Context: an optimization exercise on an open-source flow, tuned for small area and a short achievable clock period. The choices shown serve that exercise and are no tape-out recipe.
RTL that was checked went through simulation tests only; none was proved equivalent to the original.
The series may have gaps, and a smaller design here may also do less where the tests do not look.
The RTL of runs 1 to 5, 9 and 12 was laid out without a check of its function.

### Clock distribution, run 1

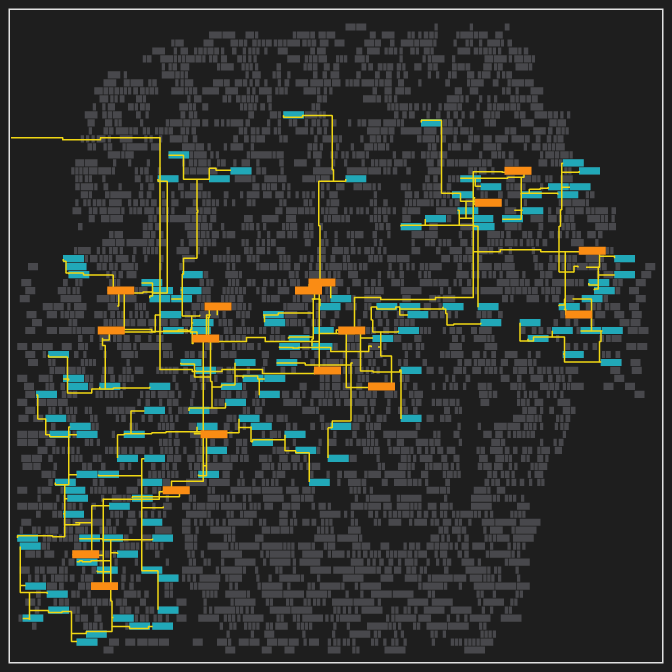
### Gate families picked out, run 1

The bar under the picture is 50 µm long.
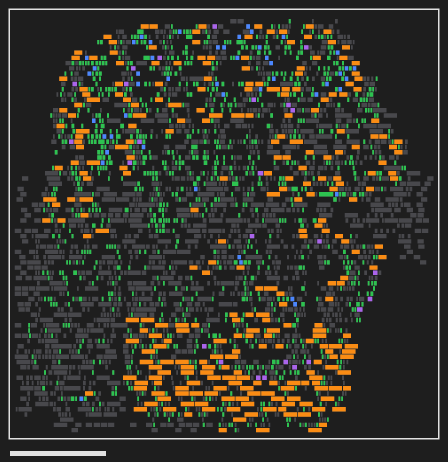
### Cell classes on the final placement, run 1

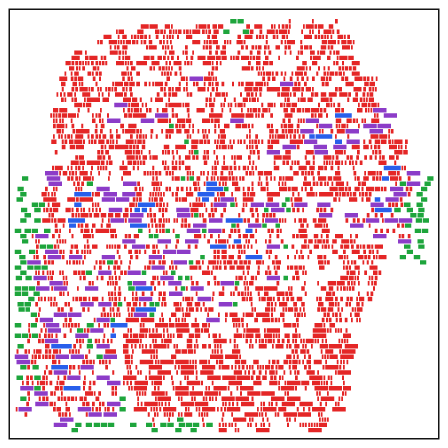
**config.mk**
```make
export PLATFORM = sky130hd
export DESIGN_NAME = CPU
export DESIGN_NICKNAME = CPU
export VERILOG_FILES = /design/flow/design.v
export SDC_FILE = /design/flow/constraint.sdc
export NUM_CORES = 4
export LEC_CHECK = 0
export ABC_AREA = 1
export CAP_MARGIN = 20
export CORE_MARGIN = 2
export CORE_UTILIZATION = 40
export SLEW_MARGIN = 20
```
**run.sh**
```bash
#!/bin/bash
# synth_recipe.tcl (not shown) runs the flow's synth.tcl, then flattens the netlist and writes it again
# the make line also repeats each setting of config.mk as NAME=value (left out here)
make -C /OpenROAD-flow-scripts/flow DESIGN_CONFIG=/design/flow/config.mk WORK_HOME=/design/flow/orfs CLKGATE_MAP_FILE= SYNTH_SCRIPT=/design/flow/synth_recipe.tcl finish
```
**constraint.sdc**
```tcl
create_clock -name core_clock -period 32.0 [get_ports {clock}]
set_input_delay 6.4000 -clock core_clock [delete_from_list [all_inputs] [get_ports {clock}]]
set_output_delay 6.4000 -clock core_clock [all_outputs]
set_load 0.01 [all_outputs]
```
**design.v**
```verilog
module CPU(clock,reset,MemData,MemOut,rd,wr,PC,IR,MBR,AC,MAR,SR);
input clock;
input reset;
input signed [15:0] MemData;
output reg signed [15:0] MemOut;
output reg [10:0] PC,MAR;
output reg signed [15:0] IR,MBR;
output signed [15:0] AC;
output reg wr,rd;
output [3:0] SR;    
parameter K1 = 4;           
parameter K3 = 2;           
localparam K12 = 16 - K3;   
reg [2:0] state;
reg signed [15:0] ACr;
reg [3:0] SRr;
reg accSel;                 
wire [3:0] op = IR[15:12];
wire       m  = IR[11];
wire        sa   = ACr[15];
wire [15:0] absa = sa ? -ACr : ACr;
wire [15:0] d1 = m ? MemData : {5'b0, IR[10:0]};
function fits;   
  input [15:0] d;
  input integer w;
  reg [15:0] e;
  integer j;
  reg hi, lo;
  begin
    e = d ^ {16{d[15]}};
    hi = 1'b0;
    for (j = 0; j < 16; j = j + 1) if (j >= w) hi = hi | e[j];
    lo = 1'b1;
    for (j = 0; j < 16; j = j + 1) if (j < w) lo = lo & e[j];
    fits = ~hi & ~(d[15] & lo);
  end
endfunction
wire [15:0] B1 = d1 ^ {16{~d1[15]}};
wire [15:0] B2 = MBR ^ {16{~MBR[15]}};
wire [15:0] ra [0:16];
wire [15:0] qa;
assign ra[0] = 16'd0;
genvar n;
generate
  for (n = 0; n < K1; n = n + 1) begin : s1
    localparam W = n + 1;
    wire [W-1:0] x;
    if (n == 0) begin : x0
      assign x = absa[15];
    end else begin : xn
      assign x = {ra[n][W-2:0], absa[15-n]};
    end
    wire [W:0] t = {1'b0, x} + {1'b0, B1[W-1:0]} + {{W{1'b0}}, ~d1[15]};
    wire       q = t[W] & fits(d1, W);
    assign qa[15-n] = q;
    assign ra[n+1] = {{(16-W){1'b0}}, (q ? t[W-1:0] : x)};
  end
endgenerate
reg [K1-1:0] p1r, p1q;
always @(posedge clock) begin
  p1r <= ra[K1][K1-1:0];
  p1q <= qa[15:16-K1];
end
wire [15:0] rb [K1:16];
wire [15:0] qb;
assign rb[K1] = {{(16-K1){1'b0}}, p1r};
assign qb[15:16-K1] = p1q;
generate
  for (n = K1; n < K12; n = n + 1) begin : s2
    localparam W = n + 1;
    wire [W-1:0] x = {rb[n][W-2:0], absa[15-n]};
    wire [W:0] t = {1'b0, x} + {1'b0, B2[W-1:0]} + {{W{1'b0}}, ~MBR[15]};
    wire       q = t[W] & fits(MBR, W);
    assign qb[15-n] = q;
    assign rb[n+1] = {{(16-W){1'b0}}, (q ? t[W-1:0] : x)};
  end
endgenerate
reg [K12-1:0] p2r, p2q;
always @(posedge clock) begin
  p2r <= rb[K12][K12-1:0];
  p2q <= qb[15:16-K12];
end
wire [15:0] rc [K12:16];
wire [15:0] qc;
assign rc[K12] = {{(16-K12){1'b0}}, p2r};
assign qc[15:16-K12] = p2q;
generate
  for (n = K12; n < 16; n = n + 1) begin : s3
    localparam W = n + 1;
    wire [W-1:0] x = {rc[n][W-2:0], absa[15-n]};
    wire [W:0] t = {1'b0, x} + {1'b0, B2[W-1:0]} + {{W{1'b0}}, ~MBR[15]};
    wire       q = t[W] & fits(MBR, W);
    assign qc[15-n] = q;
    if (W < 16) begin : rr
      assign rc[n+1] = {{(16-W){1'b0}}, (q ? t[W-1:0] : x)};
    end
  end
endgenerate
wire [15:0] qu   = qc;
wire        dz   = (MBR == 16'd0);
wire        negq = sa ^ MBR[15];
wire [15:0] lowor;      
assign lowor[0] = 1'b0;
generate
  for (n = 1; n < 16; n = n + 1) begin : lo
    assign lowor[n] = |qu[n-1:0];
  end
endgenerate
wire [15:0] quot  = dz ? 16'd0 : (qu ^ ({16{negq}} & lowor));
wire        quotz = dz | ~|qu;
assign AC = accSel ? quot : ACr;
assign SR = accSel ? {quotz, quot[15], 2'b00} : SRr;
wire [16:0] sum  = {1'b0,ACr} + {1'b0,MBR};
wire [16:0] diff = {1'b0,ACr} - {1'b0,MBR};
wire [15:0] prod;
mul16lo umul(.a(ACr), .b(MBR), .p(prod));
wire add_v = (ACr[15] == MBR[15]) && (sum[15]  != ACr[15]);
wire sub_v = (ACr[15] != MBR[15]) && (diff[15] != ACr[15]);
always @(posedge clock) begin
  if (reset) begin
    PC <= 0; MAR <= 0; IR <= 0; MBR <= 0; ACr <= 0; MemOut <= 0; SRr <= 0;
    rd <= 1; wr <= 0;
    accSel <= 0;
    state <= 0;
  end else
  case (state)
  0: begin
    rd <= 1; wr <= 0;
    MAR <= PC;
    if (accSel) begin
      ACr <= quot;
      SRr <= {quotz, quot[15], 2'b00};
    end
    accSel <= 0;
    state <= 1;
  end
  1: begin
    rd <= 1; wr <= 0;
    IR <= MemData;
    PC <= PC + 1'b1;
    state <= 2;
  end
  2: begin
    if (m) MAR <= IR[10:0];
    state <= 3;
  end
  3: begin
    state <= 4;
    case (op)
      4'h1, 4'h3, 4'h4, 4'h5, 4'h6: MBR <= d1;
      4'h2: begin MBR <= ACr; rd <= 0; wr <= 1; end
      4'h7: begin PC <= MAR; state <= 0; end
      4'h8: if (SRr[3]) begin PC <= MAR; state <= 0; end
      default: ;
    endcase
  end
  4: begin
    state <= 0;
    case (op)
      4'h1: begin ACr <= MBR;       SRr <= {MBR == 16'd0, MBR[15], 2'b00}; end
      4'h2: MemOut <= MBR;
      4'h3: begin ACr <= sum[15:0];  SRr <= {sum[15:0] == 16'd0, sum[15], sum[16], add_v}; end
      4'h4: begin ACr <= diff[15:0]; SRr <= {diff[15:0] == 16'd0, diff[15], diff[16], sub_v}; end
      4'h5: begin ACr <= prod;       SRr <= {prod == 16'd0, prod[15], 2'b00}; end
      4'h6: accSel <= 1'b1;
      default: ;
    endcase
  end
  default: state <= 0;
  endcase
end
endmodule
module mul16lo(input [15:0] a, input [15:0] b, output [15:0] p);
wire w1;
wire w2;
wire w3;
wire w4;
wire w5;
wire w6;
wire w7;
wire w8;
wire w9;
wire w10;
wire w11;
wire w12;
wire w13;
wire w14;
wire w15;
wire w16;
wire w17;
wire w18;
wire w19;
wire w20;
wire w21;
wire w22;
wire w23;
wire w24;
wire w25;
wire w26;
wire w27;
wire w28;
wire w29;
wire w30;
wire w31;
wire w32;
wire w33;
wire w34;
wire w35;
wire w36;
wire w37;
wire w38;
wire w39;
wire w40;
wire w41;
wire w42;
wire w43;
wire w44;
wire w45;
wire w46;
wire w47;
wire w48;
wire w49;
wire w50;
wire w51;
wire w52;
wire w53;
wire w54;
wire w55;
wire w56;
wire w57;
wire w58;
wire w59;
wire w60;
wire w61;
wire w62;
wire w63;
wire w64;
wire w65;
wire w66;
wire w67;
wire w68;
wire w69;
wire w70;
wire w71;
wire w72;
wire w73;
wire w74;
wire w75;
wire w76;
wire w77;
wire w78;
wire w79;
wire w80;
wire w81;
wire w82;
wire w83;
wire w84;
wire w85;
wire w86;
wire w87;
wire w88;
wire w89;
wire w90;
wire w91;
wire w92;
wire w93;
wire w94;
wire w95;
wire w96;
wire w97;
wire w98;
wire w99;
wire w100;
wire w101;
wire w102;
wire w103;
wire w104;
wire w105;
wire w106;
wire w107;
wire w108;
wire w109;
wire w110;
wire w111;
wire w112;
wire w113;
wire w114;
wire w115;
wire w116;
wire w117;
wire w118;
wire w119;
wire w120;
wire w121;
wire w122;
wire w123;
wire w124;
wire w125;
wire w126;
wire w127;
wire w128;
wire w129;
wire w130;
wire w131;
wire w132;
wire w133;
wire w134;
wire w135;
wire w136;
wire w137;
wire w138;
wire w139;
wire w140;
wire w141;
wire w142;
wire w143;
wire w144;
wire w145;
wire w146;
wire w147;
wire w148;
wire w149;
wire w150;
wire w151;
wire w152;
wire w153;
wire w154;
wire w155;
wire w156;
wire w157;
wire w158;
wire w159;
wire w160;
wire w161;
wire w162;
wire w163;
wire w164;
wire w165;
wire w166;
wire w167;
wire w168;
wire w169;
wire w170;
wire w171;
wire w172;
wire w173;
wire w174;
wire w175;
wire w176;
wire w177;
wire w178;
wire w179;
wire w180;
wire w181;
wire w182;
wire w183;
wire w184;
wire w185;
wire w186;
wire w187;
wire w188;
wire w189;
wire w190;
wire w191;
wire w192;
wire w193;
wire w194;
wire w195;
wire w196;
wire w197;
wire w198;
wire w199;
wire w200;
wire w201;
wire w202;
wire w203;
wire w204;
wire w205;
wire w206;
wire w207;
wire w208;
wire w209;
wire w210;
assign w1 = (a[13] & b[0]) ^ (a[12] & b[1]);
assign w2 = (a[13] & b[0]) & (a[12] & b[1]);
assign w3 = (a[14] & b[0]) ^ (a[13] & b[1]) ^ (a[12] & b[2]);
assign w4 = ((a[14] & b[0]) & (a[13] & b[1])) | ((a[14] & b[0]) & (a[12] & b[2])) | ((a[13] & b[1]) & (a[12] & b[2]));
assign w5 = (a[11] & b[3]) ^ (a[10] & b[4]);
assign w6 = (a[11] & b[3]) & (a[10] & b[4]);
assign w7 = (a[15] & b[0]) ^ (a[14] & b[1]) ^ (a[13] & b[2]);
assign w8 = ((a[15] & b[0]) & (a[14] & b[1])) | ((a[15] & b[0]) & (a[13] & b[2])) | ((a[14] & b[1]) & (a[13] & b[2]));
assign w9 = (a[12] & b[3]) ^ (a[11] & b[4]) ^ (a[10] & b[5]);
assign w10 = ((a[12] & b[3]) & (a[11] & b[4])) | ((a[12] & b[3]) & (a[10] & b[5])) | ((a[11] & b[4]) & (a[10] & b[5]));
assign w11 = (a[9] & b[6]) ^ (a[8] & b[7]);
assign w12 = (a[9] & b[6]) & (a[8] & b[7]);
assign w13 = (a[9] & b[0]) ^ (a[8] & b[1]);
assign w14 = (a[9] & b[0]) & (a[8] & b[1]);
assign w15 = (a[10] & b[0]) ^ (a[9] & b[1]) ^ (a[8] & b[2]);
assign w16 = ((a[10] & b[0]) & (a[9] & b[1])) | ((a[10] & b[0]) & (a[8] & b[2])) | ((a[9] & b[1]) & (a[8] & b[2]));
assign w17 = (a[7] & b[3]) ^ (a[6] & b[4]);
assign w18 = (a[7] & b[3]) & (a[6] & b[4]);
assign w19 = (a[11] & b[0]) ^ (a[10] & b[1]) ^ (a[9] & b[2]);
assign w20 = ((a[11] & b[0]) & (a[10] & b[1])) | ((a[11] & b[0]) & (a[9] & b[2])) | ((a[10] & b[1]) & (a[9] & b[2]));
assign w21 = (a[8] & b[3]) ^ (a[7] & b[4]) ^ (a[6] & b[5]);
assign w22 = ((a[8] & b[3]) & (a[7] & b[4])) | ((a[8] & b[3]) & (a[6] & b[5])) | ((a[7] & b[4]) & (a[6] & b[5]));
assign w23 = (a[5] & b[6]) ^ (a[4] & b[7]);
assign w24 = (a[5] & b[6]) & (a[4] & b[7]);
assign w25 = (a[12] & b[0]) ^ (a[11] & b[1]) ^ (a[10] & b[2]);
assign w26 = ((a[12] & b[0]) & (a[11] & b[1])) | ((a[12] & b[0]) & (a[10] & b[2])) | ((a[11] & b[1]) & (a[10] & b[2]));
assign w27 = (a[9] & b[3]) ^ (a[8] & b[4]) ^ (a[7] & b[5]);
assign w28 = ((a[9] & b[3]) & (a[8] & b[4])) | ((a[9] & b[3]) & (a[7] & b[5])) | ((a[8] & b[4]) & (a[7] & b[5]));
assign w29 = (a[6] & b[6]) ^ (a[5] & b[7]) ^ (a[4] & b[8]);
assign w30 = ((a[6] & b[6]) & (a[5] & b[7])) | ((a[6] & b[6]) & (a[4] & b[8])) | ((a[5] & b[7]) & (a[4] & b[8]));
assign w31 = (a[3] & b[9]) ^ (a[2] & b[10]);
assign w32 = (a[3] & b[9]) & (a[2] & b[10]);
assign w33 = w1 ^ (a[11] & b[2]) ^ (a[10] & b[3]);
assign w34 = (w1 & (a[11] & b[2])) | (w1 & (a[10] & b[3])) | ((a[11] & b[2]) & (a[10] & b[3]));
assign w35 = (a[9] & b[4]) ^ (a[8] & b[5]) ^ (a[7] & b[6]);
assign w36 = ((a[9] & b[4]) & (a[8] & b[5])) | ((a[9] & b[4]) & (a[7] & b[6])) | ((a[8] & b[5]) & (a[7] & b[6]));
assign w37 = (a[6] & b[7]) ^ (a[5] & b[8]) ^ (a[4] & b[9]);
assign w38 = ((a[6] & b[7]) & (a[5] & b[8])) | ((a[6] & b[7]) & (a[4] & b[9])) | ((a[5] & b[8]) & (a[4] & b[9]));
assign w39 = (a[3] & b[10]) ^ (a[2] & b[11]) ^ (a[1] & b[12]);
assign w40 = ((a[3] & b[10]) & (a[2] & b[11])) | ((a[3] & b[10]) & (a[1] & b[12])) | ((a[2] & b[11]) & (a[1] & b[12]));
assign w41 = w3 ^ w5 ^ (a[9] & b[5]);
assign w42 = (w3 & w5) | (w3 & (a[9] & b[5])) | (w5 & (a[9] & b[5]));
assign w43 = (a[8] & b[6]) ^ (a[7] & b[7]) ^ (a[6] & b[8]);
assign w44 = ((a[8] & b[6]) & (a[7] & b[7])) | ((a[8] & b[6]) & (a[6] & b[8])) | ((a[7] & b[7]) & (a[6] & b[8]));
assign w45 = (a[5] & b[9]) ^ (a[4] & b[10]) ^ (a[3] & b[11]);
assign w46 = ((a[5] & b[9]) & (a[4] & b[10])) | ((a[5] & b[9]) & (a[3] & b[11])) | ((a[4] & b[10]) & (a[3] & b[11]));
assign w47 = (a[2] & b[12]) ^ (a[1] & b[13]) ^ (a[0] & b[14]);
assign w48 = ((a[2] & b[12]) & (a[1] & b[13])) | ((a[2] & b[12]) & (a[0] & b[14])) | ((a[1] & b[13]) & (a[0] & b[14]));
assign w49 = w7 ^ w9 ^ w11;
assign w50 = (w7 & w9) | (w7 & w11) | (w9 & w11);
assign w51 = (a[7] & b[8]) ^ (a[6] & b[9]) ^ (a[5] & b[10]);
assign w52 = ((a[7] & b[8]) & (a[6] & b[9])) | ((a[7] & b[8]) & (a[5] & b[10])) | ((a[6] & b[9]) & (a[5] & b[10]));
assign w53 = (a[4] & b[11]) ^ (a[3] & b[12]) ^ (a[2] & b[13]);
assign w54 = ((a[4] & b[11]) & (a[3] & b[12])) | ((a[4] & b[11]) & (a[2] & b[13])) | ((a[3] & b[12]) & (a[2] & b[13]));
assign w55 = (a[1] & b[14]) ^ (a[0] & b[15]) ^ w4;
assign w56 = ((a[1] & b[14]) & (a[0] & b[15])) | ((a[1] & b[14]) & w4) | ((a[0] & b[15]) & w4);
assign w57 = (a[6] & b[0]) ^ (a[5] & b[1]);
assign w58 = (a[6] & b[0]) & (a[5] & b[1]);
assign w59 = (a[7] & b[0]) ^ (a[6] & b[1]) ^ (a[5] & b[2]);
assign w60 = ((a[7] & b[0]) & (a[6] & b[1])) | ((a[7] & b[0]) & (a[5] & b[2])) | ((a[6] & b[1]) & (a[5] & b[2]));
assign w61 = (a[4] & b[3]) ^ (a[3] & b[4]);
assign w62 = (a[4] & b[3]) & (a[3] & b[4]);
assign w63 = (a[8] & b[0]) ^ (a[7] & b[1]) ^ (a[6] & b[2]);
assign w64 = ((a[8] & b[0]) & (a[7] & b[1])) | ((a[8] & b[0]) & (a[6] & b[2])) | ((a[7] & b[1]) & (a[6] & b[2]));
assign w65 = (a[5] & b[3]) ^ (a[4] & b[4]) ^ (a[3] & b[5]);
assign w66 = ((a[5] & b[3]) & (a[4] & b[4])) | ((a[5] & b[3]) & (a[3] & b[5])) | ((a[4] & b[4]) & (a[3] & b[5]));
assign w67 = (a[2] & b[6]) ^ (a[1] & b[7]);
assign w68 = (a[2] & b[6]) & (a[1] & b[7]);
assign w69 = w13 ^ (a[7] & b[2]) ^ (a[6] & b[3]);
assign w70 = (w13 & (a[7] & b[2])) | (w13 & (a[6] & b[3])) | ((a[7] & b[2]) & (a[6] & b[3]));
assign w71 = (a[5] & b[4]) ^ (a[4] & b[5]) ^ (a[3] & b[6]);
assign w72 = ((a[5] & b[4]) & (a[4] & b[5])) | ((a[5] & b[4]) & (a[3] & b[6])) | ((a[4] & b[5]) & (a[3] & b[6]));
assign w73 = (a[2] & b[7]) ^ (a[1] & b[8]) ^ (a[0] & b[9]);
assign w74 = ((a[2] & b[7]) & (a[1] & b[8])) | ((a[2] & b[7]) & (a[0] & b[9])) | ((a[1] & b[8]) & (a[0] & b[9]));
assign w75 = w15 ^ w17 ^ (a[5] & b[5]);
assign w76 = (w15 & w17) | (w15 & (a[5] & b[5])) | (w17 & (a[5] & b[5]));
assign w77 = (a[4] & b[6]) ^ (a[3] & b[7]) ^ (a[2] & b[8]);
assign w78 = ((a[4] & b[6]) & (a[3] & b[7])) | ((a[4] & b[6]) & (a[2] & b[8])) | ((a[3] & b[7]) & (a[2] & b[8]));
assign w79 = (a[1] & b[9]) ^ (a[0] & b[10]) ^ w14;
assign w80 = ((a[1] & b[9]) & (a[0] & b[10])) | ((a[1] & b[9]) & w14) | ((a[0] & b[10]) & w14);
assign w81 = w19 ^ w21 ^ w23;
assign w82 = (w19 & w21) | (w19 & w23) | (w21 & w23);
assign w83 = (a[3] & b[8]) ^ (a[2] & b[9]) ^ (a[1] & b[10]);
assign w84 = ((a[3] & b[8]) & (a[2] & b[9])) | ((a[3] & b[8]) & (a[1] & b[10])) | ((a[2] & b[9]) & (a[1] & b[10]));
assign w85 = (a[0] & b[11]) ^ w16 ^ w18;
assign w86 = ((a[0] & b[11]) & w16) | ((a[0] & b[11]) & w18) | (w16 & w18);
assign w87 = w25 ^ w27 ^ w29;
assign w88 = (w25 & w27) | (w25 & w29) | (w27 & w29);
assign w89 = w31 ^ (a[1] & b[11]) ^ (a[0] & b[12]);
assign w90 = (w31 & (a[1] & b[11])) | (w31 & (a[0] & b[12])) | ((a[1] & b[11]) & (a[0] & b[12]));
assign w91 = w20 ^ w22 ^ w24;
assign w92 = (w20 & w22) | (w20 & w24) | (w22 & w24);
assign w93 = w33 ^ w35 ^ w37;
assign w94 = (w33 & w35) | (w33 & w37) | (w35 & w37);
assign w95 = w39 ^ (a[0] & b[13]) ^ w26;
assign w96 = (w39 & (a[0] & b[13])) | (w39 & w26) | ((a[0] & b[13]) & w26);
assign w97 = w28 ^ w30 ^ w32;
assign w98 = (w28 & w30) | (w28 & w32) | (w30 & w32);
assign w99 = w41 ^ w43 ^ w45;
assign w100 = (w41 & w43) | (w41 & w45) | (w43 & w45);
assign w101 = w47 ^ w2 ^ w34;
assign w102 = (w47 & w2) | (w47 & w34) | (w2 & w34);
assign w103 = w36 ^ w38 ^ w40;
assign w104 = (w36 & w38) | (w36 & w40) | (w38 & w40);
assign w105 = w49 ^ w51 ^ w53;
assign w106 = (w49 & w51) | (w49 & w53) | (w51 & w53);
assign w107 = w55 ^ w6 ^ w42;
assign w108 = (w55 & w6) | (w55 & w42) | (w6 & w42);
assign w109 = w44 ^ w46 ^ w48;
assign w110 = (w44 & w46) | (w44 & w48) | (w46 & w48);
assign w111 = (a[4] & b[0]) ^ (a[3] & b[1]);
assign w112 = (a[4] & b[0]) & (a[3] & b[1]);
assign w113 = (a[5] & b[0]) ^ (a[4] & b[1]) ^ (a[3] & b[2]);
assign w114 = ((a[5] & b[0]) & (a[4] & b[1])) | ((a[5] & b[0]) & (a[3] & b[2])) | ((a[4] & b[1]) & (a[3] & b[2]));
assign w115 = (a[2] & b[3]) ^ (a[1] & b[4]);
assign w116 = (a[2] & b[3]) & (a[1] & b[4]);
assign w117 = w57 ^ (a[4] & b[2]) ^ (a[3] & b[3]);
assign w118 = (w57 & (a[4] & b[2])) | (w57 & (a[3] & b[3])) | ((a[4] & b[2]) & (a[3] & b[3]));
assign w119 = (a[2] & b[4]) ^ (a[1] & b[5]) ^ (a[0] & b[6]);
assign w120 = ((a[2] & b[4]) & (a[1] & b[5])) | ((a[2] & b[4]) & (a[0] & b[6])) | ((a[1] & b[5]) & (a[0] & b[6]));
assign w121 = w59 ^ w61 ^ (a[2] & b[5]);
assign w122 = (w59 & w61) | (w59 & (a[2] & b[5])) | (w61 & (a[2] & b[5]));
assign w123 = (a[1] & b[6]) ^ (a[0] & b[7]) ^ w58;
assign w124 = ((a[1] & b[6]) & (a[0] & b[7])) | ((a[1] & b[6]) & w58) | ((a[0] & b[7]) & w58);
assign w125 = w63 ^ w65 ^ w67;
assign w126 = (w63 & w65) | (w63 & w67) | (w65 & w67);
assign w127 = (a[0] & b[8]) ^ w60 ^ w62;
assign w128 = ((a[0] & b[8]) & w60) | ((a[0] & b[8]) & w62) | (w60 & w62);
assign w129 = w69 ^ w71 ^ w73;
assign w130 = (w69 & w71) | (w69 & w73) | (w71 & w73);
assign w131 = w64 ^ w66 ^ w68;
assign w132 = (w64 & w66) | (w64 & w68) | (w66 & w68);
assign w133 = w75 ^ w77 ^ w79;
assign w134 = (w75 & w77) | (w75 & w79) | (w77 & w79);
assign w135 = w70 ^ w72 ^ w74;
assign w136 = (w70 & w72) | (w70 & w74) | (w72 & w74);
assign w137 = w81 ^ w83 ^ w85;
assign w138 = (w81 & w83) | (w81 & w85) | (w83 & w85);
assign w139 = w76 ^ w78 ^ w80;
assign w140 = (w76 & w78) | (w76 & w80) | (w78 & w80);
assign w141 = w87 ^ w89 ^ w91;
assign w142 = (w87 & w89) | (w87 & w91) | (w89 & w91);
assign w143 = w82 ^ w84 ^ w86;
assign w144 = (w82 & w84) | (w82 & w86) | (w84 & w86);
assign w145 = w93 ^ w95 ^ w97;
assign w146 = (w93 & w95) | (w93 & w97) | (w95 & w97);
assign w147 = w88 ^ w90 ^ w92;
assign w148 = (w88 & w90) | (w88 & w92) | (w90 & w92);
assign w149 = w99 ^ w101 ^ w103;
assign w150 = (w99 & w101) | (w99 & w103) | (w101 & w103);
assign w151 = w94 ^ w96 ^ w98;
assign w152 = (w94 & w96) | (w94 & w98) | (w96 & w98);
assign w153 = w105 ^ w107 ^ w109;
assign w154 = (w105 & w107) | (w105 & w109) | (w107 & w109);
assign w155 = w100 ^ w102 ^ w104;
assign w156 = (w100 & w102) | (w100 & w104) | (w102 & w104);
assign w157 = (a[3] & b[0]) ^ (a[2] & b[1]);
assign w158 = (a[3] & b[0]) & (a[2] & b[1]);
assign w159 = w111 ^ (a[2] & b[2]) ^ (a[1] & b[3]);
assign w160 = (w111 & (a[2] & b[2])) | (w111 & (a[1] & b[3])) | ((a[2] & b[2]) & (a[1] & b[3]));
assign w161 = w113 ^ w115 ^ (a[0] & b[5]);
assign w162 = (w113 & w115) | (w113 & (a[0] & b[5])) | (w115 & (a[0] & b[5]));
assign w163 = w117 ^ w119 ^ w114;
assign w164 = (w117 & w119) | (w117 & w114) | (w119 & w114);
assign w165 = w121 ^ w123 ^ w118;
assign w166 = (w121 & w123) | (w121 & w118) | (w123 & w118);
assign w167 = w125 ^ w127 ^ w122;
assign w168 = (w125 & w127) | (w125 & w122) | (w127 & w122);
assign w169 = w129 ^ w131 ^ w126;
assign w170 = (w129 & w131) | (w129 & w126) | (w131 & w126);
assign w171 = w133 ^ w135 ^ w130;
assign w172 = (w133 & w135) | (w133 & w130) | (w135 & w130);
assign w173 = w137 ^ w139 ^ w134;
assign w174 = (w137 & w139) | (w137 & w134) | (w139 & w134);
assign w175 = w141 ^ w143 ^ w138;
assign w176 = (w141 & w143) | (w141 & w138) | (w143 & w138);
assign w177 = w145 ^ w147 ^ w142;
assign w178 = (w145 & w147) | (w145 & w142) | (w147 & w142);
assign w179 = w149 ^ w151 ^ w146;
assign w180 = (w149 & w151) | (w149 & w146) | (w151 & w146);
assign w181 = w153 ^ w155 ^ w150;
assign w182 = (w153 & w155) | (w153 & w150) | (w155 & w150);
assign w183 = (a[2] & b[0]) ^ (a[1] & b[1]);
assign w184 = (a[2] & b[0]) & (a[1] & b[1]);
assign w185 = w157 ^ (a[1] & b[2]) ^ (a[0] & b[3]);
assign w186 = (w157 & (a[1] & b[2])) | (w157 & (a[0] & b[3])) | ((a[1] & b[2]) & (a[0] & b[3]));
assign w187 = w159 ^ (a[0] & b[4]) ^ w158;
assign w188 = (w159 & (a[0] & b[4])) | (w159 & w158) | ((a[0] & b[4]) & w158);
assign w189 = w161 ^ w112 ^ w160;
assign w190 = (w161 & w112) | (w161 & w160) | (w112 & w160);
assign w191 = w163 ^ w116 ^ w162;
assign w192 = (w163 & w116) | (w163 & w162) | (w116 & w162);
assign w193 = w165 ^ w120 ^ w164;
assign w194 = (w165 & w120) | (w165 & w164) | (w120 & w164);
assign w195 = w167 ^ w124 ^ w166;
assign w196 = (w167 & w124) | (w167 & w166) | (w124 & w166);
assign w197 = w169 ^ w128 ^ w168;
assign w198 = (w169 & w128) | (w169 & w168) | (w128 & w168);
assign w199 = w171 ^ w132 ^ w170;
assign w200 = (w171 & w132) | (w171 & w170) | (w132 & w170);
assign w201 = w173 ^ w136 ^ w172;
assign w202 = (w173 & w136) | (w173 & w172) | (w136 & w172);
assign w203 = w175 ^ w140 ^ w174;
assign w204 = (w175 & w140) | (w175 & w174) | (w140 & w174);
assign w205 = w177 ^ w144 ^ w176;
assign w206 = (w177 & w144) | (w177 & w176) | (w144 & w176);
assign w207 = w179 ^ w148 ^ w178;
assign w208 = (w179 & w148) | (w179 & w178) | (w148 & w178);
assign w209 = w181 ^ w152 ^ w180;
assign w210 = (w181 & w152) | (w181 & w180) | (w152 & w180);
wire [15:0] ra = {w209, w207, w205, w203, w201, w199, w197, w195, w193, w191, w189, w187, w185, w183, (a[1] & b[0]), (a[0] & b[0])};
wire [15:0] rb = {w208, w206, w204, w202, w200, w198, w196, w194, w192, w190, w188, w186, w184, (a[0] & b[2]), (a[0] & b[1]), 1'b0};
assign p = ra + rb;
endmodule
```
==> summary.md, run 1 <==
| Metric | Value |
|---|---|
| Worst-Margin Slew | 0.989 ns |
| Clk root buf | clkbuf_16 |
| Vias in the first global route | around 19000 |
| Max Fclk | 46.2 MHz |
| Dpl hpwl | 51700 µm |
| Min setup slack post-route | 10.33 ns |
| Starting density of the core | approximately two fifths |
| Share of cells above drive strength 1 | 4.94% |
| R2R Path Start | MBR[15] |
| Post-Synth Adder-Cell Area | 21.9% |
| Met1 WL | 31100 µm |
| Area delta synth->final | 12.3% |
| Synth Area in Compound Gates | 17.1% |
| Mapped Cells | 2944 |
| Die Area | 49300 µm² |
| Synth Cell Area | 19000 µm² |
| R2R cell count | 110 |
| Synth top area cells | nand2_1 14%, dfxtp_1 14%, ha_1 12% |
| CP max FO | 20 |
| Crit end category | register |
| Final Cycle Share | roughly 68% |
| Num ports | 110 |
| Kind of critical path | register to register |
| Diode count | 0 |
| Count leader, synth | nand2_1 |
| Total wire length | 67600 µm |
| Hold buffer count at cts | 0 |
| Met3 WL | around 5700 µm |
| Synth Register Bits | 132 |
| Post-synth top cells | 723 x nand2_1, 457 x inv_1, 231 x a21oi_1 |
| Synth Warn # | 1 |
| Post-Synth Simple-Gate Area | 27.0% |
| Met3 usage in global routing | 5.16% |
| Vias per cell | 5.47 |
| Register area | 2640 µm² |
| Most used cell, CP | nand2_1 |
| HP Class | register to register |
| Num rows | 79 |
| Layer with the highest usage | met2 |
| Slew HR | between 30% and 40% |
| Grt met2 use | roughly two fifths |
| DR iter-0 viols | about 1800 |
| Die width | 222 µm |
| Largest area contributor in the netlist | nand2_1 |
| Clock Pin Slew Worst Setup and Hold Paths | about 0.070 ns |
| H-tree depth | 4 |
| Post-synth EDFFs | 0 |
| Yosys cell types | 59 |
| Final hold violations | 0 |
| Hold Crit Endpoint | p2q[11] |
| Via count | between 15000 and 20000 |
| Critical path arrival | 22.00 ns |
| Top Layer Used | met5 |
| Fillers | 4879 |
| Post-DRT Antenna Nets | 0 |
| PostCTS Resize Cnt | 0 |
| Drt first pass iters | 8 |
| Largest family of logic cells by synthesized area | simple AND/OR/NAND/NOR gates |
| Area share of the largest cell type after synthesis | roughly 14% |
| Outcome | finished clean |
| Critical Path Start Type | register |
| Total gr overflow | 0 |
| Crit-path max cell delay | 0.73 ns |
| Port buffer count | 109 |
| Metal2 WL | between 20000 and 30000 µm |
| Multi-input logic area | about 14000 µm² |
| Global-route wire length before repair | 106000 µm |
| Hold path cells | 0 |
| Worst reg2reg setup slack | 10.33 ns |
| Crit-path slowest cell | a2111oi_0 |
| Final setup fails | 0 |
| Syn avg cell area | 6.46 µm² |
| RSZ-0062 raised after global routing | false |
| HP Start | p1q[1] |
| Fin crit period | 21.67 ns |
| Gr usage total | 27.2% |
| Pin count of the biggest net entering global routing | 52 |
| CTS Buffer Depth | 2 |
| Syn Nets | ~3200 |
## Picture notes: 'Clock distribution'
[clock-net drivers] orange | count: 17
[clock wires] yellow | length: 2430 µm
[flip-flops] cyan | count: 132
routed clock nets: 18
clk_skew: 0.0165 ns
worst skew pair latency: 0.47 ns

## Picture notes: 'Gate families picked out'
| family | colour | cells |
|---|---|---|
| non-inverting ao/oa cells | purple | 25 |
| fa/ha/maj cells | orange | 276 |
| and/or cells | blue | 47 |
| nand cells | green | 937 |

## Picture notes: 'Cell classes on the final placement'
| class | colour | cells |
|---|---|---|
| clock drivers and dummy loads | blue | 32 |
| registers | purple | 132 |
| remaining logic cells | red | 2704 |
| remaining buffers and delay cells | green | 150 |

==> run 1: area by class of cell <==
class                   instances  share of cell area (%)
multi-input cells            2230                    66.2
flip-flops and latches        132                    12.4
inverters                     474                    8.33
repair buffers                150                    6.57
well taps                     607                    3.56
clock buffers                  17                    1.99
clock inverters                15                   0.932
==> run 1: metrics by stage <==
stage / hold WS (ns) / utilization [%] / cells / area (µm²)
after floorplan: 0.310 / - / 2944 / 19000
after global placement: 0.312 / 44.3 / 3592 / 20700
after detailed placement: 0.312 / 44.3 / 3593 / 20700
after CTS: 0.326 / 45.6 / 3625 / 21300
after global routing: 0.331 / 45.7 / 3625 / 21300
final: 0.325 / 45.7 / 3625 / 21300
==> run 1: critical path: cells and delay by family, from the launching register on <==
| kind | cells | cell delay, ns |
|---|---|---|
| AND/OR/NAND/NOR | 50 | 7.78 |
| buffers and inverters | 16 | 3.56 |
| XOR/XNOR | 2 | 0.39 |
| AO/OA/AOI/OAI | 32 | 5.98 |
| adder cells (fa/ha/maj) | 10 | 3.53 |
| flip-flops | 1 | 0.31 |
==> run 1: state kept, by name, summed over array words and instances (netlist names) <==
register and cells:
state 3, accSel 1, MBR 16, p2r 14, SRr 4, PC 11, MemOut 16, p1q 4
p1r 4, p2q 14, IR 16, ACr 16, wr 1, rd 1, MAR 11
==> run 1: placed cells by master, fill, tap and decap left out, drive strengths merged, types with 20 or more instances in the layout <==
cell and instances:
inv 482, xor2 121, or2 23, nand3 173, buf 41, fa 95, a21oi 232, and2 20
dfxtp 132, nand2 730, xnor2 53, clkdlybuf4s50 109, nor3 31, ha 181, a31oi 26, nand4 30
o21ai 210, nor2 175
==> run 1: logic make-up (layout without fill, tap and decap cells) <==
kind of cell / Yosys count / after routing
compound gates: 575 / 575
flops: 132 / 132
xor+xnor: 174 / 174
buf+inv: 582 / 656
fa+ha+maj: 276 / 276
mux: 3 / 3
simple gates: 1202 / 1202
## Run 2: what changed since run 1
==> flow/run.sh (new file) <==
#!/bin/bash
set -euo pipefail
MARGIN=$(python3 -c "print(${FLOW_PERIOD_NS} - 16)")
bash standard.sh SETUP_SLACK_MARGIN=$MARGIN finish > standard_flow.log 2>&1
==> standard.sh (new file) <==
#!/bin/bash
# synth_recipe.tcl (not shown) runs the flow's synth.tcl, then flattens the netlist and writes it again
# the make line also repeats each setting of config.mk as NAME=value (left out here)
make -C /OpenROAD-flow-scripts/flow DESIGN_CONFIG=/design/flow/config.mk WORK_HOME=/design/flow/orfs CLKGATE_MAP_FILE= SYNTH_SCRIPT=/design/flow/synth_recipe.tcl "${@:-finish}"
removed: run.sh
### Met1 routing, run 2

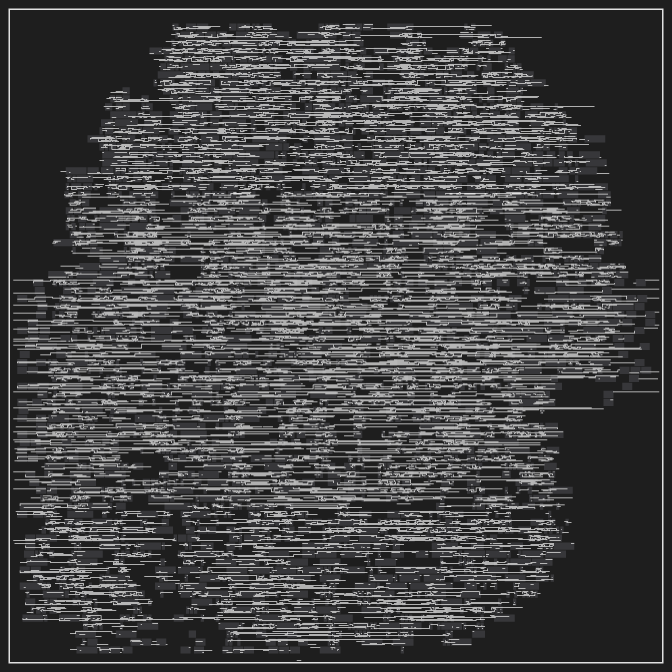
nets with wire on the layer: 3241
share of all routed wire: 43%
via count: 20900
M1 GR Usage: 38.1%
total wire length: 72600 µm

==> summary.md, run 2 <==
| Metric | Value |
|---|---|
| Pin count of the biggest net entering global routing | 43 (-17%) |
| Clock Pin Slew Worst Setup and Hold Paths | 0.08 ns (about the same) |
| Gr usage total | 28.1% (+0.93 points) |
| CTS Buffer Depth | 2 (unchanged) |
| Port buffer count | 109 (unchanged) |
| Syn Nets | 3238 (unchanged) |
| DR iter-0 viols | 1737 (-5.2%) |
| Ys flop type | dfxtp_1 |
| Worst reg2reg setup slack | 15.84 ns (+5.50 ns) |
| Post-DRT Antenna Nets | 0 (unchanged) |
| Critical path arrival | 16.53 ns (-5.47 ns) |
| Die Area | 49300 µm² (unchanged) |
| WP data required | 32.37 ns |
| Global-route wire length before repair | 109000 µm (+2.9%) |
| H-tree depth | 4 (unchanged) |
| Max Fclk | 61.9 MHz (+34%) |
| Post-synth EDFFs | 0 (unchanged) |
| Crit-path slowest cell | dfxtp_4 |
| Largest area contributor in the netlist | nand2_1 |
| Crit-path max cell delay | 0.41 ns (-0.32 ns) |
| CTS tree | done |
| Final hold violations | 0 (unchanged) |
| Kind of critical path | register to register |
| Fin crit period | 16.16 ns (-5.50 ns) |
| Worst-Margin Slew | 0.946 ns (-0.0427 ns) |
| Clk root buf | clkbuf_16 |
| Synth Area in Compound Gates | 17.1% (unchanged) |
| Register area | 2670 µm² (+0.99%) |
| Final Cycle Share | 50.5% (-17 points) |
| Final setup fails | 0 (unchanged) |
| CP max FO | 8 (-60%) |
| Die width | 222 µm (unchanged) |
| Vias in the first global route | 19700 (+3.5%) |
| Multi-input logic area | 15800 µm² (+12%) |
| CTS sink count | 132 |
| Diode count | 0 (unchanged) |
| Count leader, synth | nand2_1 |
| Post-synth top cells | 723 x nand2_1, 457 x inv_1, 231 x a21oi_1 |
| Syn avg cell area | 6.46 µm² (unchanged) |
| Worst skew pair latency | 0.47 ns (about the same) |
| Num ports | 110 (unchanged) |
| R2R Path Start | MBR[15] |
| R2R cell count | 115 (+4.5%) |
| Layout Utilization | 52.1% (+6.4 points) |
| Synth Register Bits | 132 (unchanged) |
| Dpl hpwl | 50900 µm (-1.7%) |
| Area delta synth->final | 28.0% |
| Synth Cell Area | 19000 µm² (unchanged) |
| Share of cells above drive strength 1 | 17.8% (+13 points) |
| Synth Warn # | 1 (unchanged) |
| Synth top area cells | nand2_1 14%, dfxtp_1 14%, ha_1 12% |
| Num rows | 79 (unchanged) |
| Outcome | finished clean |
| Post-Synth Simple-Gate Area | 27.0% (unchanged) |
| Post-Synth Adder-Cell Area | 21.9% (unchanged) |
| Most frequent cells in the layout | 656 x nand2_1, 436 x inv_1, 202 x a21oi_1 |
| Most used cell, CP | nand2_2 |
| Core area | 46800 µm² |
| HP Class | register to register |
| Yosys cell types | 59 (unchanged) |
| Total gr overflow | 0 (unchanged) |
| Area share of the largest cell type after synthesis | 14.3% (unchanged) |
| Clk_skew | 0.0193 ns (+0.00283 ns) |
| DRC | 0 |
| RSZ-0062 raised after global routing | true |
| Mapped Cells | 2944 (unchanged) |
| Fillers | 4512 (-7.5%) |
| Commonest non-fill, non-tap cell in the layout | nand2_1 |
| Drt first pass iters | 6 (-2) |
| Crit end category | register |
| Vias per cell | 5.55 (+1.4%) |
| Slew HR | 36.2% (+2.4 points) |
| Critical Path Start Type | register |
| Largest family of logic cells by synthesized area | simple AND/OR/NAND/NOR gates |
| Starting density of the core | 40.7% (unchanged) |
| Worst Setup SP | MBR[15] |
### Gate families picked out, run 2

The bar under the picture is 50 µm long.
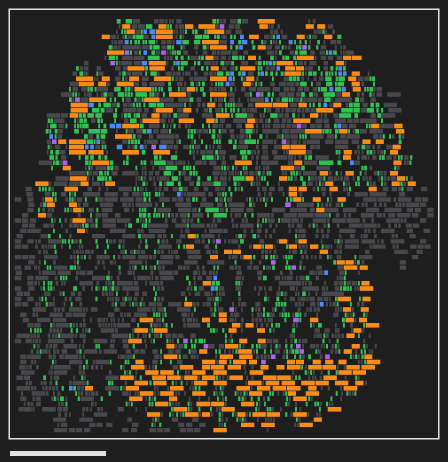
| family | colour | cells |
|---|---|---|
| and/or cells | blue | 48 |
| non-inverting ao/oa cells | purple | 25 |
| fa/ha/maj cells | orange | 276 |
| nand cells | green | 943 |

==> run 2: cell counts after synthesis <==
No cell type changed its count.
==> run 2: cells by family (layout without fill, tap and decap cells) <==
family,after synthesis,count (layout)
xor gates and xnor gates,174,174
DFF,132,132
and+or+nand+nor,1202,1209
buffers and inverters,582,789
adders and majority gates,276,276
AOI/OAI and AO/OA,575,575
muxes,3,3
==> run 2: worst max-delay path, delay by kind of cell (launching register included) <==
family	cells	cell delay [ns]
simple gates	42	4.94
compound gates	33	4.86
buf+inv	29	2.99
fa+ha+maj	9	2.33
flops	1	0.41
mux	1	0.27
xor+xnor	1	0.15
==> run 2: worst min-delay path by stage <==
stage / startpoint / cells past startpoint / end / slack, ns
floorplan: p1q[0] / 0 / p2q[10] / 0.31
global placement: p1q[2] / 0 / p2q[12] / 0.31
detailed placement: p1q[3] / 0 / p2q[13] / 0.31
CTS: p1q[3] / 0 / p2q[13] / 0.32
global route: p1q[0] / 0 / p2q[10] / 0.33
finish: p1q[3] / 0 / p2q[13] / 0.32
==> run 2: final cells by class <==
type | instances | area share [%]
timing repair buffer | 281 | 10.9
tap | 607 | 3.12
inverter | 474 | 7.61
multi-input combinational | 2237 | 64.8
sequential | 132 | 11.0
clock buffer | 17 | 1.75
timing repair inverter | 2 | 0.0668
clock inverter | 15 | 0.755
==> run 2: through the flow <==
stage / cells / setup WS [ns] / instance area, µm² / hold WS [ns]
after CTS: 3717 / 16.00 / 23000 / 0.321
after global placement: 3598 / 12.47 / 20800 / 0.312
after global routing: 3765 / 14.89 / 24300 / 0.327
after detailed placement: 3598 / 11.71 / 20800 / 0.312
final: 3765 / 15.84 / 24300 / 0.318
after floorplan: 2944 / 16.01 / 19100 / 0.310
==> run 2: what timing repair did <==
item / 4_1_cts / 5_1_grt
cloned: 11 / 1
buffers inserted: 76 / 46
resized for setup: 174 / 242
endpoints found under the setup margin: 16 / 15
pin swaps: 49 / 137
hold buffers: 0 / 0
==> run 2: layer usage <==
| metal | vias to the layer above | share of wire, % | global-route usage, % |
|---|---|---|---|
| li1 | 9918 | - | - |
| met1 | 9831 | 43 | 38.1 |
| met2 | 961 | 44 | 44.7 |
| met3 | 175 | 9.1 | 5.42 |
| met4 | 0 | 3.3 | 9.44 |
| met5 | - | 0 | 0 |
## Run 3: what changed since run 2
==> flow/run.sh (replaced) <==
#!/bin/bash
set -euo pipefail
MARGIN=$(python3 -c "print(${FLOW_PERIOD_NS} - 13)")
bash standard.sh SETUP_SLACK_MARGIN=$MARGIN finish > standard_flow.log 2>&1
### Gate families picked out, run 3

The bar under the picture is 50 µm long.
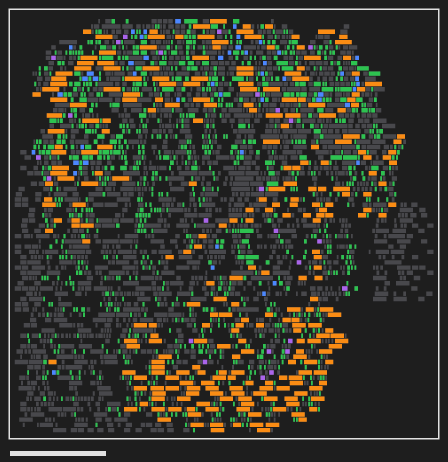
| family | colour | cells |
|---|---|---|
| nand cells | green | 944 |
| fa/ha/maj cells | orange | 276 |
| and/or cells | blue | 47 |
| non-inverting ao/oa cells | purple | 25 |
fraction of area in multi-input gates: 63.8%
Layout Cells excl Fill: 3843
commonest non-fill, non-tap cell in the layout: nand2_1

==> summary.md, run 3 <==
| Metric | Value |
|---|---|
| Outcome | finished clean |
| Share of cells above drive strength 1 | 21.3% (+3.6 points) |
| Starting density of the core | 40.7% (unchanged) |
| Area share of the largest cell type after synthesis | 14.3% (unchanged) |
| Drt first pass iters | 6 (unchanged) |
| Clk_skew | 0.0174 ns (-0.00190 ns) |
| Worst skew pair latency | 0.47 ns (about the same) |
| Die Area | 49300 µm² (unchanged) |
| DRC | 0 (unchanged) |
| Vias per cell | 5.63 (+1.5%) |
| Met1 WL | 33000 µm (+4.8%) |
| Placed insts | 3590 (-0.22%) |
| Num ports | 110 (unchanged) |
| HP Class | register to register |
| WP data required | 32.34 ns (-0.03 ns) |
| Gr usage total | 29.8% (+1.7 points) |
| Slew HR | 36.3% (+0.084 points) |
| Port buffer count | 109 (unchanged) |
| CP max FO | 9 (+1) |
| Total gr overflow | 0 (unchanged) |
| Yosys cell types | 59 (unchanged) |
| Crit end category | register |
| Pin count of the biggest net entering global routing | 68 (+58%) |
| DP Worst Slack | 13.14 ns (+1.43 ns) |
| Metal2 WL | 33300 µm (+3.5%) |
| Vias in the first global route | 20500 (+4.2%) |
| Critical path arrival | 16.52 ns (about the same) |
| DP Area | 21100 µm² (+1.5%) |
| Post-synth EDFFs | 0 (unchanged) |
| DR iter-0 viols | 2232 (+28%) |
| Global-route wire length before repair | 115000 µm (+5.7%) |
| Synth Cell Area | 19000 µm² (unchanged) |
| Core area | 46800 µm² (unchanged) |
| Clock Pin Slew Worst Setup and Hold Paths | 0.07 ns (about the same) |
| Final Cycle Share | 50.6% (about the same) |
| Most used cell, CP | nand2_2 |
| Ys flop type | dfxtp_1 |
| Kind of critical path | register to register |
| Met3 WL | 7460 µm (+13%) |
| Area delta synth->final | 33.6% |
| Final hold violations | 0 (unchanged) |
| Die width | 222 µm (unchanged) |
| CTS tree | done |
| Worst-Margin Slew | 0.952 ns (+0.00523 ns) |
| CTS sink count | 132 (unchanged) |
| Top Layer Used | met4 |
| Clk root buf | clkbuf_16 |
| Diode count | 0 (unchanged) |
| Max Fclk | 61.8 MHz (about the same) |
| Fin crit period | 16.18 ns (+0.0148 ns) |
| H-tree depth | 4 (unchanged) |
| Most frequent cells in the layout | 643 x nand2_1, 432 x inv_1, 220 x buf_4 |
| Mapped Cells | 2944 (unchanged) |
| Crit-path max cell delay | 0.56 ns (+0.15 ns) |
| Synth Warn # | 1 (unchanged) |
| Post-DRT Antenna Nets | 0 (unchanged) |
| Largest area contributor in the netlist | nand2_1 |
| CTS Buffer Depth | 2 (unchanged) |
| Count leader, synth | nand2_1 |
| Post-synth top cells | 723 x nand2_1, 457 x inv_1, 231 x a21oi_1 |
| Min setup slack post-route | 15.82 ns (-0.0148 ns) |
| Dpl hpwl | 52000 µm (+2.3%) |
| Synth Register Bits | 132 (unchanged) |
### Met1 routing, run 3

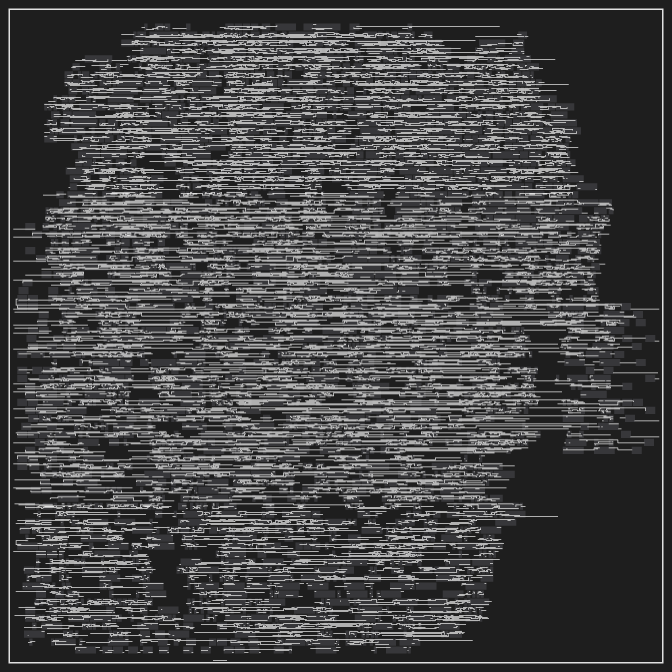
share of all routed wire: 43%
longest straight run: 68.1 µm
nets with wire on the layer: 3322
wire length on this layer: 33.0 mm
total wire length: 77100 µm
M1 GR Usage: 41.1%
via count: 21600

==> run 3: cells by family (layout without fill, tap and decap cells) <==
group | after synthesis | count (layout) | share of synthesized area, %
AND/OR/NAND/NOR | 1202 | 1209 | 27.0
buffers and inverters | 582 | 867 | 11.9
AO/OA/AOI/OAI | 575 | 575 | 17.1
adder cells (fa/ha/maj) | 276 | 276 | 21.9
XOR/XNOR | 174 | 174 | 8.13
flip-flops | 132 | 132 | 13.9
multiplexers | 3 | 3 | 0.158
==> run 3: layout make-up <==
| type | count | area, µm² | area share [%] |
|---|---|---|---|
| timing repair buffer | 360 | 3290 | 13.0 |
| multi-input combinational | 2237 | 16200 | 63.8 |
| inverter | 474 | 1860 | 7.33 |
| timing repair inverter | 2 | 18.8 | 0.0739 |
| clock buffer | 18 | 450 | 1.77 |
| sequential | 132 | 2680 | 10.5 |
| clock inverter | 13 | 136 | 0.537 |
| tap | 607 | 759 | 2.99 |
==> run 3: worst paths after layout <==
kind	start	endpoint	slack, ns	cells past startpoint
setup / recovery	MBR[13]	p2r[0]	15.82	106
hold / removal	p1q[1]	p2q[11]	0.33	0
setup reg to reg	MBR[13]	p2r[0]	15.82	106
hold reg to reg	p1q[1]	p2q[11]	0.33	0
==> run 3: worst max-delay path, delay by kind of cell, from the launching register on <==
kind,cells,cell delay (ns)
flip-flops,1,0.56
buffers and inverters,19,2.30
AND/OR/NAND/NOR,48,6.02
XOR/XNOR,7,1.25
adder cells (fa/ha/maj),9,2.83
AO/OA/AOI/OAI,23,3.08
==> run 3: repair_timing <==
item                                    CTS  global route
setup buffers                           160            48
hold buffers                              0             0
endpoints found under the setup margin   35            35
pin swaps                               117           129
resized for setup                       231           171
gates cloned                             14             0
==> run 3: metal layers <==
layer	GRT usage [%]	vias up
met3	5.91	231
met1	41.1	10200
li1	-	10100
met2	45.6	1091
met4	11.9	0
met5	0	-
## Run 4: what changed since run 3
--- a/design.v
+++ b/design.v
@@ -9,6 +9,6 @@
 output reg wr,rd;
 output [3:0] SR;    
-parameter K1 = 4;           
-parameter K3 = 2;           
+parameter K1 = 6;           
+parameter K3 = 3;           
 localparam K12 = 16 - K3;   
 reg [2:0] state;
@@ -111,10 +111,19 @@
 assign AC = accSel ? quot : ACr;
 assign SR = accSel ? {quotz, quot[15], 2'b00} : SRr;
-wire [16:0] sum  = {1'b0,ACr} + {1'b0,MBR};
-wire [16:0] diff = {1'b0,ACr} - {1'b0,MBR};
+wire        sub  = (op == 4'h4);
+wire [15:0] bop  = MBR ^ {16{sub}};
+wire [16:0] sum  = {1'b0,ACr} + {1'b0,bop} + {16'd0,sub};
+wire        as_c = sum[16] ^ sub;                                   
+wire        as_v = (ACr[15] == bop[15]) && (sum[15] != ACr[15]);    
 wire [15:0] prod;
 mul16lo umul(.a(ACr), .b(MBR), .p(prod));
-wire add_v = (ACr[15] == MBR[15]) && (sum[15]  != ACr[15]);
-wire sub_v = (ACr[15] != MBR[15]) && (diff[15] != ACr[15]);
+reg [15:0] acn;
+always @(*)
+  case (op)
+    4'h1:       acn = MBR;
+    4'h3, 4'h4: acn = sum[15:0];
+    default:    acn = prod;
+  endcase
+wire [1:0] cv = (op == 4'h3 || op == 4'h4) ? {as_c, as_v} : 2'b00;
 always @(posedge clock) begin
   if (reset) begin
@@ -158,9 +167,6 @@
     state <= 0;
     case (op)
-      4'h1: begin ACr <= MBR;       SRr <= {MBR == 16'd0, MBR[15], 2'b00}; end
+      4'h1, 4'h3, 4'h4, 4'h5: begin ACr <= acn; SRr <= {acn == 16'd0, acn[15], cv}; end
       4'h2: MemOut <= MBR;
-      4'h3: begin ACr <= sum[15:0];  SRr <= {sum[15:0] == 16'd0, sum[15], sum[16], add_v}; end
-      4'h4: begin ACr <= diff[15:0]; SRr <= {diff[15:0] == 16'd0, diff[15], diff[16], sub_v}; end
-      4'h5: begin ACr <= prod;       SRr <= {prod == 16'd0, prod[15], 2'b00}; end
       4'h6: accSel <= 1'b1;
       default: ;
==> flow/run.sh (replaced) <==
#!/bin/bash
set -euo pipefail
MARGIN=$(python3 -c "print(round(${FLOW_PERIOD_NS} - 14.5, 3))")
bash standard.sh SETUP_SLACK_MARGIN=$MARGIN finish > standard_flow.log 2>&1
### Gate families picked out, run 4

The bar under the picture is 50 µm long.
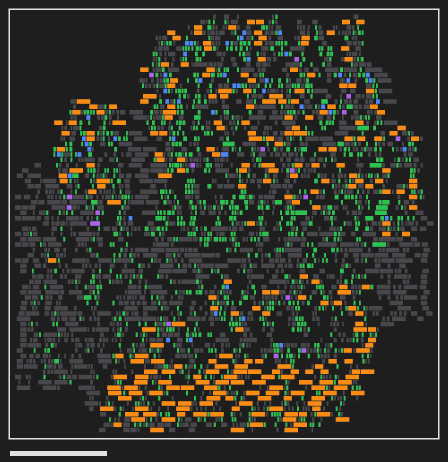
| family | colour | cells |
|---|---|---|
| fa/ha/maj cells | orange | 259 |
| and/or cells | blue | 47 |
| nand cells | green | 993 |
| non-inverting ao/oa cells | purple | 17 |

==> summary.md, run 4 <==
| Metric | Value |
|---|---|
| Commonest non-fill, non-tap cell in the layout | nand2_1 |
| CTS sink count | 134 (+1.5%) |
| HP Class | register to register |
| Final hold violations | 0 (unchanged) |
| Post-synth EDFFs | 0 (unchanged) |
| Total gr overflow | 0 (unchanged) |
| Die width | 220 µm (-1.0%) |
| Worst-Margin Slew | 1.01 ns (+0.0615 ns) |
| Met3 usage in global routing | 4.76% (-1.1 points) |
| Largest area contributor in the netlist | nand2_1 |
| Worst skew pair latency | 0.47 ns (about the same) |
| Diode count | 0 (unchanged) |
| Post-synth top cells | 753 x nand2_1, 455 x inv_1, 201 x a21oi_1 |
| Num ports | 110 (unchanged) |
| Gr usage total | 27.2% (-2.6 points) |
| Met1 WL | 29700 µm (-9.8%) |
| Synth Register Bits | 134 (+1.5%) |
| Area share of the largest cell type after synthesis | 15.2% (+0.91 points) |
| Mux contribution to synthesized area | 0.0605% (-0.097 points) |
| CTS Buffer Depth | 2 (unchanged) |
| Outcome | finished clean |
| Clock Pin Slew Worst Setup and Hold Paths | 0.08 ns (about the same) |
| Count leader, synth | nand2_1 |
| Kind of critical path | register to output pin |
| Post-DRT Antenna Nets | 0 (unchanged) |
| Pin count of the biggest net entering global routing | 39 (-43%) |
| Crit end category | output pin |
| Area delta synth->final | 16.1% |
| Drt first pass iters | 6 (unchanged) |
| Yosys cell types | 57 (-3.4%) |
| Top Layer Used | met4 |
| Vias in the first global route | 18600 (-9.3%) |
| Global-route wire length before repair | 102000 µm (-11%) |
| Critical path arrival | 7.66 ns (-8.86 ns) |
| Port buffer count | 109 (unchanged) |
| Synth Area in Compound Gates | 16.6% (-0.44 points) |
| Most used cell, CP | nand2_1 |
| DRC | 0 (unchanged) |
| DR iter-0 viols | 1724 (-23%) |
| Most frequent cells in the layout | 747 x nand2_1, 444 x inv_1, 198 x a21oi_1 |
| Mapped Cells | 2913 (-1.1%) |
| Crit-path max cell delay | 0.58 ns (+0.02 ns) |
| Slew HR | 32.4% (-4.0 points) |
| Starting density of the core | 40.2% (-0.43 points) |
| Post-Synth Simple-Gate Area | 28.5% (+1.5 points) |
| Post-Synth Adder-Cell Area | 21.2% (-0.71 points) |
| Met3 WL | 5490 µm (-26%) |
| Fin crit period | 14.06 ns (-2.11 ns) |
### Met1 routing, run 4

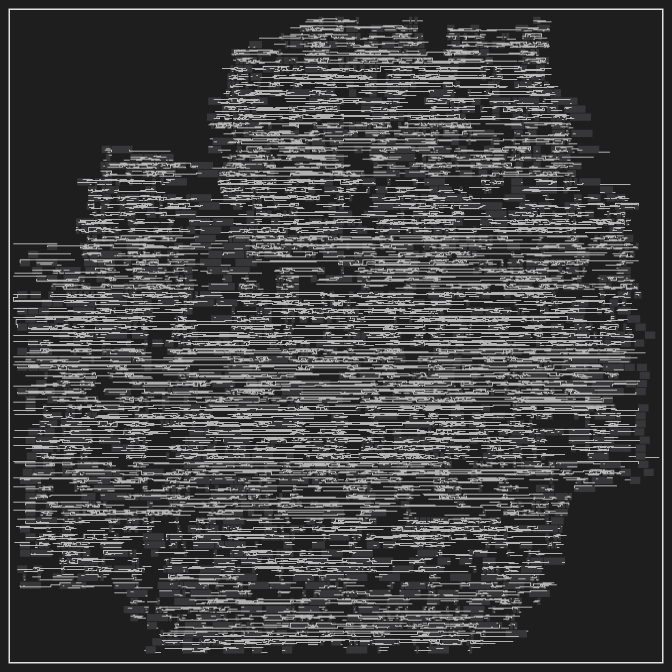
main direction: horizontal
longest straight run: 86.5 µm
wire length on this layer: 29.7 mm
M1 GR Usage: 37.3%
total wire length: 66200 µm

run 4: changes by cell type after synthesis, sizes merged, moves of 8 or more:
| cell | before | now |
|---|---|---|
| xor2 | 121 | 95 |
| o211ai | 7 | 27 |
| a21oi | 232 | 203 |
| o22ai | 15 | 7 |
| nor2 | 175 | 164 |
| o21ai | 210 | 221 |
| ha | 181 | 165 |
| nand3 | 173 | 186 |
| nand2 | 730 | 767 |
run 4: per-stage QoR:
| step | worst slack (ns) | util, % | instance area [µm²] |
|---|---|---|---|
| 3_5_place_dp | 15.51 | 43.8 | 20300 |
| 3_3_place_gp | 15.96 | 43.8 | 20300 |
| 2_1_floorplan | 18.83 | - | 18600 |
| 4_1_cts | 17.52 | 45.3 | 21000 |
| 5_1_grt | 17.39 | 46.7 | 21600 |
| 6_report | 17.94 | 46.7 | 21600 |
run 4: path summary, 6_finish.rpt:
check                           cells past startpoint       to    start
worst max register to register                     80  p2r[12]  MBR[15]
worst max-delay path                               48   AC[14]   ACr[1]
worst min-delay path                                0  p2q[12]   p1q[5]
worst min register to register                      0  p2q[12]   p1q[5]
run 4: timing repair:
action / in CTS / in global routing
buffers inserted: 4 / 41
endpoints found under the setup margin: 39 / 39
pin swaps: 2 / 18
cloned: 0 / 6
gates resized for setup: 27 / 77
run 4: cell type report:
class | instances | area, µm²
Multi-Input combinational cell | 2207 | 14000
Tap cell | 607 | 759
Clock inverter | 12 | 109
Timing Repair Buffer | 192 | 1760
Sequential cell | 134 | 2690
Fill cell | 4846 | 24600
Clock buffer | 20 | 467
Inverter | 472 | 1800
run 4: kinds of logic (layout without fill, tap and decap cells):
| family | Yosys count | after routing |
|---|---|---|
| flops | 134 | 134 |
| simple gates | 1234 | 1240 |
| fa+ha+maj | 259 | 259 |
| xor+xnor | 152 | 152 |
| mux | 1 | 1 |
| compound gates | 555 | 555 |
| buf+inv | 578 | 696 |
## Run 5: what changed since run 4
==> flow/run.sh (replaced) <==
#!/bin/bash
set -euo pipefail
MARGIN=$(python3 -c "print(round(${FLOW_PERIOD_NS} - 13, 3))")
bash standard.sh SETUP_SLACK_MARGIN=$MARGIN finish > standard_flow.log 2>&1
### Gate families picked out, run 5

The bar under the picture is 50 µm long.
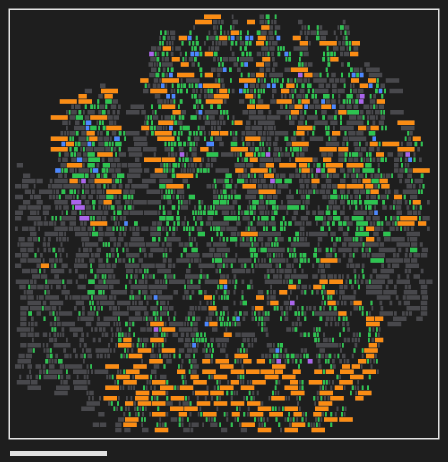
| family | colour | cells |
|---|---|---|
| and/or cells | blue | 47 |
| fa/ha/maj cells | orange | 259 |
| nand cells | green | 993 |
| non-inverting ao/oa cells | purple | 17 |

==> summary.md, run 5 <==
| Metric | Value |
|---|---|
| Postcts setup bufs | 74 (+70) |
| CP max FO | 7 |
| Seq/Total Area, Yosys | 14.4% |
| Clk_skew | 0.0146 ns |
| Syn Nets | 3190 |
| Post-synth top cells | 753 x nand2_1, 455 x inv_1, 201 x a21oi_1 |
| Die Area | 48300 µm² |
| Layout Utilization | 52.3% (+5.5 points) |
| CTS Buffer Depth | 2 (unchanged) |
| Area delta synth->final | 29.8% |
| Largest family of logic cells by synthesized area | simple AND/OR/NAND/NOR gates |
| GP Congestion | 0.944 |
| Total gr overflow | 0 (unchanged) |
| Via count | 20800 |
| Gr usage total | 28.6% (+1.4 points) |
| Most frequent cells in the layout | 693 x nand2_1, 428 x inv_1, 170 x a21oi_1, 170 x buf_4, 154 x nand3_1 |
| Clock Pin Slew Worst Setup and Hold Paths | 0.08 ns (about the same) |
| Xor and xnor fraction of the mapped netlist area | 7.15% |
| Kind of critical path | register to output pin |
| Final Max Slew Viols | 0 |
| Commonest non-fill, non-tap cell in the layout | nand2_1 |
| Post-Synth Adder-Cell Area | 21.2% (unchanged) |
| Max Fclk | 76.4 MHz |
| Clk root buf | clkbuf_16 |
| Synth top area cells | nand2_1 15%, dfxtp_1 14%, ha_1 11% |
| Worst-Margin Slew | 1.35 ns (+0.338 ns) |
| Critical path arrival | 6.69 ns (-0.97 ns) |
| Slew HR | 9.83% (-23 points) |
| Nets | 3418 |
| CTS tree | done |
| Share of cells above drive strength 1 | 19.6% |
| Port buffer count | 109 (unchanged) |
| Drt first pass iters | 6 (unchanged) |
| Most used cell, CP | nand2_1 |
| Critical Path Start Type | register |
| Ys async rst share | 0% |
| DRC | 0 (unchanged) |
| DR iter-0 viols | 1706 (-1.0%) |
| Syn avg cell area | 6.39 µm² |
| CTS buffer count | 17 |
| Mapped Cells | 2913 (unchanged) |
| Number of max-cap violations | 0 |
| H-tree depth | 4 |
| Post-Synth Simple-Gate Area | 28.5% (unchanged) |
| Die width | 220 µm (unchanged) |
| Synth Cell Area | between 15000 and 20000 µm² |
| Num ports | 110 (unchanged) |
| Fin crit period | 13.09 ns (-0.968 ns) |
| Global-route wire length before repair | 108000 µm (+5.5%) |
| WL per Instance | 19.0 µm |
| Synth Warn # | 1 |
| Outcome | finished clean |
| Final Cycle Share | 40.9% |
| Dpl hpwl | 49500 µm |
| Post-synth EDFFs | 0 (unchanged) |
| Crit end category | output pin |
| CTS sink count | 134 (unchanged) |
| Fillers | 4527 (-6.6%) |
| Hold buffer count at cts | 0 |
| DIE HEIGHT | 220 µm |
| Starting density of the core | 40.2% (unchanged) |
| WP data required | 25.60 ns |
| RSZ-0062 raised after global routing | true |
| Final hold violations | 0 (unchanged) |
| Pin count of the biggest net entering global routing | 42 (+7.7%) |
| Yosys cell types | 57 (unchanged) |
| Setup TNS | 0 ns |
| Area share of the largest cell type after synthesis | 15.2% (unchanged) |
| Total wire length | 71400 µm (+7.9%) |
| Mux contribution to synthesized area | 0.0605% (unchanged) |
| Crit-path slowest cell | clkdlybuf4s50_1 |
| Vias in the first global route | 19500 (+4.9%) |
| HP Class | register to register |
| Synth Area in Compound Gates | 16.6% (unchanged) |
| Ys flop type | dfxtp_1 |
| Vias per cell | 5.54 |
| Worst skew pair latency | 0.47 ns (about the same) |
| Post-DRT Antenna Nets | 0 (unchanged) |
| Count leader, synth | nand2_1 |
| Final setup fails | 0 |
| Synth Register Bits | 134 (unchanged) |
| PostCTS Resize Cnt | 243 (+800%) |
| Num rows | 79 |
| Crit-path max cell delay | 0.61 ns (+0.03 ns) |
| Initial antenna violation count | 3 |
| Largest area contributor in the netlist | nand2_1 |
### Cell classes on the final placement, run 5

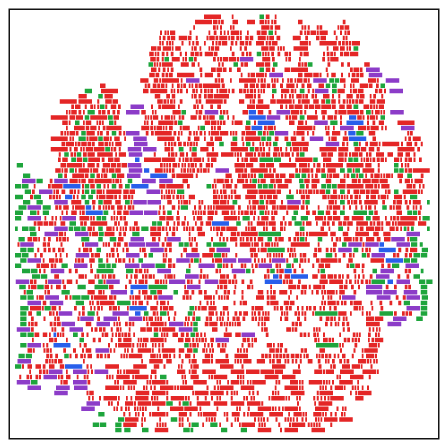
| class | colour | cells |
|---|---|---|
| clock drivers and dummy loads | blue | 32 |
| registers | purple | 134 |
| remaining logic cells | red | 2679 |
| remaining buffers and delay cells | green | 309 |
core area: 46300 µm²
sequential cell area share: 11.2%

## run 5: cell counts after synthesis
Identical to the previous run, type by type.
## run 5: final timing paths
check                           cells after the start  slack, ns     from  endpoint
worst max-delay path                               46      18.91   ACr[1]     AC[0]
worst min-delay path                                0       0.32   p1q[5]   p2q[12]
worst max register to register                     86      19.46  MBR[15]    p2r[2]
worst min register to register                      0       0.32   p1q[5]   p2q[12]
## run 5: area by class of cell
| cell class | count | area, µm² | area share (%) |
|---|---|---|---|
| multi-input combinational | 2207 | 15400 | 63.8 |
| timing repair buffer | 309 | 2880 | 11.9 |
| sequential | 134 | 2710 | 11.2 |
| inverter | 472 | 1830 | 7.58 |
| tap | 607 | 759 | 3.14 |
| clock buffer | 17 | 425 | 1.76 |
| clock inverter | 15 | 141 | 0.585 |
| antenna | 2 | 5.00 | 0.0207 |
## run 5: layer usage
| metal | GRT usage, % | vias to the layer above | routed length, µm |
|---|---|---|---|
| met5 | 0 | - | 11 |
| met4 | 10.9 | 2 | 2690 |
| met3 | 5.74 | 170 | 6500 |
| met2 | 45.4 | 971 | 32200 |
| met1 | 38.2 | 9868 | 30000 |
| li1 | - | 9837 | - |
## run 5: cell families after synthesis
kind of cell	Yosys count
and+or+nand+nor	1234
buffers and inverters	578
AOI/OAI and AO/OA	555
adders and majority gates	259
xor gates and xnor gates	152
DFF	134
muxes	1
## run 5: worst max-delay path, delay by kind of cell (launching register included)
kind | cells | cell delay, ns
compound gates | 2 | 0.44
xor+xnor | 1 | 0.13
fa+ha+maj | 4 | 1.11
buf+inv | 8 | 1.13
flops | 1 | 0.38
mux | 1 | 0.36
simple gates | 30 | 2.60
## run 5: per-stage QoR
step / setup WS (ns) / hold slack [ns] / area (µm²) / cells
2_1_floorplan: 19.01 / 0.310 / 18600 / 2913
3_3_place_gp: 16.21 / 0.311 / 20300 / 3557
3_5_place_dp: 15.68 / 0.312 / 20300 / 3558
4_1_cts: 18.88 / 0.318 / 22200 / 3671
5_1_grt: 18.58 / 0.330 / 24200 / 3761
6_report: 18.91 / 0.324 / 24200 / 3763
==> run 6: too many edits to list; what changed since run 5 <==
design.v: 603 -> 782 lines; modules unchanged: 0
  CPU: edited, 178 -> 782 lines
  removed: mul16lo
==> flow/run.sh (replaced) <==
#!/bin/bash
set -euo pipefail
MARGIN=$(python3 -c "print(round(${FLOW_PERIOD_NS} - 13.5, 3))")
bash standard.sh SETUP_SLACK_MARGIN=$MARGIN "BUFFER_PORTS_ARGS=-buffer_cell sky130_fd_sc_hd__buf_1" finish > standard_flow.log 2>&1
### Cell classes on the final placement, run 6

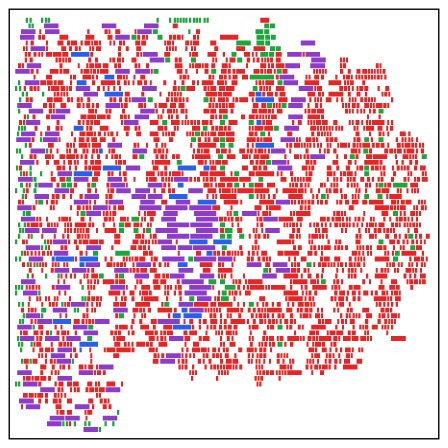
| class | colour | cells |
|---|---|---|
| registers | purple | 168 |
| remaining buffers and delay cells | green | 223 |
| clock drivers and dummy loads | blue | 32 |
| remaining logic cells | red | 2283 |
sequential cell area share: 18.8%
core area: 39700 µm²
Layout Utilization: 47.5%
final instance area: 18900 µm²

==> summary.md, run 6 <==
| Metric | Value |
|---|---|
| Pin count of the biggest net entering global routing | 64 (+52%) |
| Via count | 17200 (-18%) |
| GP Congestion | 0.921 (-2.4%) |
| Initial antenna violation count | 0 (-3) |
| Clk_skew | 0.0151 ns (+0.000427 ns) |
| Synth Cell Area | 16100 µm² (-13%) |
| HP Class | register to register |
| CTS buffer count | 17 (unchanged) |
| DP Worst Slack | 17.21 ns (+1.53 ns) |
| Port buffer count | 109 (unchanged) |
| Vias per cell | 5.31 (-4.1%) |
| Area share of the largest cell type after synthesis | 18.6% (+3.4 points) |
| Num rows | 73 (-7.6%) |
| Synth Warn # | 1 (unchanged) |
| DIE HEIGHT | 205 µm (-6.8%) |
| Synth Register Bits | 168 (+25%) |
| Count leader, synth | nand2_1 |
| Layout Cells excl Fill | 3232 (-14%) |
| WP data required | 25.60 ns (about the same) |
| Min setup slack post-route | 18.51 ns (-0.397 ns) |
| Crit end category | output pin |
| Ys async rst share | 0% (unchanged) |
| Final setup fails | 0 (unchanged) |
| Mapped Cells | 2532 (-13%) |
| Share of cells above drive strength 1 | 14.2% (-5.4 points) |
| Hold Slack | 0.331 ns (+0.00746 ns) |
| CTS tree | done |
| Commonest non-fill, non-tap cell in the layout | nand2_1 |
| Final Max Slew Viols | 0 (unchanged) |
| Die width | 205 µm (-6.8%) |
| DP Area | 16900 µm² (-17%) |
| Post-DRT Antenna Nets | 0 (unchanged) |
| Num ports | 110 (unchanged) |
| Clock Pin Slew Worst Setup and Hold Paths | 0.06 ns (-0.02 ns) |
| Number of max-cap violations | 0 (unchanged) |
| Area delta synth->final | 16.9% |
| Drt first pass iters | 6 (unchanged) |
| Most frequent cells in the layout | 687 x nand2_1, 288 x inv_1, 191 x nor2_1 |
| Hold buffer count at cts | 0 (unchanged) |
| Placed insts | 3105 (-13%) |
| Critical path arrival | 7.09 ns (+0.40 ns) |
| Die Area | 42000 µm² (-13%) |
| CTS sink count | 168 (+25%) |
| Final Cycle Share | 42.2% (+1.2 points) |
| RSZ-0062 raised after global routing | true |
| Global-route wire length before repair | 84300 µm (-22%) |
| Nets | 2799 (-18%) |
| Dpl hpwl | 39600 µm (-20%) |
| Syn Nets | 2638 (-17%) |
| Fin crit period | 13.49 ns (+0.397 ns) |
| Starting density of the core | 40.6% (+0.36 points) |
| Seq/Total Area, Yosys | 22.0% (+7.6 points) |
| Largest area contributor in the netlist | dfxtp_1 |
| Clk root buf | clkbuf_16 |
| H-tree depth | 4 (unchanged) |
| Setup TNS | 0 ns (unchanged) |
| DRC | 0 (unchanged) |
| Yosys cell types | 61 (+7.0%) |
| Syn avg cell area | 6.37 µm² (-0.31%) |
| Total wire length | 54300 µm (-24%) |
| Worst-Margin Slew | 1.13 ns (-0.219 ns) |
| Gr usage total | 25.4% (-3.2 points) |
| Worst skew pair latency | 0.45 ns (-0.02 ns) |
| Synth top area cells | dfxtp_1 19%, nand2_1 16%, inv_1 6.8% |
| Max Fclk | 74.1 MHz (-2.9%) |
| CP max FO | 7 (unchanged) |
| Outcome | finished clean |
| Vias in the first global route | 16200 (-17%) |
| Critical Path Start Type | register |
| Fillers | 4166 (-8.0%) |
| Final hold violations | 0 (unchanged) |
| Most used cell, CP | nand2_2 |
| Post-synth EDFFs | 18 (+18) |
| Ys flop type | dfxtp_1 |
| Crit-path max cell delay | 0.56 ns (-0.05 ns) |
| Kind of critical path | register to output pin |
| Post-synth top cells | 701 x nand2_1, 292 x inv_1, 199 x nand3_1 |
| CTS Buffer Depth | 2 (unchanged) |
| Crit-path slowest cell | or4_4 |
| Slew HR | 24.3% (+14 points) |
| DR iter-0 viols | 1129 (-34%) |
| Total gr overflow | 0 (unchanged) |
### Track usage over the die, run 6

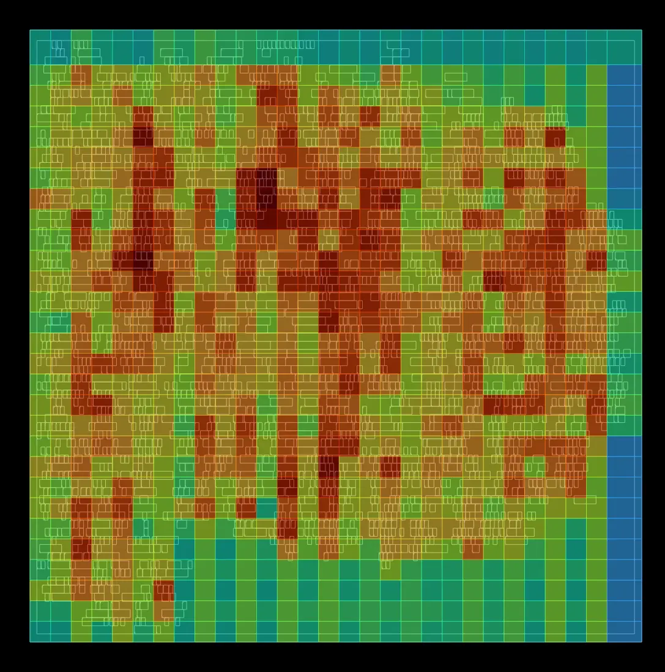
layer with the highest usage: met2
met3 usage in global routing: 3.75%
M1 GR Usage: 31.9%
WL per Instance: 16.8 µm

[run 6: cell type report]
| cell class | instances | area (µm²) | share of cell area [%] |
|---|---|---|---|
| multi-input cells | 1962 | 11500 | 60.9 |
| flip-flops and latches | 168 | 3540 | 18.8 |
| repair buffers | 223 | 1370 | 7.26 |
| inverters | 321 | 1230 | 6.52 |
| well taps | 525 | 657 | 3.48 |
| clock buffers | 22 | 484 | 2.57 |
| clock inverters | 10 | 81.3 | 0.431 |
| diodes | 1 | 2.50 | 0.0133 |
[run 6: per-stage QoR]
stage | util, %
2_1_floorplan | -
3_3_place_gp | 42.5
3_5_place_dp | 42.5
4_1_cts | 45.2
5_1_grt | 47.5
6_report | 47.5
[run 6: cell families after synthesis]
group | Yosys count | synth area share (%)
compound gates | 442 | 15.4
xor+xnor | 143 | 7.76
fa+ha+maj | 89 | 8.47
buf+inv | 408 | 10.8
flops | 168 | 22.0
mux | 1 | 0.0621
simple gates | 1281 | 35.5
[run 6: path summary, 6_finish.rpt]
| path | start | endpoint | depth (start not counted) | slack, ns |
|---|---|---|---|---|
| max | B1r[0] | SR[3] | 49 | 18.51 |
| min | p1q[2] | p2q[11] | 0 | 0.33 |
| max reg2reg | B1r[0] | p2r[8] | 99 | 19.29 |
| min reg2reg | p1q[2] | p2q[11] | 0 | 0.33 |
[run 6: worst max-delay path, delay by kind of cell (launching register included)]
kind	cells	cell delay (ns)
simple gates	26	2.76
compound gates	17	2.16
fa+ha+maj	2	0.76
buf+inv	4	0.56
flops	1	0.44
[run 6: repair_timing]
item / 4_1_cts / 5_1_grt
setup endpoints to repair: 39 / 38
resized for setup: 48 / 100
cloned: 2 / 5
pin swaps: 23 / 51
setup buffers: 36 / 50
[run 6: per-layer routing]
metal  track usage, %  wire [µm]
met5                0          0
met4             10.0       1800
met3             3.75       3130
met2             43.8      26000
met1             31.9      23400
## Run 7: what changed since run 6
==> flow/run.sh (replaced) <==
#!/bin/bash
set -euo pipefail
MARGIN=$(python3 -c "print(round(${FLOW_PERIOD_NS} - 12.5, 3))")
bash standard.sh SETUP_SLACK_MARGIN=$MARGIN "BUFFER_PORTS_ARGS=-buffer_cell sky130_fd_sc_hd__buf_1" finish > standard_flow.log 2>&1
### Cell classes on the final placement, run 7

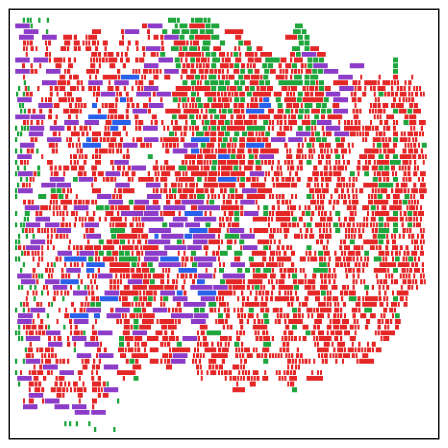
| class | colour | cells |
|---|---|---|
| remaining buffers and delay cells | green | 385 |
| registers | purple | 168 |
| clock drivers and dummy loads | blue | 32 |
| remaining logic cells | red | 2285 |
Layout Utilization: 53.9%
sequential cell area share: 16.5%
num rows: 73
final instance area: 21400 µm²

==> summary.md, run 7 <==
| Metric | Value |
|---|---|
| Post-synth top cells | 701 x nand2_1, 292 x inv_1, 199 x nand3_1 |
| Synth Register Bits | 168 (unchanged) |
| Total wire length | 58100 µm (+7.0%) |
| Met3 WL | 3420 µm (+9.0%) |
| Core area | 39700 µm² (unchanged) |
| Initial antenna violation count | 0 (unchanged) |
| Post-synth EDFFs | 18 (unchanged) |
| Global-route wire length before repair | 87600 µm (+3.9%) |
| Clk root buf | clkbuf_16 |
| Outcome | finished clean |
| Final setup fails | 0 (unchanged) |
| Mapped Cells | 2532 (unchanged) |
| CP max FO | 6 (-1) |
| Ys flop type | dfxtp_1 |
| Fillers | 3807 (-8.6%) |
| Vias per cell | 5.34 (+0.56%) |
| Setup TNS | 0 ns (unchanged) |
| Starting density of the core | 40.6% (unchanged) |
| Crit-path slowest cell | edfxtp_1 |
| Yosys cell types | 61 (unchanged) |
| Synth top area cells | dfxtp_1 19%, nand2_1 16%, inv_1 6.8% |
| CTS Buffer Depth | 2 (unchanged) |
| Diode count | 0 (-1) |
| Die width | 205 µm (unchanged) |
| Top Layer Used | met4 |
| Final Cycle Share | 42.9% (+0.70 points) |
| Most used cell, CP | buf_4 |
| Dpl hpwl | 39000 µm (-1.5%) |
| CTS tree | done |
| Commonest non-fill, non-tap cell in the layout | nand2_1 |
| Hold buffer count at cts | 0 (unchanged) |
| Area share of the largest cell type after synthesis | 18.6% (unchanged) |
| Syn Nets | 2638 (unchanged) |
| Worst skew pair latency | 0.45 ns (about the same) |
| Multi-input logic area | 12500 µm² (+9.2%) |
| Vias in the first global route | 16900 (+4.4%) |
| Most frequent cells in the layout | 633 x nand2_1, 281 x inv_1, 235 x buf_4 |
| Final hold violations | 0 (unchanged) |
| Register area | 3540 µm² (unchanged) |
| CTS sink count | 168 (unchanged) |
| Crit-path max cell delay | 0.42 ns (-0.14 ns) |
| Total gr overflow | 0 (unchanged) |
| Pin count of the biggest net entering global routing | 64 (unchanged) |
| Max Fclk | 72.9 MHz (-1.6%) |
| Count leader, synth | nand2_1 |
| Met1 WL | 24900 µm (+6.2%) |
| Clk_skew | 0.0211 ns (+0.00605 ns) |
| Critical Path Start Type | register |
| Drt first pass iters | 6 (unchanged) |
| Port buffer count | 109 (unchanged) |
| CTS buffer count | 17 (unchanged) |
| DIE HEIGHT | 205 µm (unchanged) |
| Synth Cell Area | 16100 µm² (unchanged) |
| Worst-Margin Slew | 0.995 ns (-0.137 ns) |
| Metal2 WL | 27500 µm (+5.9%) |
| Num ports | 110 (unchanged) |
| M1 GR Usage | 32.4% (+0.55 points) |
| DRC | 0 (unchanged) |
| Via count | 18100 (+5.6%) |
| H-tree depth | 4 (unchanged) |
| Slew HR | 33.6% (+9.3 points) |
| Syn avg cell area | 6.37 µm² (unchanged) |
| Largest area contributor in the netlist | dfxtp_1 |
| WP data required | 25.60 ns (about the same) |
| Synth Warn # | 1 (unchanged) |
| Seq/Total Area, Yosys | 22.0% (unchanged) |
| DR iter-0 viols | 1204 (+6.6%) |
| Number of max-cap violations | 0 (unchanged) |
| Die Area | 42000 µm² (unchanged) |
| Final Max Slew Viols | 0 (unchanged) |
| Share of cells above drive strength 1 | 25.5% (+11 points) |
| Nets | 2963 (+5.9%) |
| GP Congestion | 0.943 (+2.4%) |
| Crit end category | output pin |
| Met3 usage in global routing | 4.26% (+0.51 points) |
| WL per Instance | 17.1 µm (+1.9%) |
| Fin crit period | 13.72 ns (+0.224 ns) |
| Clock Pin Slew Worst Setup and Hold Paths | 0.08 ns (+0.02 ns) |
| Critical path arrival | 7.32 ns (+0.23 ns) |
| Layer with the highest usage | met2 |
| Kind of critical path | register to output pin |
| Area delta synth->final | 32.7% |
| HP Class | register to register |
| Grt met2 use | 44.9% (+1.1 points) |
| Post-DRT Antenna Nets | 0 (unchanged) |
| Ys async rst share | 0% (unchanged) |
| Gr usage total | 26.1% (+0.68 points) |
| RSZ-0062 raised after global routing | true |
### Gate families picked out, run 7

The bar under the picture is 50 µm long.
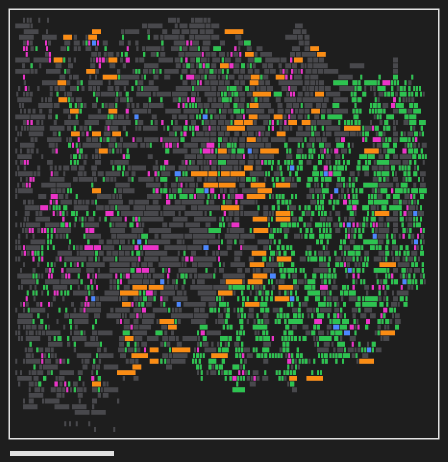
| family | colour | cells |
|---|---|---|
| and/or cells | blue | 25 |
| nand cells | green | 1027 |
| fa/ha/maj cells | orange | 89 |
| nor cells | magenta | 235 |
fraction of area in multi-input gates: 58.6%
Layout Cells excl Fill: 3395

## run 7: cell count changes in the layout (fill, tap and decap cells not counted), moves of 22 or more
cell / previous run / this run
nand2_1: 687 / 633
o21ai_0: 150 / 128
nand3_2: 23 / 48
buf_4: 99 / 235
nand3_1: 190 / 164
buf_6: 8 / 40
nand2_2: 62 / 100
## run 7: path summary, 6_finish.rpt
kind          start       to  slack [ns]  cells past startpoint
min reg2reg  p1q[2]  p2q[11]        0.33                      0
min          p1q[2]  p2q[11]        0.33                      0
max            cinr    SR[3]       18.28                     50
max reg2reg    cinr   p2r[7]       19.81                    104
## run 7: cell type report
class                           instances  area share (%)
Multi-Input combinational cell       1964            58.6
Sequential cell                       168            16.5
Timing Repair Buffer                  385            13.2
Inverter                              321            5.76
Tap cell                              525            3.07
Clock buffer                           17            1.99
Clock inverter                         15           0.818
## run 7: what timing repair did
item	in CTS	in global routing
cloned	3	8
pin swaps	65	163
buffers inserted	126	124
resized for setup	142	278
endpoints found under the setup margin	40	40
## run 7: stage by stage
stage / cells / hold WS (ns) / instance area, µm² / worst slack (ns)
2_1_floorplan: 2532 / 0.310 / 16300 / 19.41
3_3_place_gp: 3102 / 0.312 / 17000 / 17.79
3_5_place_dp: 3102 / 0.323 / 17000 / 17.53
4_1_cts: 3263 / 0.337 / 19200 / 18.60
5_1_grt: 3395 / 0.339 / 21400 / 17.94
6_report: 3395 / 0.329 / 21400 / 18.28
## run 7: worst max-delay path, delay by kind of cell (launching register included)
family          cells  cell delay, ns
buf+inv            14            1.74
simple gates       18            1.80
flops               1            0.42
xor+xnor            1            0.18
compound gates     15            2.09
fa+ha+maj           2            0.62
## run 7: cell families after synthesis
| logic type | synth area share [%] |
|---|---|
| flip-flops | 22.0 |
| multiplexers | 0.0621 |
| XOR/XNOR | 7.76 |
| buffers and inverters | 10.8 |
| adder cells (fa/ha/maj) | 8.47 |
| AO/OA/AOI/OAI | 15.4 |
| AND/OR/NAND/NOR | 35.5 |
## Run 8: what changed since run 7
==> flow/run.sh (replaced) <==
#!/bin/bash
set -euo pipefail
MARGIN=$(python3 -c "print(round(${FLOW_PERIOD_NS} - 14, 3))")
bash standard.sh SETUP_SLACK_MARGIN=$MARGIN "BUFFER_PORTS_ARGS=-buffer_cell sky130_fd_sc_hd__buf_1" finish > standard_flow.log 2>&1
### Clock distribution, run 8

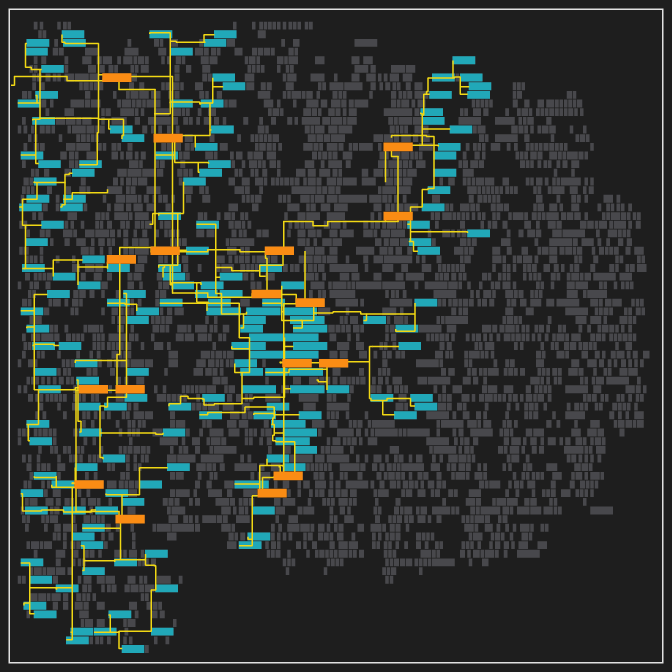
[clock-net drivers] orange | count: 17
[clock wires] yellow | length: 2370 µm
[flip-flops] cyan | count: 168
routed clock nets: 18
worst skew pair latency: 0.45 ns

==> summary.md, run 8 <==
| Metric | Value |
|---|---|
| Outcome | finished clean |
| Die width | 205 µm (unchanged) |
| Worst-Margin Slew | 1.05 ns (+0.0509 ns) |
| Hold Crit Endpoint | p2q[12] |
| Area delta synth->final | 14.5% |
| Final hold violations | 0 (unchanged) |
| Gr usage total | 25.3% (-0.85 points) |
| Min setup slack post-route | 18.24 ns (-0.0493 ns) |
| Layout Utilization | 46.5% (-7.4 points) |
| GP Congestion | 0.921 (-2.3%) |
| WL per Instance | 16.8 µm (-1.7%) |
| Synth top area cells | dfxtp_1 19%, nand2_1 16%, inv_1 6.8% |
| Ys flop type | dfxtp_1 |
| Via count | 17000 (-6.3%) |
| Top Layer Used | met4 |
| Commonest non-fill, non-tap cell in the layout | nand2_1 |
| Layout Cells excl Fill | 3202 (-5.7%) |
| Dpl hpwl | 39600 µm (+1.5%) |
| Post-synth EDFFs | 18 (unchanged) |
| DR iter-0 viols | 1204 (unchanged) |
| Largest area contributor in the netlist | dfxtp_1 |
| Placed insts | 3105 (+0.097%) |
| Met1 WL | 23400 µm (-5.8%) |
| Starting density of the core | 40.6% (unchanged) |
| DIE HEIGHT | 205 µm (unchanged) |
| Vias in the first global route | 16000 (-5.4%) |
| R2R Path Start | cinr |
| Port buffer count | 109 (unchanged) |
| Critical path arrival | 7.36 ns (+0.04 ns) |
| CTS tree | done |
| Critical Path Start Type | register |
| Mapped Cells | 2532 (unchanged) |
| Max Fclk | 72.7 MHz (-0.36%) |
| Vias per cell | 5.30 (-0.69%) |
| Clk_skew | 0.0162 ns (-0.00487 ns) |
| Count leader, synth | nand2_1 |
| Core area | 39700 µm² (unchanged) |
| Initial antenna violation count | 0 (unchanged) |
| Num ports | 110 (unchanged) |
| Kind of critical path | register to output pin |
| Share of cells above drive strength 1 | 12.4% (-13 points) |
### Cell classes on the final placement, run 8

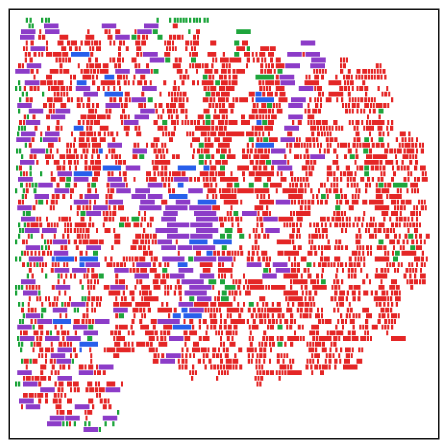
| class | colour | cells |
|---|---|---|
| remaining logic cells | red | 2283 |
| clock drivers and dummy loads | blue | 32 |
| remaining buffers and delay cells | green | 194 |
| registers | purple | 168 |

[run 8: cell counts after synthesis]
Identical to the previous run, type by type.
[run 8: timing repair]
action	in CTS	in global routing
buffers inserted	6	52
pin swaps	0	44
endpoints found under the setup margin	37	39
gates resized for setup	17	99
hold endpoints to repair	0	0
gates cloned	1	6
[run 8: layout make-up]
class | instances | area [µm²]
Multi-Input combinational cell | 1962 | 11400
Tap cell | 525 | 657
Timing Repair Buffer | 194 | 1110
Inverter | 321 | 1230
Fill cell | 4173 | 21300
Clock inverter | 10 | 81.3
Sequential cell | 168 | 3540
Clock buffer | 22 | 484
[run 8: kinds of logic (layout without fill, tap and decap cells)]
group           Yosys count  in the layout  synth area share [%]
simple gates           1281           1285                  35.5
compound gates          442            444                  15.4
buf+inv                 408            547                  10.8
flops                   168            168                  22.0
xor+xnor                143            143                  7.76
fa+ha+maj                89             89                  8.47
mux                       1              1                0.0621
[run 8: metal layers]
layer | vias up | track usage (%)
li1 | 8477 | -
met1 | 7887 | 31.9
met2 | 511 | 43.4
met3 | 109 | 3.58
met4 | 0 | 9.55
met5 | - | 0
[run 8: how the worst max path moves through the flow]
stage	endpoint	start	slack (ns)	cells past startpoint
6_report	SR[3]	B1r[0]	18.24	49
3_5_place_dp	p1r[0]	MemData[15]	17.21	42
3_3_place_gp	p1r[0]	MemData[15]	17.37	40
4_1_cts	SR[3]	B1r[0]	17.96	48
5_1_grt	SR[3]	B1r[0]	17.82	48
2_1_floorplan	p1r[0]	MemData[15]	18.64	39
[run 8: worst max-delay path, delay by kind of cell (launching register included)]
family	cells	cell delay [ns]
adders and majority gates	2	0.73
and+or+nand+nor	26	2.88
DFF	1	0.44
AOI/OAI and AO/OA	17	2.33
buffers and inverters	4	0.56
## Run 9: what changed since run 8
--- a/design.v
+++ b/design.v
@@ -26,6 +26,5 @@
 endgenerate
 wire [15:0] absa = {16{dv}} & (ACr ^ ({16{sa}} & lorA));
-reg  [15:0] absAr;
-always @(posedge clock) absAr <= absa;
+wire [15:0] absAr = absa;
 wire [15:0] d1   = m ? MemData : {5'b0, IR[10:0]};    
 wire        cin1 = dv & ~d1[15];
==> flow/run.sh (replaced) <==
#!/bin/bash
set -euo pipefail
MARGIN=$(python3 -c "print(round(${FLOW_PERIOD_NS} - 13.5, 3))")
bash standard.sh SETUP_SLACK_MARGIN=$MARGIN "BUFFER_PORTS_ARGS=-buffer_cell sky130_fd_sc_hd__buf_1" finish > standard_flow.log 2>&1
### Clock distribution, run 9

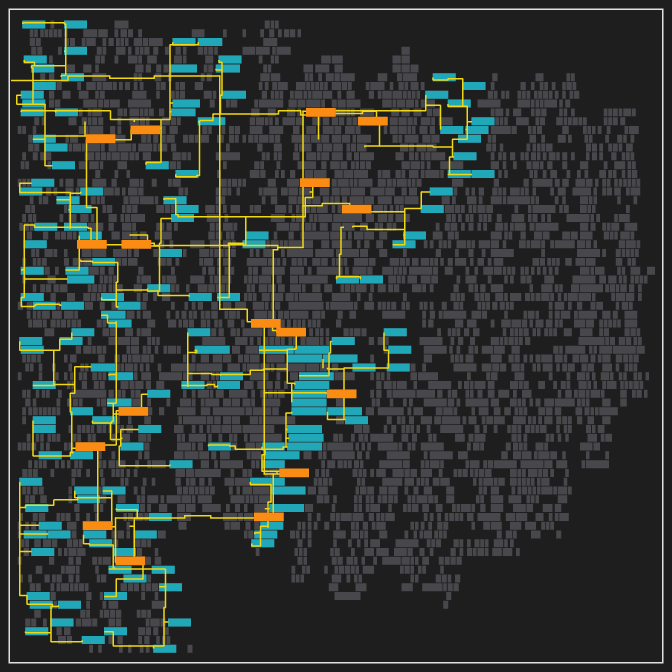
[clock-net drivers] orange | count: 17
[flip-flops] cyan | count: 152
[clock wires] yellow | length: 2300 µm
routed clock nets: 18
clk_skew: 0.0123 ns

==> summary.md, run 9 <==
| Metric | Value |
|---|---|
| Die width | 202 µm (-1.5%) |
| Gr usage total | 26.3% (+0.98 points) |
| Min setup slack post-route | 17.93 ns (-0.309 ns) |
| Synth top area cells | dfxtp_1 17%, nand2_1 17%, inv_1 7.3% |
| Hold path cells | 0 |
| Mapped Cells | 2529 (-0.12%) |
| Dpl hpwl | 39600 µm (-0.17%) |
| Initial antenna violation count | 0 (unchanged) |
| Worst reg2reg setup slack | 19.32 ns |
| Fin crit period | 14.07 ns |
| Register area | 3250 µm² (-8.3%) |
| Worst-Margin Slew | 1.09 ns (+0.0398 ns) |
| Clk root buf | clkbuf_16 |
| Clock Pin Slew Worst Setup and Hold Paths | 0.07 ns |
| CTS sink count | 152 |
| Die Area | slightly above 40000 µm² |
| Yosys cell types | 54 |
| H-tree depth | 4 |
| Core area | 38600 µm² (-2.7%) |
| Seq/Total Area, Yosys | 20.6% |
| WL per Instance | 17.0 µm (+1.2%) |
| R2R Path Start | ACr[1] |
| Num rows | a little over 70 |
| Fillers | 3885 (-6.9%) |
| Synth Warn # | 1 |
| Post-synth top cells | 710 x nand2_1, 306 x inv_1, 217 x nor2_1 |
| GP Congestion | 0.927 (+0.58%) |
| Final setup fails | 0 |
| Multi-input logic area | 12100 µm² (+6.8%) |
| DRC | 0 |
| Kind of critical path | register to output pin |
| Ys async rst share | 0% |
| Pin count of the biggest net entering global routing | 49 |
| Port buffer count | 109 (unchanged) |
| Post-DRT Antenna Nets | 0 |
| Final Cycle Share | around 44% |
| Vias in the first global route | 16200 (+1.4%) |
| R2R cell count | 105 |
| CP max FO | 7 |
| Drt first pass iters | 7 |
| CTS buffer count | 17 |
| Final Max Slew Viols | 0 |
| Worst skew pair latency | 0.45 ns (about the same) |
| WP data required | 25.60 ns |
| Share of cells above drive strength 1 | 20.5% (+8.1 points) |
| Commonest non-fill, non-tap cell in the layout | nand2_1 |
| Most frequent cells in the layout | 631 x nand2_1, 284 x inv_1, 194 x nor2_1 |
| Area share of the largest cell type after synthesis | 17.2% |
| Hold Crit Endpoint | p2q[9] |
| Starting density of the core | 40.4% (-0.16 points) |
| Outcome | finished clean |
| Crit-path leading delay family | simple AND/OR/NAND/NOR gates |
| HP Start | p1q[0] |
| Setup TNS | 0 ns |
| Max Fclk | 71.1 MHz (-2.2%) |
| DIE HEIGHT | 202 µm (-1.5%) |
| Post-synth EDFFs | 18 (unchanged) |
| Critical path arrival | 7.67 ns (+0.31 ns) |
| Num ports | 110 (unchanged) |
| Crit end category | output pin |
| Syn Nets | 2635 |
| Global-route wire length before repair | ~86000 µm |
| Total gr overflow | 0 |
| Critical path depth | 66 (+35%) |
| Syn avg cell area | around 6 µm² |
| Crit-path slowest cell | dfxtp_2 |
| Hold buffer count at cts | 0 |
| Vias per cell | 5.35 (+0.80%) |
| Nets | roughly 2900 |
| DR iter-0 viols | 1110 (-7.8%) |
| CP bufs+invs | 12 (+8) |
| Synth Register Bits | about 150 |
| Ys flop type | dfxtp_1 |
| Synth Cell Area | 15600 µm² |
| Via count | 17500 (+3.1%) |
| Area delta synth->final | 26.0% |
| RSZ-0062 raised after global routing | true |
| Largest area contributor in the netlist | dfxtp_1 |
| Critical Path Start Type | register |
| DP Worst Slack | ~16 ns |
| Number of max-cap violations | 0 |
| Slew HR | around 28% |
| Final hold violations | 0 (unchanged) |
| Critical R2R Capture | p2r[8] |
| CTS tree | done |
| Count leader, synth | nand2_1 |
| Most used cell, CP | nand2_2 |
| Worst Setup SP | IR[13] |
| CTS Buffer Depth | 2 |
| HP Class | register to register |
| Crit-path max cell delay | 0.37 ns |
### Gate families picked out, run 9

The bar under the picture is 50 µm long.
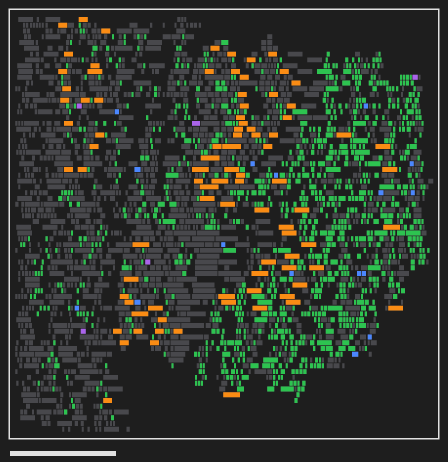
| family | colour | cells |
|---|---|---|
| fa/ha/maj cells | orange | 88 |
| non-inverting ao/oa cells | purple | 5 |
| and/or cells | blue | 16 |
| nand cells | green | 1013 |
Layout Cells excl Fill: 3276
fraction of area in multi-input gates: 61.6%

-- run 9: changes by cell type in the layout (fill, tap and decap cells not counted), sizes merged, moves of 4 or more --
| cell | previous run | this run |
|---|---|---|
| inv | 319 | 323 |
| dfxtp | 150 | 134 |
| o21ai | 188 | 205 |
| o22ai | 2 | 12 |
| nand3 | 221 | 240 |
| a211oi | 6 | 29 |
| o211ai | 31 | 9 |
| clkinv | 8 | 12 |
| nor2 | 207 | 223 |
| a31oi | 33 | 15 |
| nand2 | 765 | 737 |
| buf | 192 | 271 |
| xnor2 | 52 | 56 |
-- run 9: logic make-up after synthesis --
group | share of synthesized area, %
AOI/OAI and AO/OA | 16.3
xor gates and xnor gates | 8.18
adders and majority gates | 8.68
buffers and inverters | 10.8
DFF | 20.6
muxes | 0.0640
and+or+nand+nor | 35.4
-- run 9: routing by layer --
layer / global-route usage (%) / share of wire (%) / vias up / wire length [µm]
met5: 0 / 0 / - / 0
met4: 11.3 / 4.2 / 0 / 2340
met3: 4.16 / 6.6 / 148 / 3670
met2: 44.2 / 47 / 594 / 26100
met1: 33.2 / 42 / 8129 / 23700
li1: - / - / 8644 / -
-- run 9: repair_timing --
action / CTS / global route
setup endpoints to repair: 39 / 40
resized for setup: 122 / 293
setup buffers: 53 / 89
cloned: 7 / 9
pin swaps: 25 / 107
-- run 9: final cells by class --
type	count	area share, %
multi-input combinational	1973	61.6
inverter	325	6.43
tap	518	3.29
timing repair inverter	2	0.0826
timing repair buffer	274	9.01
clock inverter	12	0.661
clock buffer	20	2.38
sequential	152	16.5
-- run 9: metrics by stage --
| step | instances | util [%] | instance area (µm²) | hold slack [ns] |
|---|---|---|---|---|
| after floorplan | 2529 | - | 15700 | 0.310 |
| after global placement | 3086 | 42.5 | 16400 | 0.320 |
| after detailed placement | 3086 | 42.5 | 16400 | 0.315 |
| after CTS | 3178 | 46.1 | 17800 | 0.337 |
| after global routing | 3276 | 50.9 | 19700 | 0.350 |
| final | 3276 | 50.9 | 19700 | 0.335 |
-- run 9: how the worst max path moves through the flow --
stage / endpoint
5_1_grt: SR[2]
3_5_place_dp: AC[15]
2_1_floorplan: AC[15]
4_1_cts: SR[2]
6_report: SR[2]
3_3_place_gp: AC[15]
## Run 10: what changed since run 9
--- a/design.v
+++ b/design.v
@@ -26,5 +26,6 @@
 endgenerate
 wire [15:0] absa = {16{dv}} & (ACr ^ ({16{sa}} & lorA));
-wire [15:0] absAr = absa;
+reg  [15:0] absAr;
+always @(posedge clock) absAr <= absa;
 wire [15:0] d1   = m ? MemData : {5'b0, IR[10:0]};    
 wire        cin1 = dv & ~d1[15];
--- a/config.mk
+++ b/config.mk
@@ -10,3 +10,4 @@
 export CORE_MARGIN = 2
 export CORE_UTILIZATION = 40
+export CTS_BUF_LIST = sky130_fd_sc_hd__clkbuf_4 sky130_fd_sc_hd__clkbuf_8
 export SLEW_MARGIN = 20
### Cell classes on the final placement, run 10

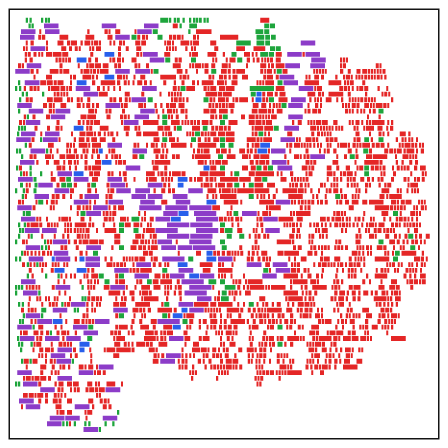
| class | colour | cells |
|---|---|---|
| remaining buffers and delay cells | green | 221 |
| remaining logic cells | red | 2280 |
| clock drivers and dummy loads | blue | 32 |
| registers | purple | 168 |
sequential cell area share: 19.0%
Layout Utilization: 47.0%
final instance area: 18700 µm²

==> summary.md, run 10 <==
| Metric | Value |
|---|---|
| Largest area contributor in the netlist | dfxtp_1 |
| Yosys cell types | 61 (+13%) |
| Crit-path slowest cell | or4_4 |
| Share of cells above drive strength 1 | 14.1% (-6.4 points) |
| WP data required | 25.60 ns (about the same) |
| Most frequent cells in the layout | 689 x nand2_1, 287 x inv_1, 191 x nor2_1, 191 x nand3_1, 150 x dfxtp_1 |
| HP Class | register to register |
| Vias per cell | 5.31 (-0.78%) |
| Synth top area cells | dfxtp_1 19%, nand2_1 16%, inv_1 6.8% |
| Mux contribution to synthesized area | 0.0620% (-0.0020 points) |
| Num ports | 110 (unchanged) |
| Worst-Margin Slew | 1.14 ns (+0.0561 ns) |
| Pin count of the biggest net entering global routing | 64 (+31%) |
| Post-Synth Adder-Cell Area | 8.47% (-0.21 points) |
| Crit-path max cell delay | 0.56 ns (+0.19 ns) |
| Worst skew pair latency | 0.49 ns (+0.04 ns) |
| Post-synth top cells | 701 x nand2_1, 292 x inv_1, 199 x nand3_1 |
| Synth Register Bits | 168 (+11%) |
| Outcome | finished clean |
| Total gr overflow | 0 (unchanged) |
| R2R Path Start | B1r[0] |
| Layout Cells excl Fill | 3226 (-1.5%) |
| Clk root buf | clkbuf_8 |
| CTS buffer count | 17 (unchanged) |
| H-tree depth | 4 (unchanged) |
| Global-route wire length before repair | 84100 µm (-2.3%) |
| CTS Buffer Depth | 2 (unchanged) |
| Hold Slack | 0.335 ns (+0.0000840 ns) |
| Worst reg2reg setup slack | 19.31 ns (about the same) |
| Dpl hpwl | 39600 µm (+0.17%) |
| Hold Crit Endpoint | p2q[13] |
| DP Area | 16900 µm² (+3.0%) |
| Die width | 205 µm (+1.6%) |
| Multi-input logic area | 11500 µm² (-5.2%) |
| Post-DRT Antenna Nets | 0 (unchanged) |
| Fin crit period | 13.60 ns (-0.478 ns) |
| Slew HR | 23.6% (-4.0 points) |
| Placed insts | 3105 (+0.62%) |
| Port buffer count | 109 (unchanged) |
| Number of max-cap violations | 0 (unchanged) |
| Post-Synth Simple-Gate Area | 35.5% (+0.12 points) |
| Die Area | 42000 µm² (+3.2%) |
| Critical R2R Capture | p2r[8] |
| Critical Path Start Type | register |
| Area share of the largest cell type after synthesis | 18.6% (+1.5 points) |
| Nets | 2794 (-2.0%) |
| Synth Cell Area | 16100 µm² (+3.2%) |
| Max Fclk | 73.6 MHz (+3.5%) |
| Count leader, synth | nand2_1 |
| Seq/Total Area, Yosys | 22.0% (+1.3 points) |
| Final hold violations | 0 (unchanged) |
| Post-synth EDFFs | 18 (unchanged) |
| Vias in the first global route | 16200 (-0.074%) |
| Starting density of the core | 40.6% (+0.16 points) |
| Most used cell, CP | nand2_2 |
| Commonest non-fill, non-tap cell in the layout | nand2_1 |
| Final setup fails | 0 (unchanged) |
| DP Worst Slack | 17.21 ns (+0.945 ns) |
| Register area | 3540 µm² (+9.1%) |
| Drt first pass iters | 6 (-1) |
| Min setup slack post-route | 18.40 ns (+0.478 ns) |
| Ys async rst share | 0% (unchanged) |
| Largest family of logic cells by synthesized area | simple AND/OR/NAND/NOR gates |
### Track usage over the die, run 10

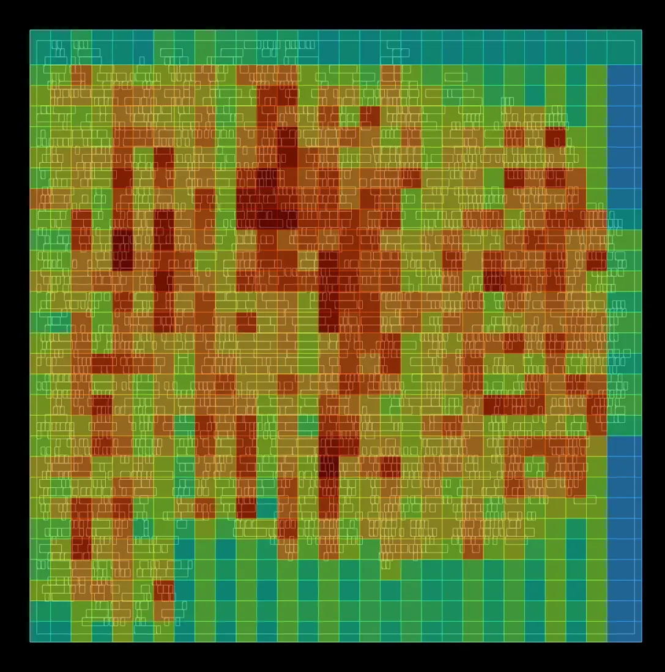
gr usage total: 25.3%
met3 usage in global routing: 4.20%
M1 GR Usage: 31.8%
grt met2 use: 43.7%
WL per Instance: 16.7 µm

[run 10: cell count changes after synthesis, sizes merged, moves of 8 or more]
cell / previous run / this run
nor2: 222 / 207
nand3: 236 / 219
o22ai: 12 / 2
a31oi: 15 / 33
o211ai: 9 / 31
dfxtp: 134 / 150
o21ai: 205 / 186
a211oi: 29 / 6
nand2: 730 / 763
inv: 321 / 313
[run 10: worst max-delay path, delay by kind of cell, from the launching register on]
kind / cells / cell delay [ns]
AND/OR/NAND/NOR: 26 / 2.78
AO/OA/AOI/OAI: 17 / 2.16
adder cells (fa/ha/maj): 2 / 0.78
buffers and inverters: 4 / 0.56
flip-flops: 1 / 0.44
[run 10: area by class of cell]
cell class	instances	area share (%)
Clock inverter	10	0.436
Sequential cell	168	19.0
Clock buffer	22	1.59
Inverter	321	6.59
Timing Repair Buffer	221	7.22
Multi-Input combinational cell	1959	61.7
Tap cell	525	3.52
[run 10: worst max path at each step]
stage / endpoint / slack (ns) / from
floorplan: p1r[0] / 18.64 / MemData[15]
global placement: p1r[0] / 17.37 / MemData[15]
CTS: SR[3] / 18.46 / cinr
finish: SR[3] / 18.40 / B1r[0]
detailed placement: p1r[0] / 17.21 / MemData[15]
global route: SR[3] / 17.90 / B1r[0]
[run 10: metal layers]
metal	up-vias	share of wire (%)	GRT usage, %
li1	8515	-	-
met1	7989	44	31.8
met2	510	48	43.7
met3	100	5.5	4.20
met4	0	3.1	9.08
met5	-	0	0
[run 10: repair_timing]
item                                    4_1_cts  5_1_grt
buffers inserted                             36       49
pin swaps                                    22       52
gates cloned                                  2        2
hold buffers                                  0        0
resized for setup                            48      118
endpoints found under the setup margin       39       38
[run 10: cell families after synthesis]
kind of cell | Yosys count
adder cells (fa/ha/maj) | 89
buffers and inverters | 408
AO/OA/AOI/OAI | 442
XOR/XNOR | 143
multiplexers | 1
AND/OR/NAND/NOR | 1281
flip-flops | 168
## Run 11: what changed since run 10
--- a/flow/run.sh
+++ b/flow/run.sh
@@ -1,3 +1,9 @@
 #!/bin/bash
+# The standard layout (standard.sh, unchanged synthesis and steps) with two
+# settings passed to ORFS:
+#  - BUFFER_PORTS_ARGS: every port still gets its own buffer, a buf_1 instead
+#    of the larger delay cell buffer_ports picks by default.
+# The make output goes to standard_flow.log; ORFS keeps each step's log under
+# orfs/logs/.
 set -euo pipefail
 MARGIN=$(python3 -c "print(round(${FLOW_PERIOD_NS} - 13.5, 3))")
--- a/config.mk
+++ b/config.mk
@@ -10,4 +10,3 @@
 export CORE_MARGIN = 2
 export CORE_UTILIZATION = 40
-export CTS_BUF_LIST = sky130_fd_sc_hd__clkbuf_4 sky130_fd_sc_hd__clkbuf_8
 export SLEW_MARGIN = 20
### Gate families picked out, run 11

The bar under the picture is 50 µm long.
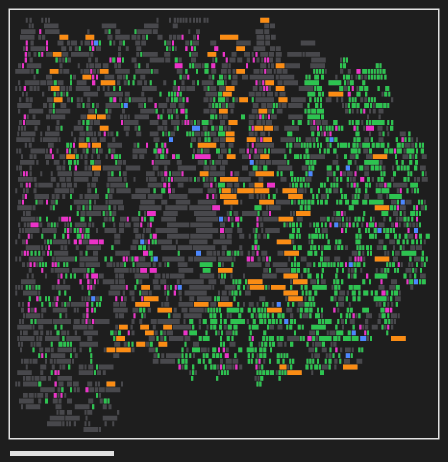
| family | colour | cells |
|---|---|---|
| nand cells | green | 1026 |
| nor cells | magenta | 235 |
| fa/ha/maj cells | orange | 89 |
| and/or cells | blue | 25 |
Layout Cells excl Fill: 3232
fraction of area in multi-input gates: 60.9%

==> summary.md, run 11 <==
| Metric | Value |
|---|---|
| Clk root buf | clkbuf_16 |
| Num ports | 110 (unchanged) |
| Dpl hpwl | 39600 µm (unchanged) |
| WL per Instance | 16.8 µm (+0.69%) |
| Synth top area cells | dfxtp_1 19%, nand2_1 16%, inv_1 6.8% |
| CTS buffer count | 17 (unchanged) |
| Slew HR | 24.3% (+0.68 points) |
| Post-DRT Antenna Nets | 0 (unchanged) |
| Outcome | finished clean |
| Vias per cell | 5.31 (+0.12%) |
| Clock Pin Slew Worst Setup and Hold Paths | approximately 0.060 ns |
| Min setup slack post-route | 18.51 ns (+0.105 ns) |
| R2R Path Start | B1r[0] |
| Final setup fails | 0 (unchanged) |
| WP data required | 25.60 ns (about the same) |
| HP Class | register to register |
| Die width | 205 µm (unchanged) |
| GP Congestion | 0.921 |
| Total gr overflow | 0 (unchanged) |
| Hold Slack | 0.331 ns (-0.00418 ns) |
| Count leader, synth | nand2_1 |
| Crit-path slowest cell | or4_4 |
| Synth Register Bits | 168 (unchanged) |
| Number of max-cap violations | 0 (unchanged) |
| Post-synth top cells | 701 x nand2_1, 292 x inv_1, 199 x nand3_1 |
| Die Area | 42000 µm² (unchanged) |
| Layout Utilization | 47.5% (+0.51 points) |
| Post-synth EDFFs | 18 (unchanged) |
| Final hold violations | 0 (unchanged) |
| CTS Buffer Depth | 2 (unchanged) |
| DP Worst Slack | 17.21 ns (unchanged) |
| Global-route wire length before repair | 84300 µm (+0.23%) |
| Most frequent cells in the layout | 687 x nand2_1, 288 x inv_1, 191 x nor2_1 |
| Critical Path Start Type | register |
| Synth Cell Area | 16100 µm² (unchanged) |
| Crit-path max cell delay | 0.56 ns (about the same) |
| Pin count of the biggest net entering global routing | 64 (unchanged) |
| H-tree depth | 4 (unchanged) |
| Most used cell, CP | nand2_2 |
| Drt first pass iters | 6 (unchanged) |
| Crit path capture | SR[3] |
| Ys async rst share | 0% (unchanged) |
| Yosys cell types | 61 (unchanged) |
| Worst Setup SP | B1r[0] |
| Worst reg2reg setup slack | 19.29 ns (-0.02 ns) |
| Starting density of the core | 40.6% (unchanged) |
| Area share of the largest cell type after synthesis | 18.6% (unchanged) |
| Fin crit period | 13.49 ns (-0.105 ns) |
| Commonest non-fill, non-tap cell in the layout | nand2_1 |
| Worst skew pair latency | 0.45 ns (-0.04 ns) |
| Nets | 2799 (+0.18%) |
| Critical R2R Capture | p2r[8] |
| Share of cells above drive strength 1 | 14.2% (+0.085 points) |
| Port buffer count | 109 (unchanged) |
| Worst-Margin Slew | 1.13 ns (-0.0102 ns) |
| CTS sink count | 168 |
| Max Fclk | 74.1 MHz (+0.78%) |
| Vias in the first global route | 16200 (-0.056%) |
| Largest area contributor in the netlist | dfxtp_1 |
| Seq/Total Area, Yosys | 22.0% (unchanged) |
| Gr usage total | 25.4% (+0.095 points) |
### Met1 routing, run 11

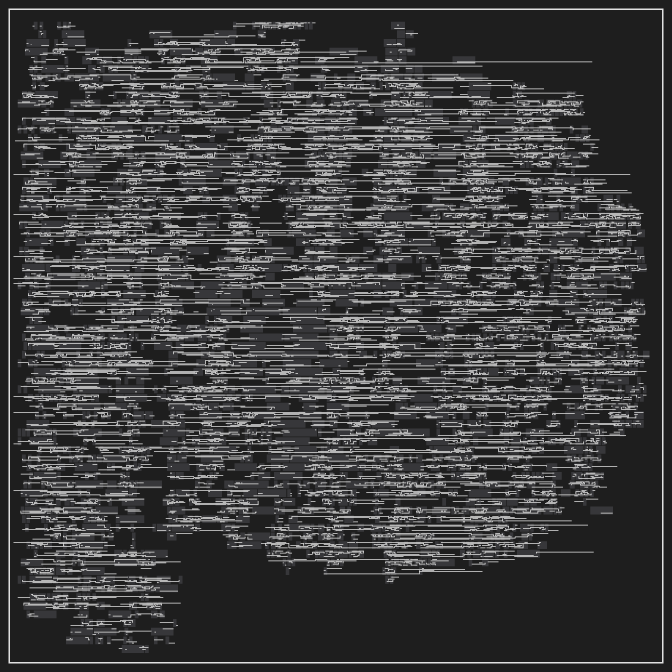
wire length on this layer: 23.4 mm
main direction: horizontal
longest straight run: 68.5 µm
share of all routed wire: 43%
M1 GR Usage: 31.9%
via count: 17200
total wire length: 54300 µm

## run 11: cell counts after synthesis
No cell type changed its count.
## run 11: logic make-up (layout without fill, tap and decap cells)
kind of cell	Yosys count	after routing	synth area share, %
AND/OR/NAND/NOR	1281	1286	35.5
AO/OA/AOI/OAI	442	443	15.4
buffers and inverters	408	576	10.8
flip-flops	168	168	22.0
XOR/XNOR	143	143	7.76
adder cells (fa/ha/maj)	89	89	8.47
multiplexers	1	1	0.0621
other	0	1	0
## run 11: repair_timing
item / in CTS / in global routing
setup endpoints to repair: 39 / 38
hold buffers: 0 / 0
pin swaps: 23 / 51
buffers inserted: 36 / 50
gates cloned: 2 / 5
resized for setup: 48 / 100
## run 11: how the worst min path moves through the flow
stage | start | end | slack (ns) | cells after the start
6_report | p1q[2] | p2q[11] | 0.33 | 0
5_1_grt | p1q[4] | p2q[13] | 0.34 | 0
4_1_cts | p1q[3] | p2q[12] | 0.33 | 0
3_5_place_dp | p1q[4] | p2q[13] | 0.31 | 0
3_3_place_gp | p1q[2] | p2q[11] | 0.32 | 0
2_1_floorplan | p1q[1] | p2q[10] | 0.31 | 0
## run 11: final cells by class
| cell class | count | area, µm² | share of cell area [%] |
|---|---|---|---|
| multi-input cells | 1962 | 11500 | 60.9 |
| flip-flops and latches | 168 | 3540 | 18.8 |
| repair buffers | 223 | 1370 | 7.26 |
| inverters | 321 | 1230 | 6.52 |
| well taps | 525 | 657 | 3.48 |
| clock buffers | 22 | 484 | 2.57 |
| clock inverters | 10 | 81.3 | 0.431 |
| diodes | 1 | 2.50 | 0.0133 |
## run 11: layer usage
layer	vias to the layer above	track usage (%)	part of all wire [%]
met5	-	0	0
met4	0	10.0	3.3
met1	7966	31.9	43
met3	102	3.75	5.8
met2	552	43.8	48
li1	8546	-	-
## run 11: stage by stage
stage	instances	instance area [µm²]
after global placement	3105	16900
after floorplan	2532	16100
after global routing	3231	18900
final	3232	18900
after detailed placement	3105	16900
after CTS	3175	18000
## run 11: worst max-delay path, delay by kind of cell (launching register included)
kind	cells	cell delay, ns
and+or+nand+nor	26	2.76
AOI/OAI and AO/OA	17	2.16
buffers and inverters	4	0.56
DFF	1	0.44
adders and majority gates	2	0.76
## Run 12: what changed since run 11
--- a/design.v
+++ b/design.v
@@ -15,4 +15,8 @@
 wire [3:0] op = IR[15:12];
 wire       m  = IR[11];
+wire        ld   = (op == 4'h1);
+wire        sub  = (op == 4'h4);
+wire        ls   = ld | (op == 4'h3) | sub;   
+wire        mul  = (op == 4'h5);
 wire        dv   = (op == 4'h6);            
 wire        sa   = ACr[15];
@@ -29,5 +33,5 @@
 always @(posedge clock) absAr <= absa;
 wire [15:0] d1   = m ? MemData : {5'b0, IR[10:0]};    
-wire        cin1 = dv & ~d1[15];
+wire        cin1 = (dv & ~d1[15]) | sub;
 wire [15:0] B1c  = d1 ^ {16{cin1}};
 wire [17:0] d3   = {{2{d1[15]}}, d1} + {d1[15], d1, 1'b0};
@@ -700,8 +704,9 @@
 wire w558 = dv ? w557 : ACr[1];
 wire [14:0] r559 = w558 ? t556[14:0] : x555;
-wire [15:0] x560 = {r559[14:0], absAr[0]};
+wire [15:0] x560 = ls ? ({16{~ld}} & ACr) : {r559[14:0], absAr[0]};
 wire [16:0] t561 = {1'b0, x560} + {1'b0, B1r[15:0]} + {16'd0, cinr};
 wire w562 = t561[16] & 1'b1;
-wire w563 = dv ? w562 : ACr[0];
+wire lastc = t561[16];     
+wire w563 = dv ? w562 : (~mul | ACr[0]);
 wire [15:0] r564 = w563 ? t561[15:0] : x560;
 wire [15:0] qu = {p2q, w557, w562};
@@ -720,14 +725,10 @@
 wire [15:0] res   = dv ? quot : prod;
 wire        resz  = dv ? (dz | ~|qu) : ~|prod;
+wire        as_   = ls & ~ld;
+wire        resc  = as_ & (lastc ^ sub);
+wire        resv  = as_ & (ACr[15] == B1r[15]) & (prod[15] != ACr[15]);
+wire [3:0]  resf  = {resz, res[15], resc, resv};
 assign AC = accSel ? res : ACr;
-assign SR = accSel ? {resz, res[15], 2'b00} : SRr;
-wire        sub  = (op == 4'h4);
-wire [15:0] bop  = MBR ^ {16{sub}};
-wire [16:0] sum  = {1'b0,ACr} + {1'b0,bop} + {16'd0,sub};
-wire        as_c = sum[16] ^ sub;                                   
-wire        as_v = (ACr[15] == bop[15]) && (sum[15] != ACr[15]);    
-wire        ld  = (op == 4'h1);
-wire [15:0] acn = ld ? MBR : sum[15:0];
-wire [1:0]  cv  = ld ? 2'b00 : {as_c, as_v};
+assign SR = accSel ? resf : SRr;
 always @(posedge clock) begin
   if (reset) begin
@@ -743,5 +744,5 @@
     if (accSel) begin
       ACr <= res;
-      SRr <= {resz, res[15], 2'b00};
+      SRr <= resf;
     end
     accSel <= 0;
@@ -771,7 +772,6 @@
     state <= 0;
     case (op)
-      4'h1, 4'h3, 4'h4: begin ACr <= acn; SRr <= {acn == 16'd0, acn[15], cv}; end
       4'h2: MemOut <= MBR;
-      4'h5, 4'h6: accSel <= 1'b1;
+      4'h1, 4'h3, 4'h4, 4'h5, 4'h6: accSel <= 1'b1;
       default: ;
     endcase
==> flow/run.sh (replaced) <==
#!/bin/bash
set -euo pipefail
MARGIN=$(python3 -c "print(round(${FLOW_PERIOD_NS} - 13.5, 3))")
bash standard.sh SETUP_SLACK_MARGIN=$MARGIN "BUFFER_PORTS_ARGS=-buffer_cell sky130_fd_sc_hd__buf_1" finish > standard_flow.log 2>&1
### Track usage over the die, run 12

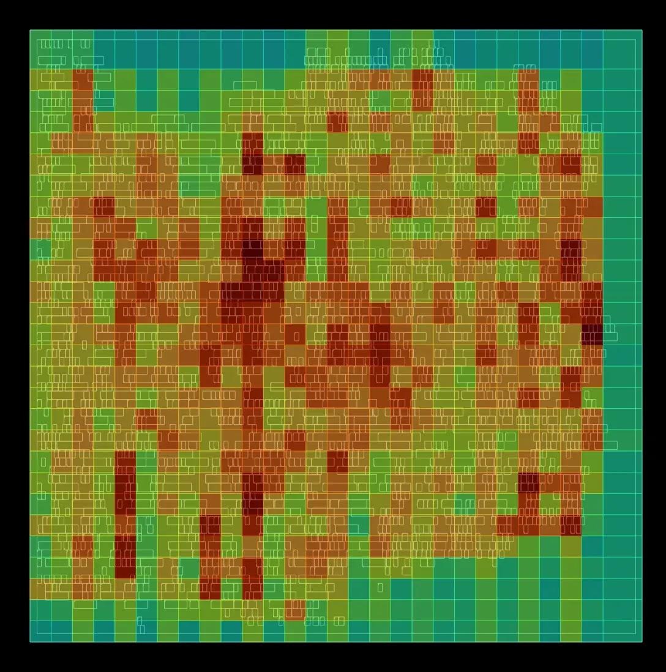
gr usage total: 26.5%
M1 GR Usage: 33.2%

==> summary.md, run 12 <==
| Metric | Value |
|---|---|
| Area share of the largest cell type after synthesis | 19.7% (+1.1 points) |
| R2R Path Start | B1r[0] |
| Diode count | 0 (-1) |
| Critical Path Start Type | register |
| Hold path cells | 0 (unchanged) |
| Synth top area cells | dfxtp_1 20%, nand2_1 16%, o21ai_0 7.4% |
| Placed insts | 2941 (-5.3%) |
| Global-route wire length before repair | 82000 µm (-2.6%) |
| Final hold violations | 0 (unchanged) |
| Port buffer count | 109 (unchanged) |
| CTS buffer count | 17 (unchanged) |
| Clk root buf | clkbuf_16 |
| HP Start | p1q[2] |
| GP Congestion | 0.946 (+2.7%) |
| Count leader, synth | nand2_1 |
| Hold buffer count at cts | 0 (unchanged) |
| Num ports | 110 (unchanged) |
| Ys async rst share | 0% (unchanged) |
| DRC | 0 |
| Setup TNS | 0 ns |
| CTS sink count | 168 (unchanged) |
| Post-synth top cells | 644 x nand2_1, 285 x inv_1, 225 x o21ai_0 |
| Die width | 199 µm (-2.8%) |
| Seq/Total Area, Yosys | 23.3% (+1.3 points) |
| WP data required | 25.60 ns (about the same) |
| Yosys cell types | 62 (+1.6%) |
| Synth Register Bits | 168 (unchanged) |
| R2R cell count | between 90 and 100 |
| Max Fclk | 70.0 MHz (-5.5%) |
| Share of cells above drive strength 1 | 14.9% (+0.71 points) |
| Hold Crit Endpoint | p2q[11] |
| Vias in the first global route | 15600 (-3.7%) |
| Worst skew pair latency | 0.44 ns (about the same) |
| Kind of critical path | register to output pin |
| CTS tree | done |
| Synth Cell Area | 15200 µm² (-5.7%) |
| Die Area | 39600 µm² (-5.6%) |
| Commonest non-fill, non-tap cell in the layout | nand2_1 |
| Vias per cell | 5.29 (-0.46%) |
| Pin count of the biggest net entering global routing | 74 (+16%) |
| CP bufs+invs | 4 (unchanged) |
| Total wire length | 52400 µm (-3.5%) |
| Area delta synth->final | 16.8% |
| Layout Cells excl Fill | 3089 (-4.4%) |
| Drt first pass iters | 5 (-1) |
| Worst-Margin Slew | 1.12 ns (-0.0136 ns) |
| Number of max-cap violations | 0 (unchanged) |
| Outcome | finished clean |
| HP Class | register to register |
| Post-synth EDFFs | 18 (unchanged) |
| WL per Instance | 17.0 µm (+0.95%) |
| Dpl hpwl | 38800 µm (-2.0%) |
| Crit-path max cell delay | 0.51 ns (-0.05 ns) |
| Most frequent cells in the layout | 636 x nand2_1, 282 x inv_1, 198 x o21ai_0 |
| Fin crit period | 14.28 ns (+0.785 ns) |
| Final Max Slew Viols | 0 |
| Largest area contributor in the netlist | dfxtp_1 |
| Nets | 2655 (-5.1%) |
| Num rows | 71 |
| Crit-path leading delay family | compound AO/OA/AOI/OAI gates |
| Starting density of the core | 40.5% (-0.13 points) |
| Initial antenna violation count | 0 |
| Clock Pin Slew Worst Setup and Hold Paths | 0.07 ns (about the same) |
| Total gr overflow | 0 (unchanged) |
| Final setup fails | 0 (unchanged) |
| H-tree depth | 4 (unchanged) |
| Clk_skew | 0.0130 ns |
| Critical R2R Capture | p2r[8] |
| CTS Buffer Depth | 2 (unchanged) |
| Worst reg2reg setup slack | 19.12 ns (-0.17 ns) |
| Post-DRT Antenna Nets | 0 (unchanged) |
| Most used cell, CP | o21bai_1 |
| Slew HR | 25.2% (+0.91 points) |
| Crit-path slowest cell | or4_4 |
| Via count | 16300 (-4.9%) |
### Cell classes on the final placement, run 12

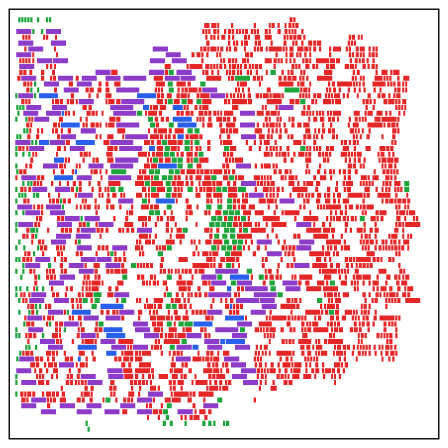
| class | colour | cells |
|---|---|---|
| remaining buffers and delay cells | green | 235 |
| remaining logic cells | red | 2143 |
| registers | purple | 168 |
| clock drivers and dummy loads | blue | 32 |
core area: 37600 µm²
sequential cell area share: 19.9%
final instance area: 17800 µm²

## run 12: cell count changes after synthesis, sizes merged, moves of 15 or more
cell,before,now
a21oi,147,125
ha,54,39
nand2,763,722
nor2,207,167
o211ai,31,9
o21ai,186,238
xor2,91,61
## run 12: worst max-delay path by stage
stage | start | endpoint | slack [ns] | cells after the start
finish | cinr | AC[15] | 17.72 | 52
global route | B1r[2] | AC[15] | 17.19 | 53
CTS | B1r[1] | AC[15] | 17.67 | 52
detailed placement | B1r[0] | AC[15] | 16.69 | 52
global placement | B1r[0] | AC[15] | 16.86 | 52
floorplan | B1r[0] | AC[15] | 18.45 | 52
## run 12: per-stage QoR
step	utilization [%]	worst slack, ns	hold WS [ns]	area (µm²)
after floorplan	-	18.45	0.310	15200
after CTS	46.0	17.67	0.329	17300
after detailed placement	42.4	16.69	0.314	15900
after global placement	42.4	16.86	0.314	15900
after global routing	47.3	17.19	0.332	17800
final	47.3	17.72	0.327	17800
## run 12: per-layer routing
metal | track usage (%) | routed length [µm]
met5 | 0 | 0
met4 | 12.4 | 2410
met3 | 3.27 | 2830
met2 | 45.3 | 24500
met1 | 33.2 | 22700
## run 12: cells by family (layout without fill, tap and decap cells)
| group | Yosys count | count (layout) | synth area share (%) |
|---|---|---|---|
| AO/OA/AOI/OAI | 454 | 455 | 16.2 |
| XOR/XNOR | 106 | 106 | 6.10 |
| adder cells (fa/ha/maj) | 73 | 73 | 7.62 |
| buffers and inverters | 400 | 590 | 11.2 |
| flip-flops | 168 | 168 | 23.3 |
| multiplexers | 2 | 2 | 0.132 |
| AND/OR/NAND/NOR | 1182 | 1184 | 35.5 |
## run 12: timing repair
action	4_1_cts	5_1_grt
setup buffers	77	33
setup endpoints to repair	26	41
pin swaps	32	43
cloned	4	2
gates resized for setup	65	45
## run 12: final cells by class
class,instances,area (µm²)
Fill cell,3910,19800
Multi-Input combinational cell,1820,10300
Sequential cell,168,3540
Timing Repair Buffer,235,1420
Inverter,320,1210
Tap cell,511,639
Clock buffer,24,492
Clock inverter,8,83.8
Timing Repair inverter,3,22.5

separate check: timing with driven ports:
How much do the figures lean on ideal ports? The routed layouts below were timed once more, with nothing changed but the port constraints. Step 1: set_driving_cell puts a clkbuf_16 on clock and a buf_2 on each other input, an assumption about the parent block. Step 2, shift: input delay + t, output delay - t, t = (earliest + latest rising clock arrival at the registers) / 2. This alone moves slack from input paths to output paths. Three values: ideal, step 1, step 2; two values: the first two.
run	t (ns)	setup slack, ns	worst slew at a driven data input, ns
run 1	0.516	10.333 / 10.333 / 10.333	0.04
run 2	0.518	15.837 / 15.837 / 15.837	0.05
run 3	0.512	15.822 / 15.822 / 15.822	0.04
run 4	0.516	17.937 / 17.881 / 17.630	0.06
run 5	0.512	18.905 / 18.853 / 18.636	0.06
run 6	0.489	18.509 / 18.458 / 18.266	0.05
run 7	0.492	18.285 / 18.234 / 18.726	0.05
run 8	0.496	18.236 / 18.184 / 18.225	0.05
run 9	0.496	17.926 / 17.875 / 18.371	0.04
run 10	0.534	18.404 / 18.354 / 18.341	0.05
run 11	0.489	18.509 / 18.458 / 18.266	0.05
run 12	0.480	17.724 / 17.674 / 17.933	0.05
After both steps every run listed still meets setup and hold. The setup slack of run 4, which loses most, moves by -0.056 ns with the drivers and by -0.307 ns with both steps.
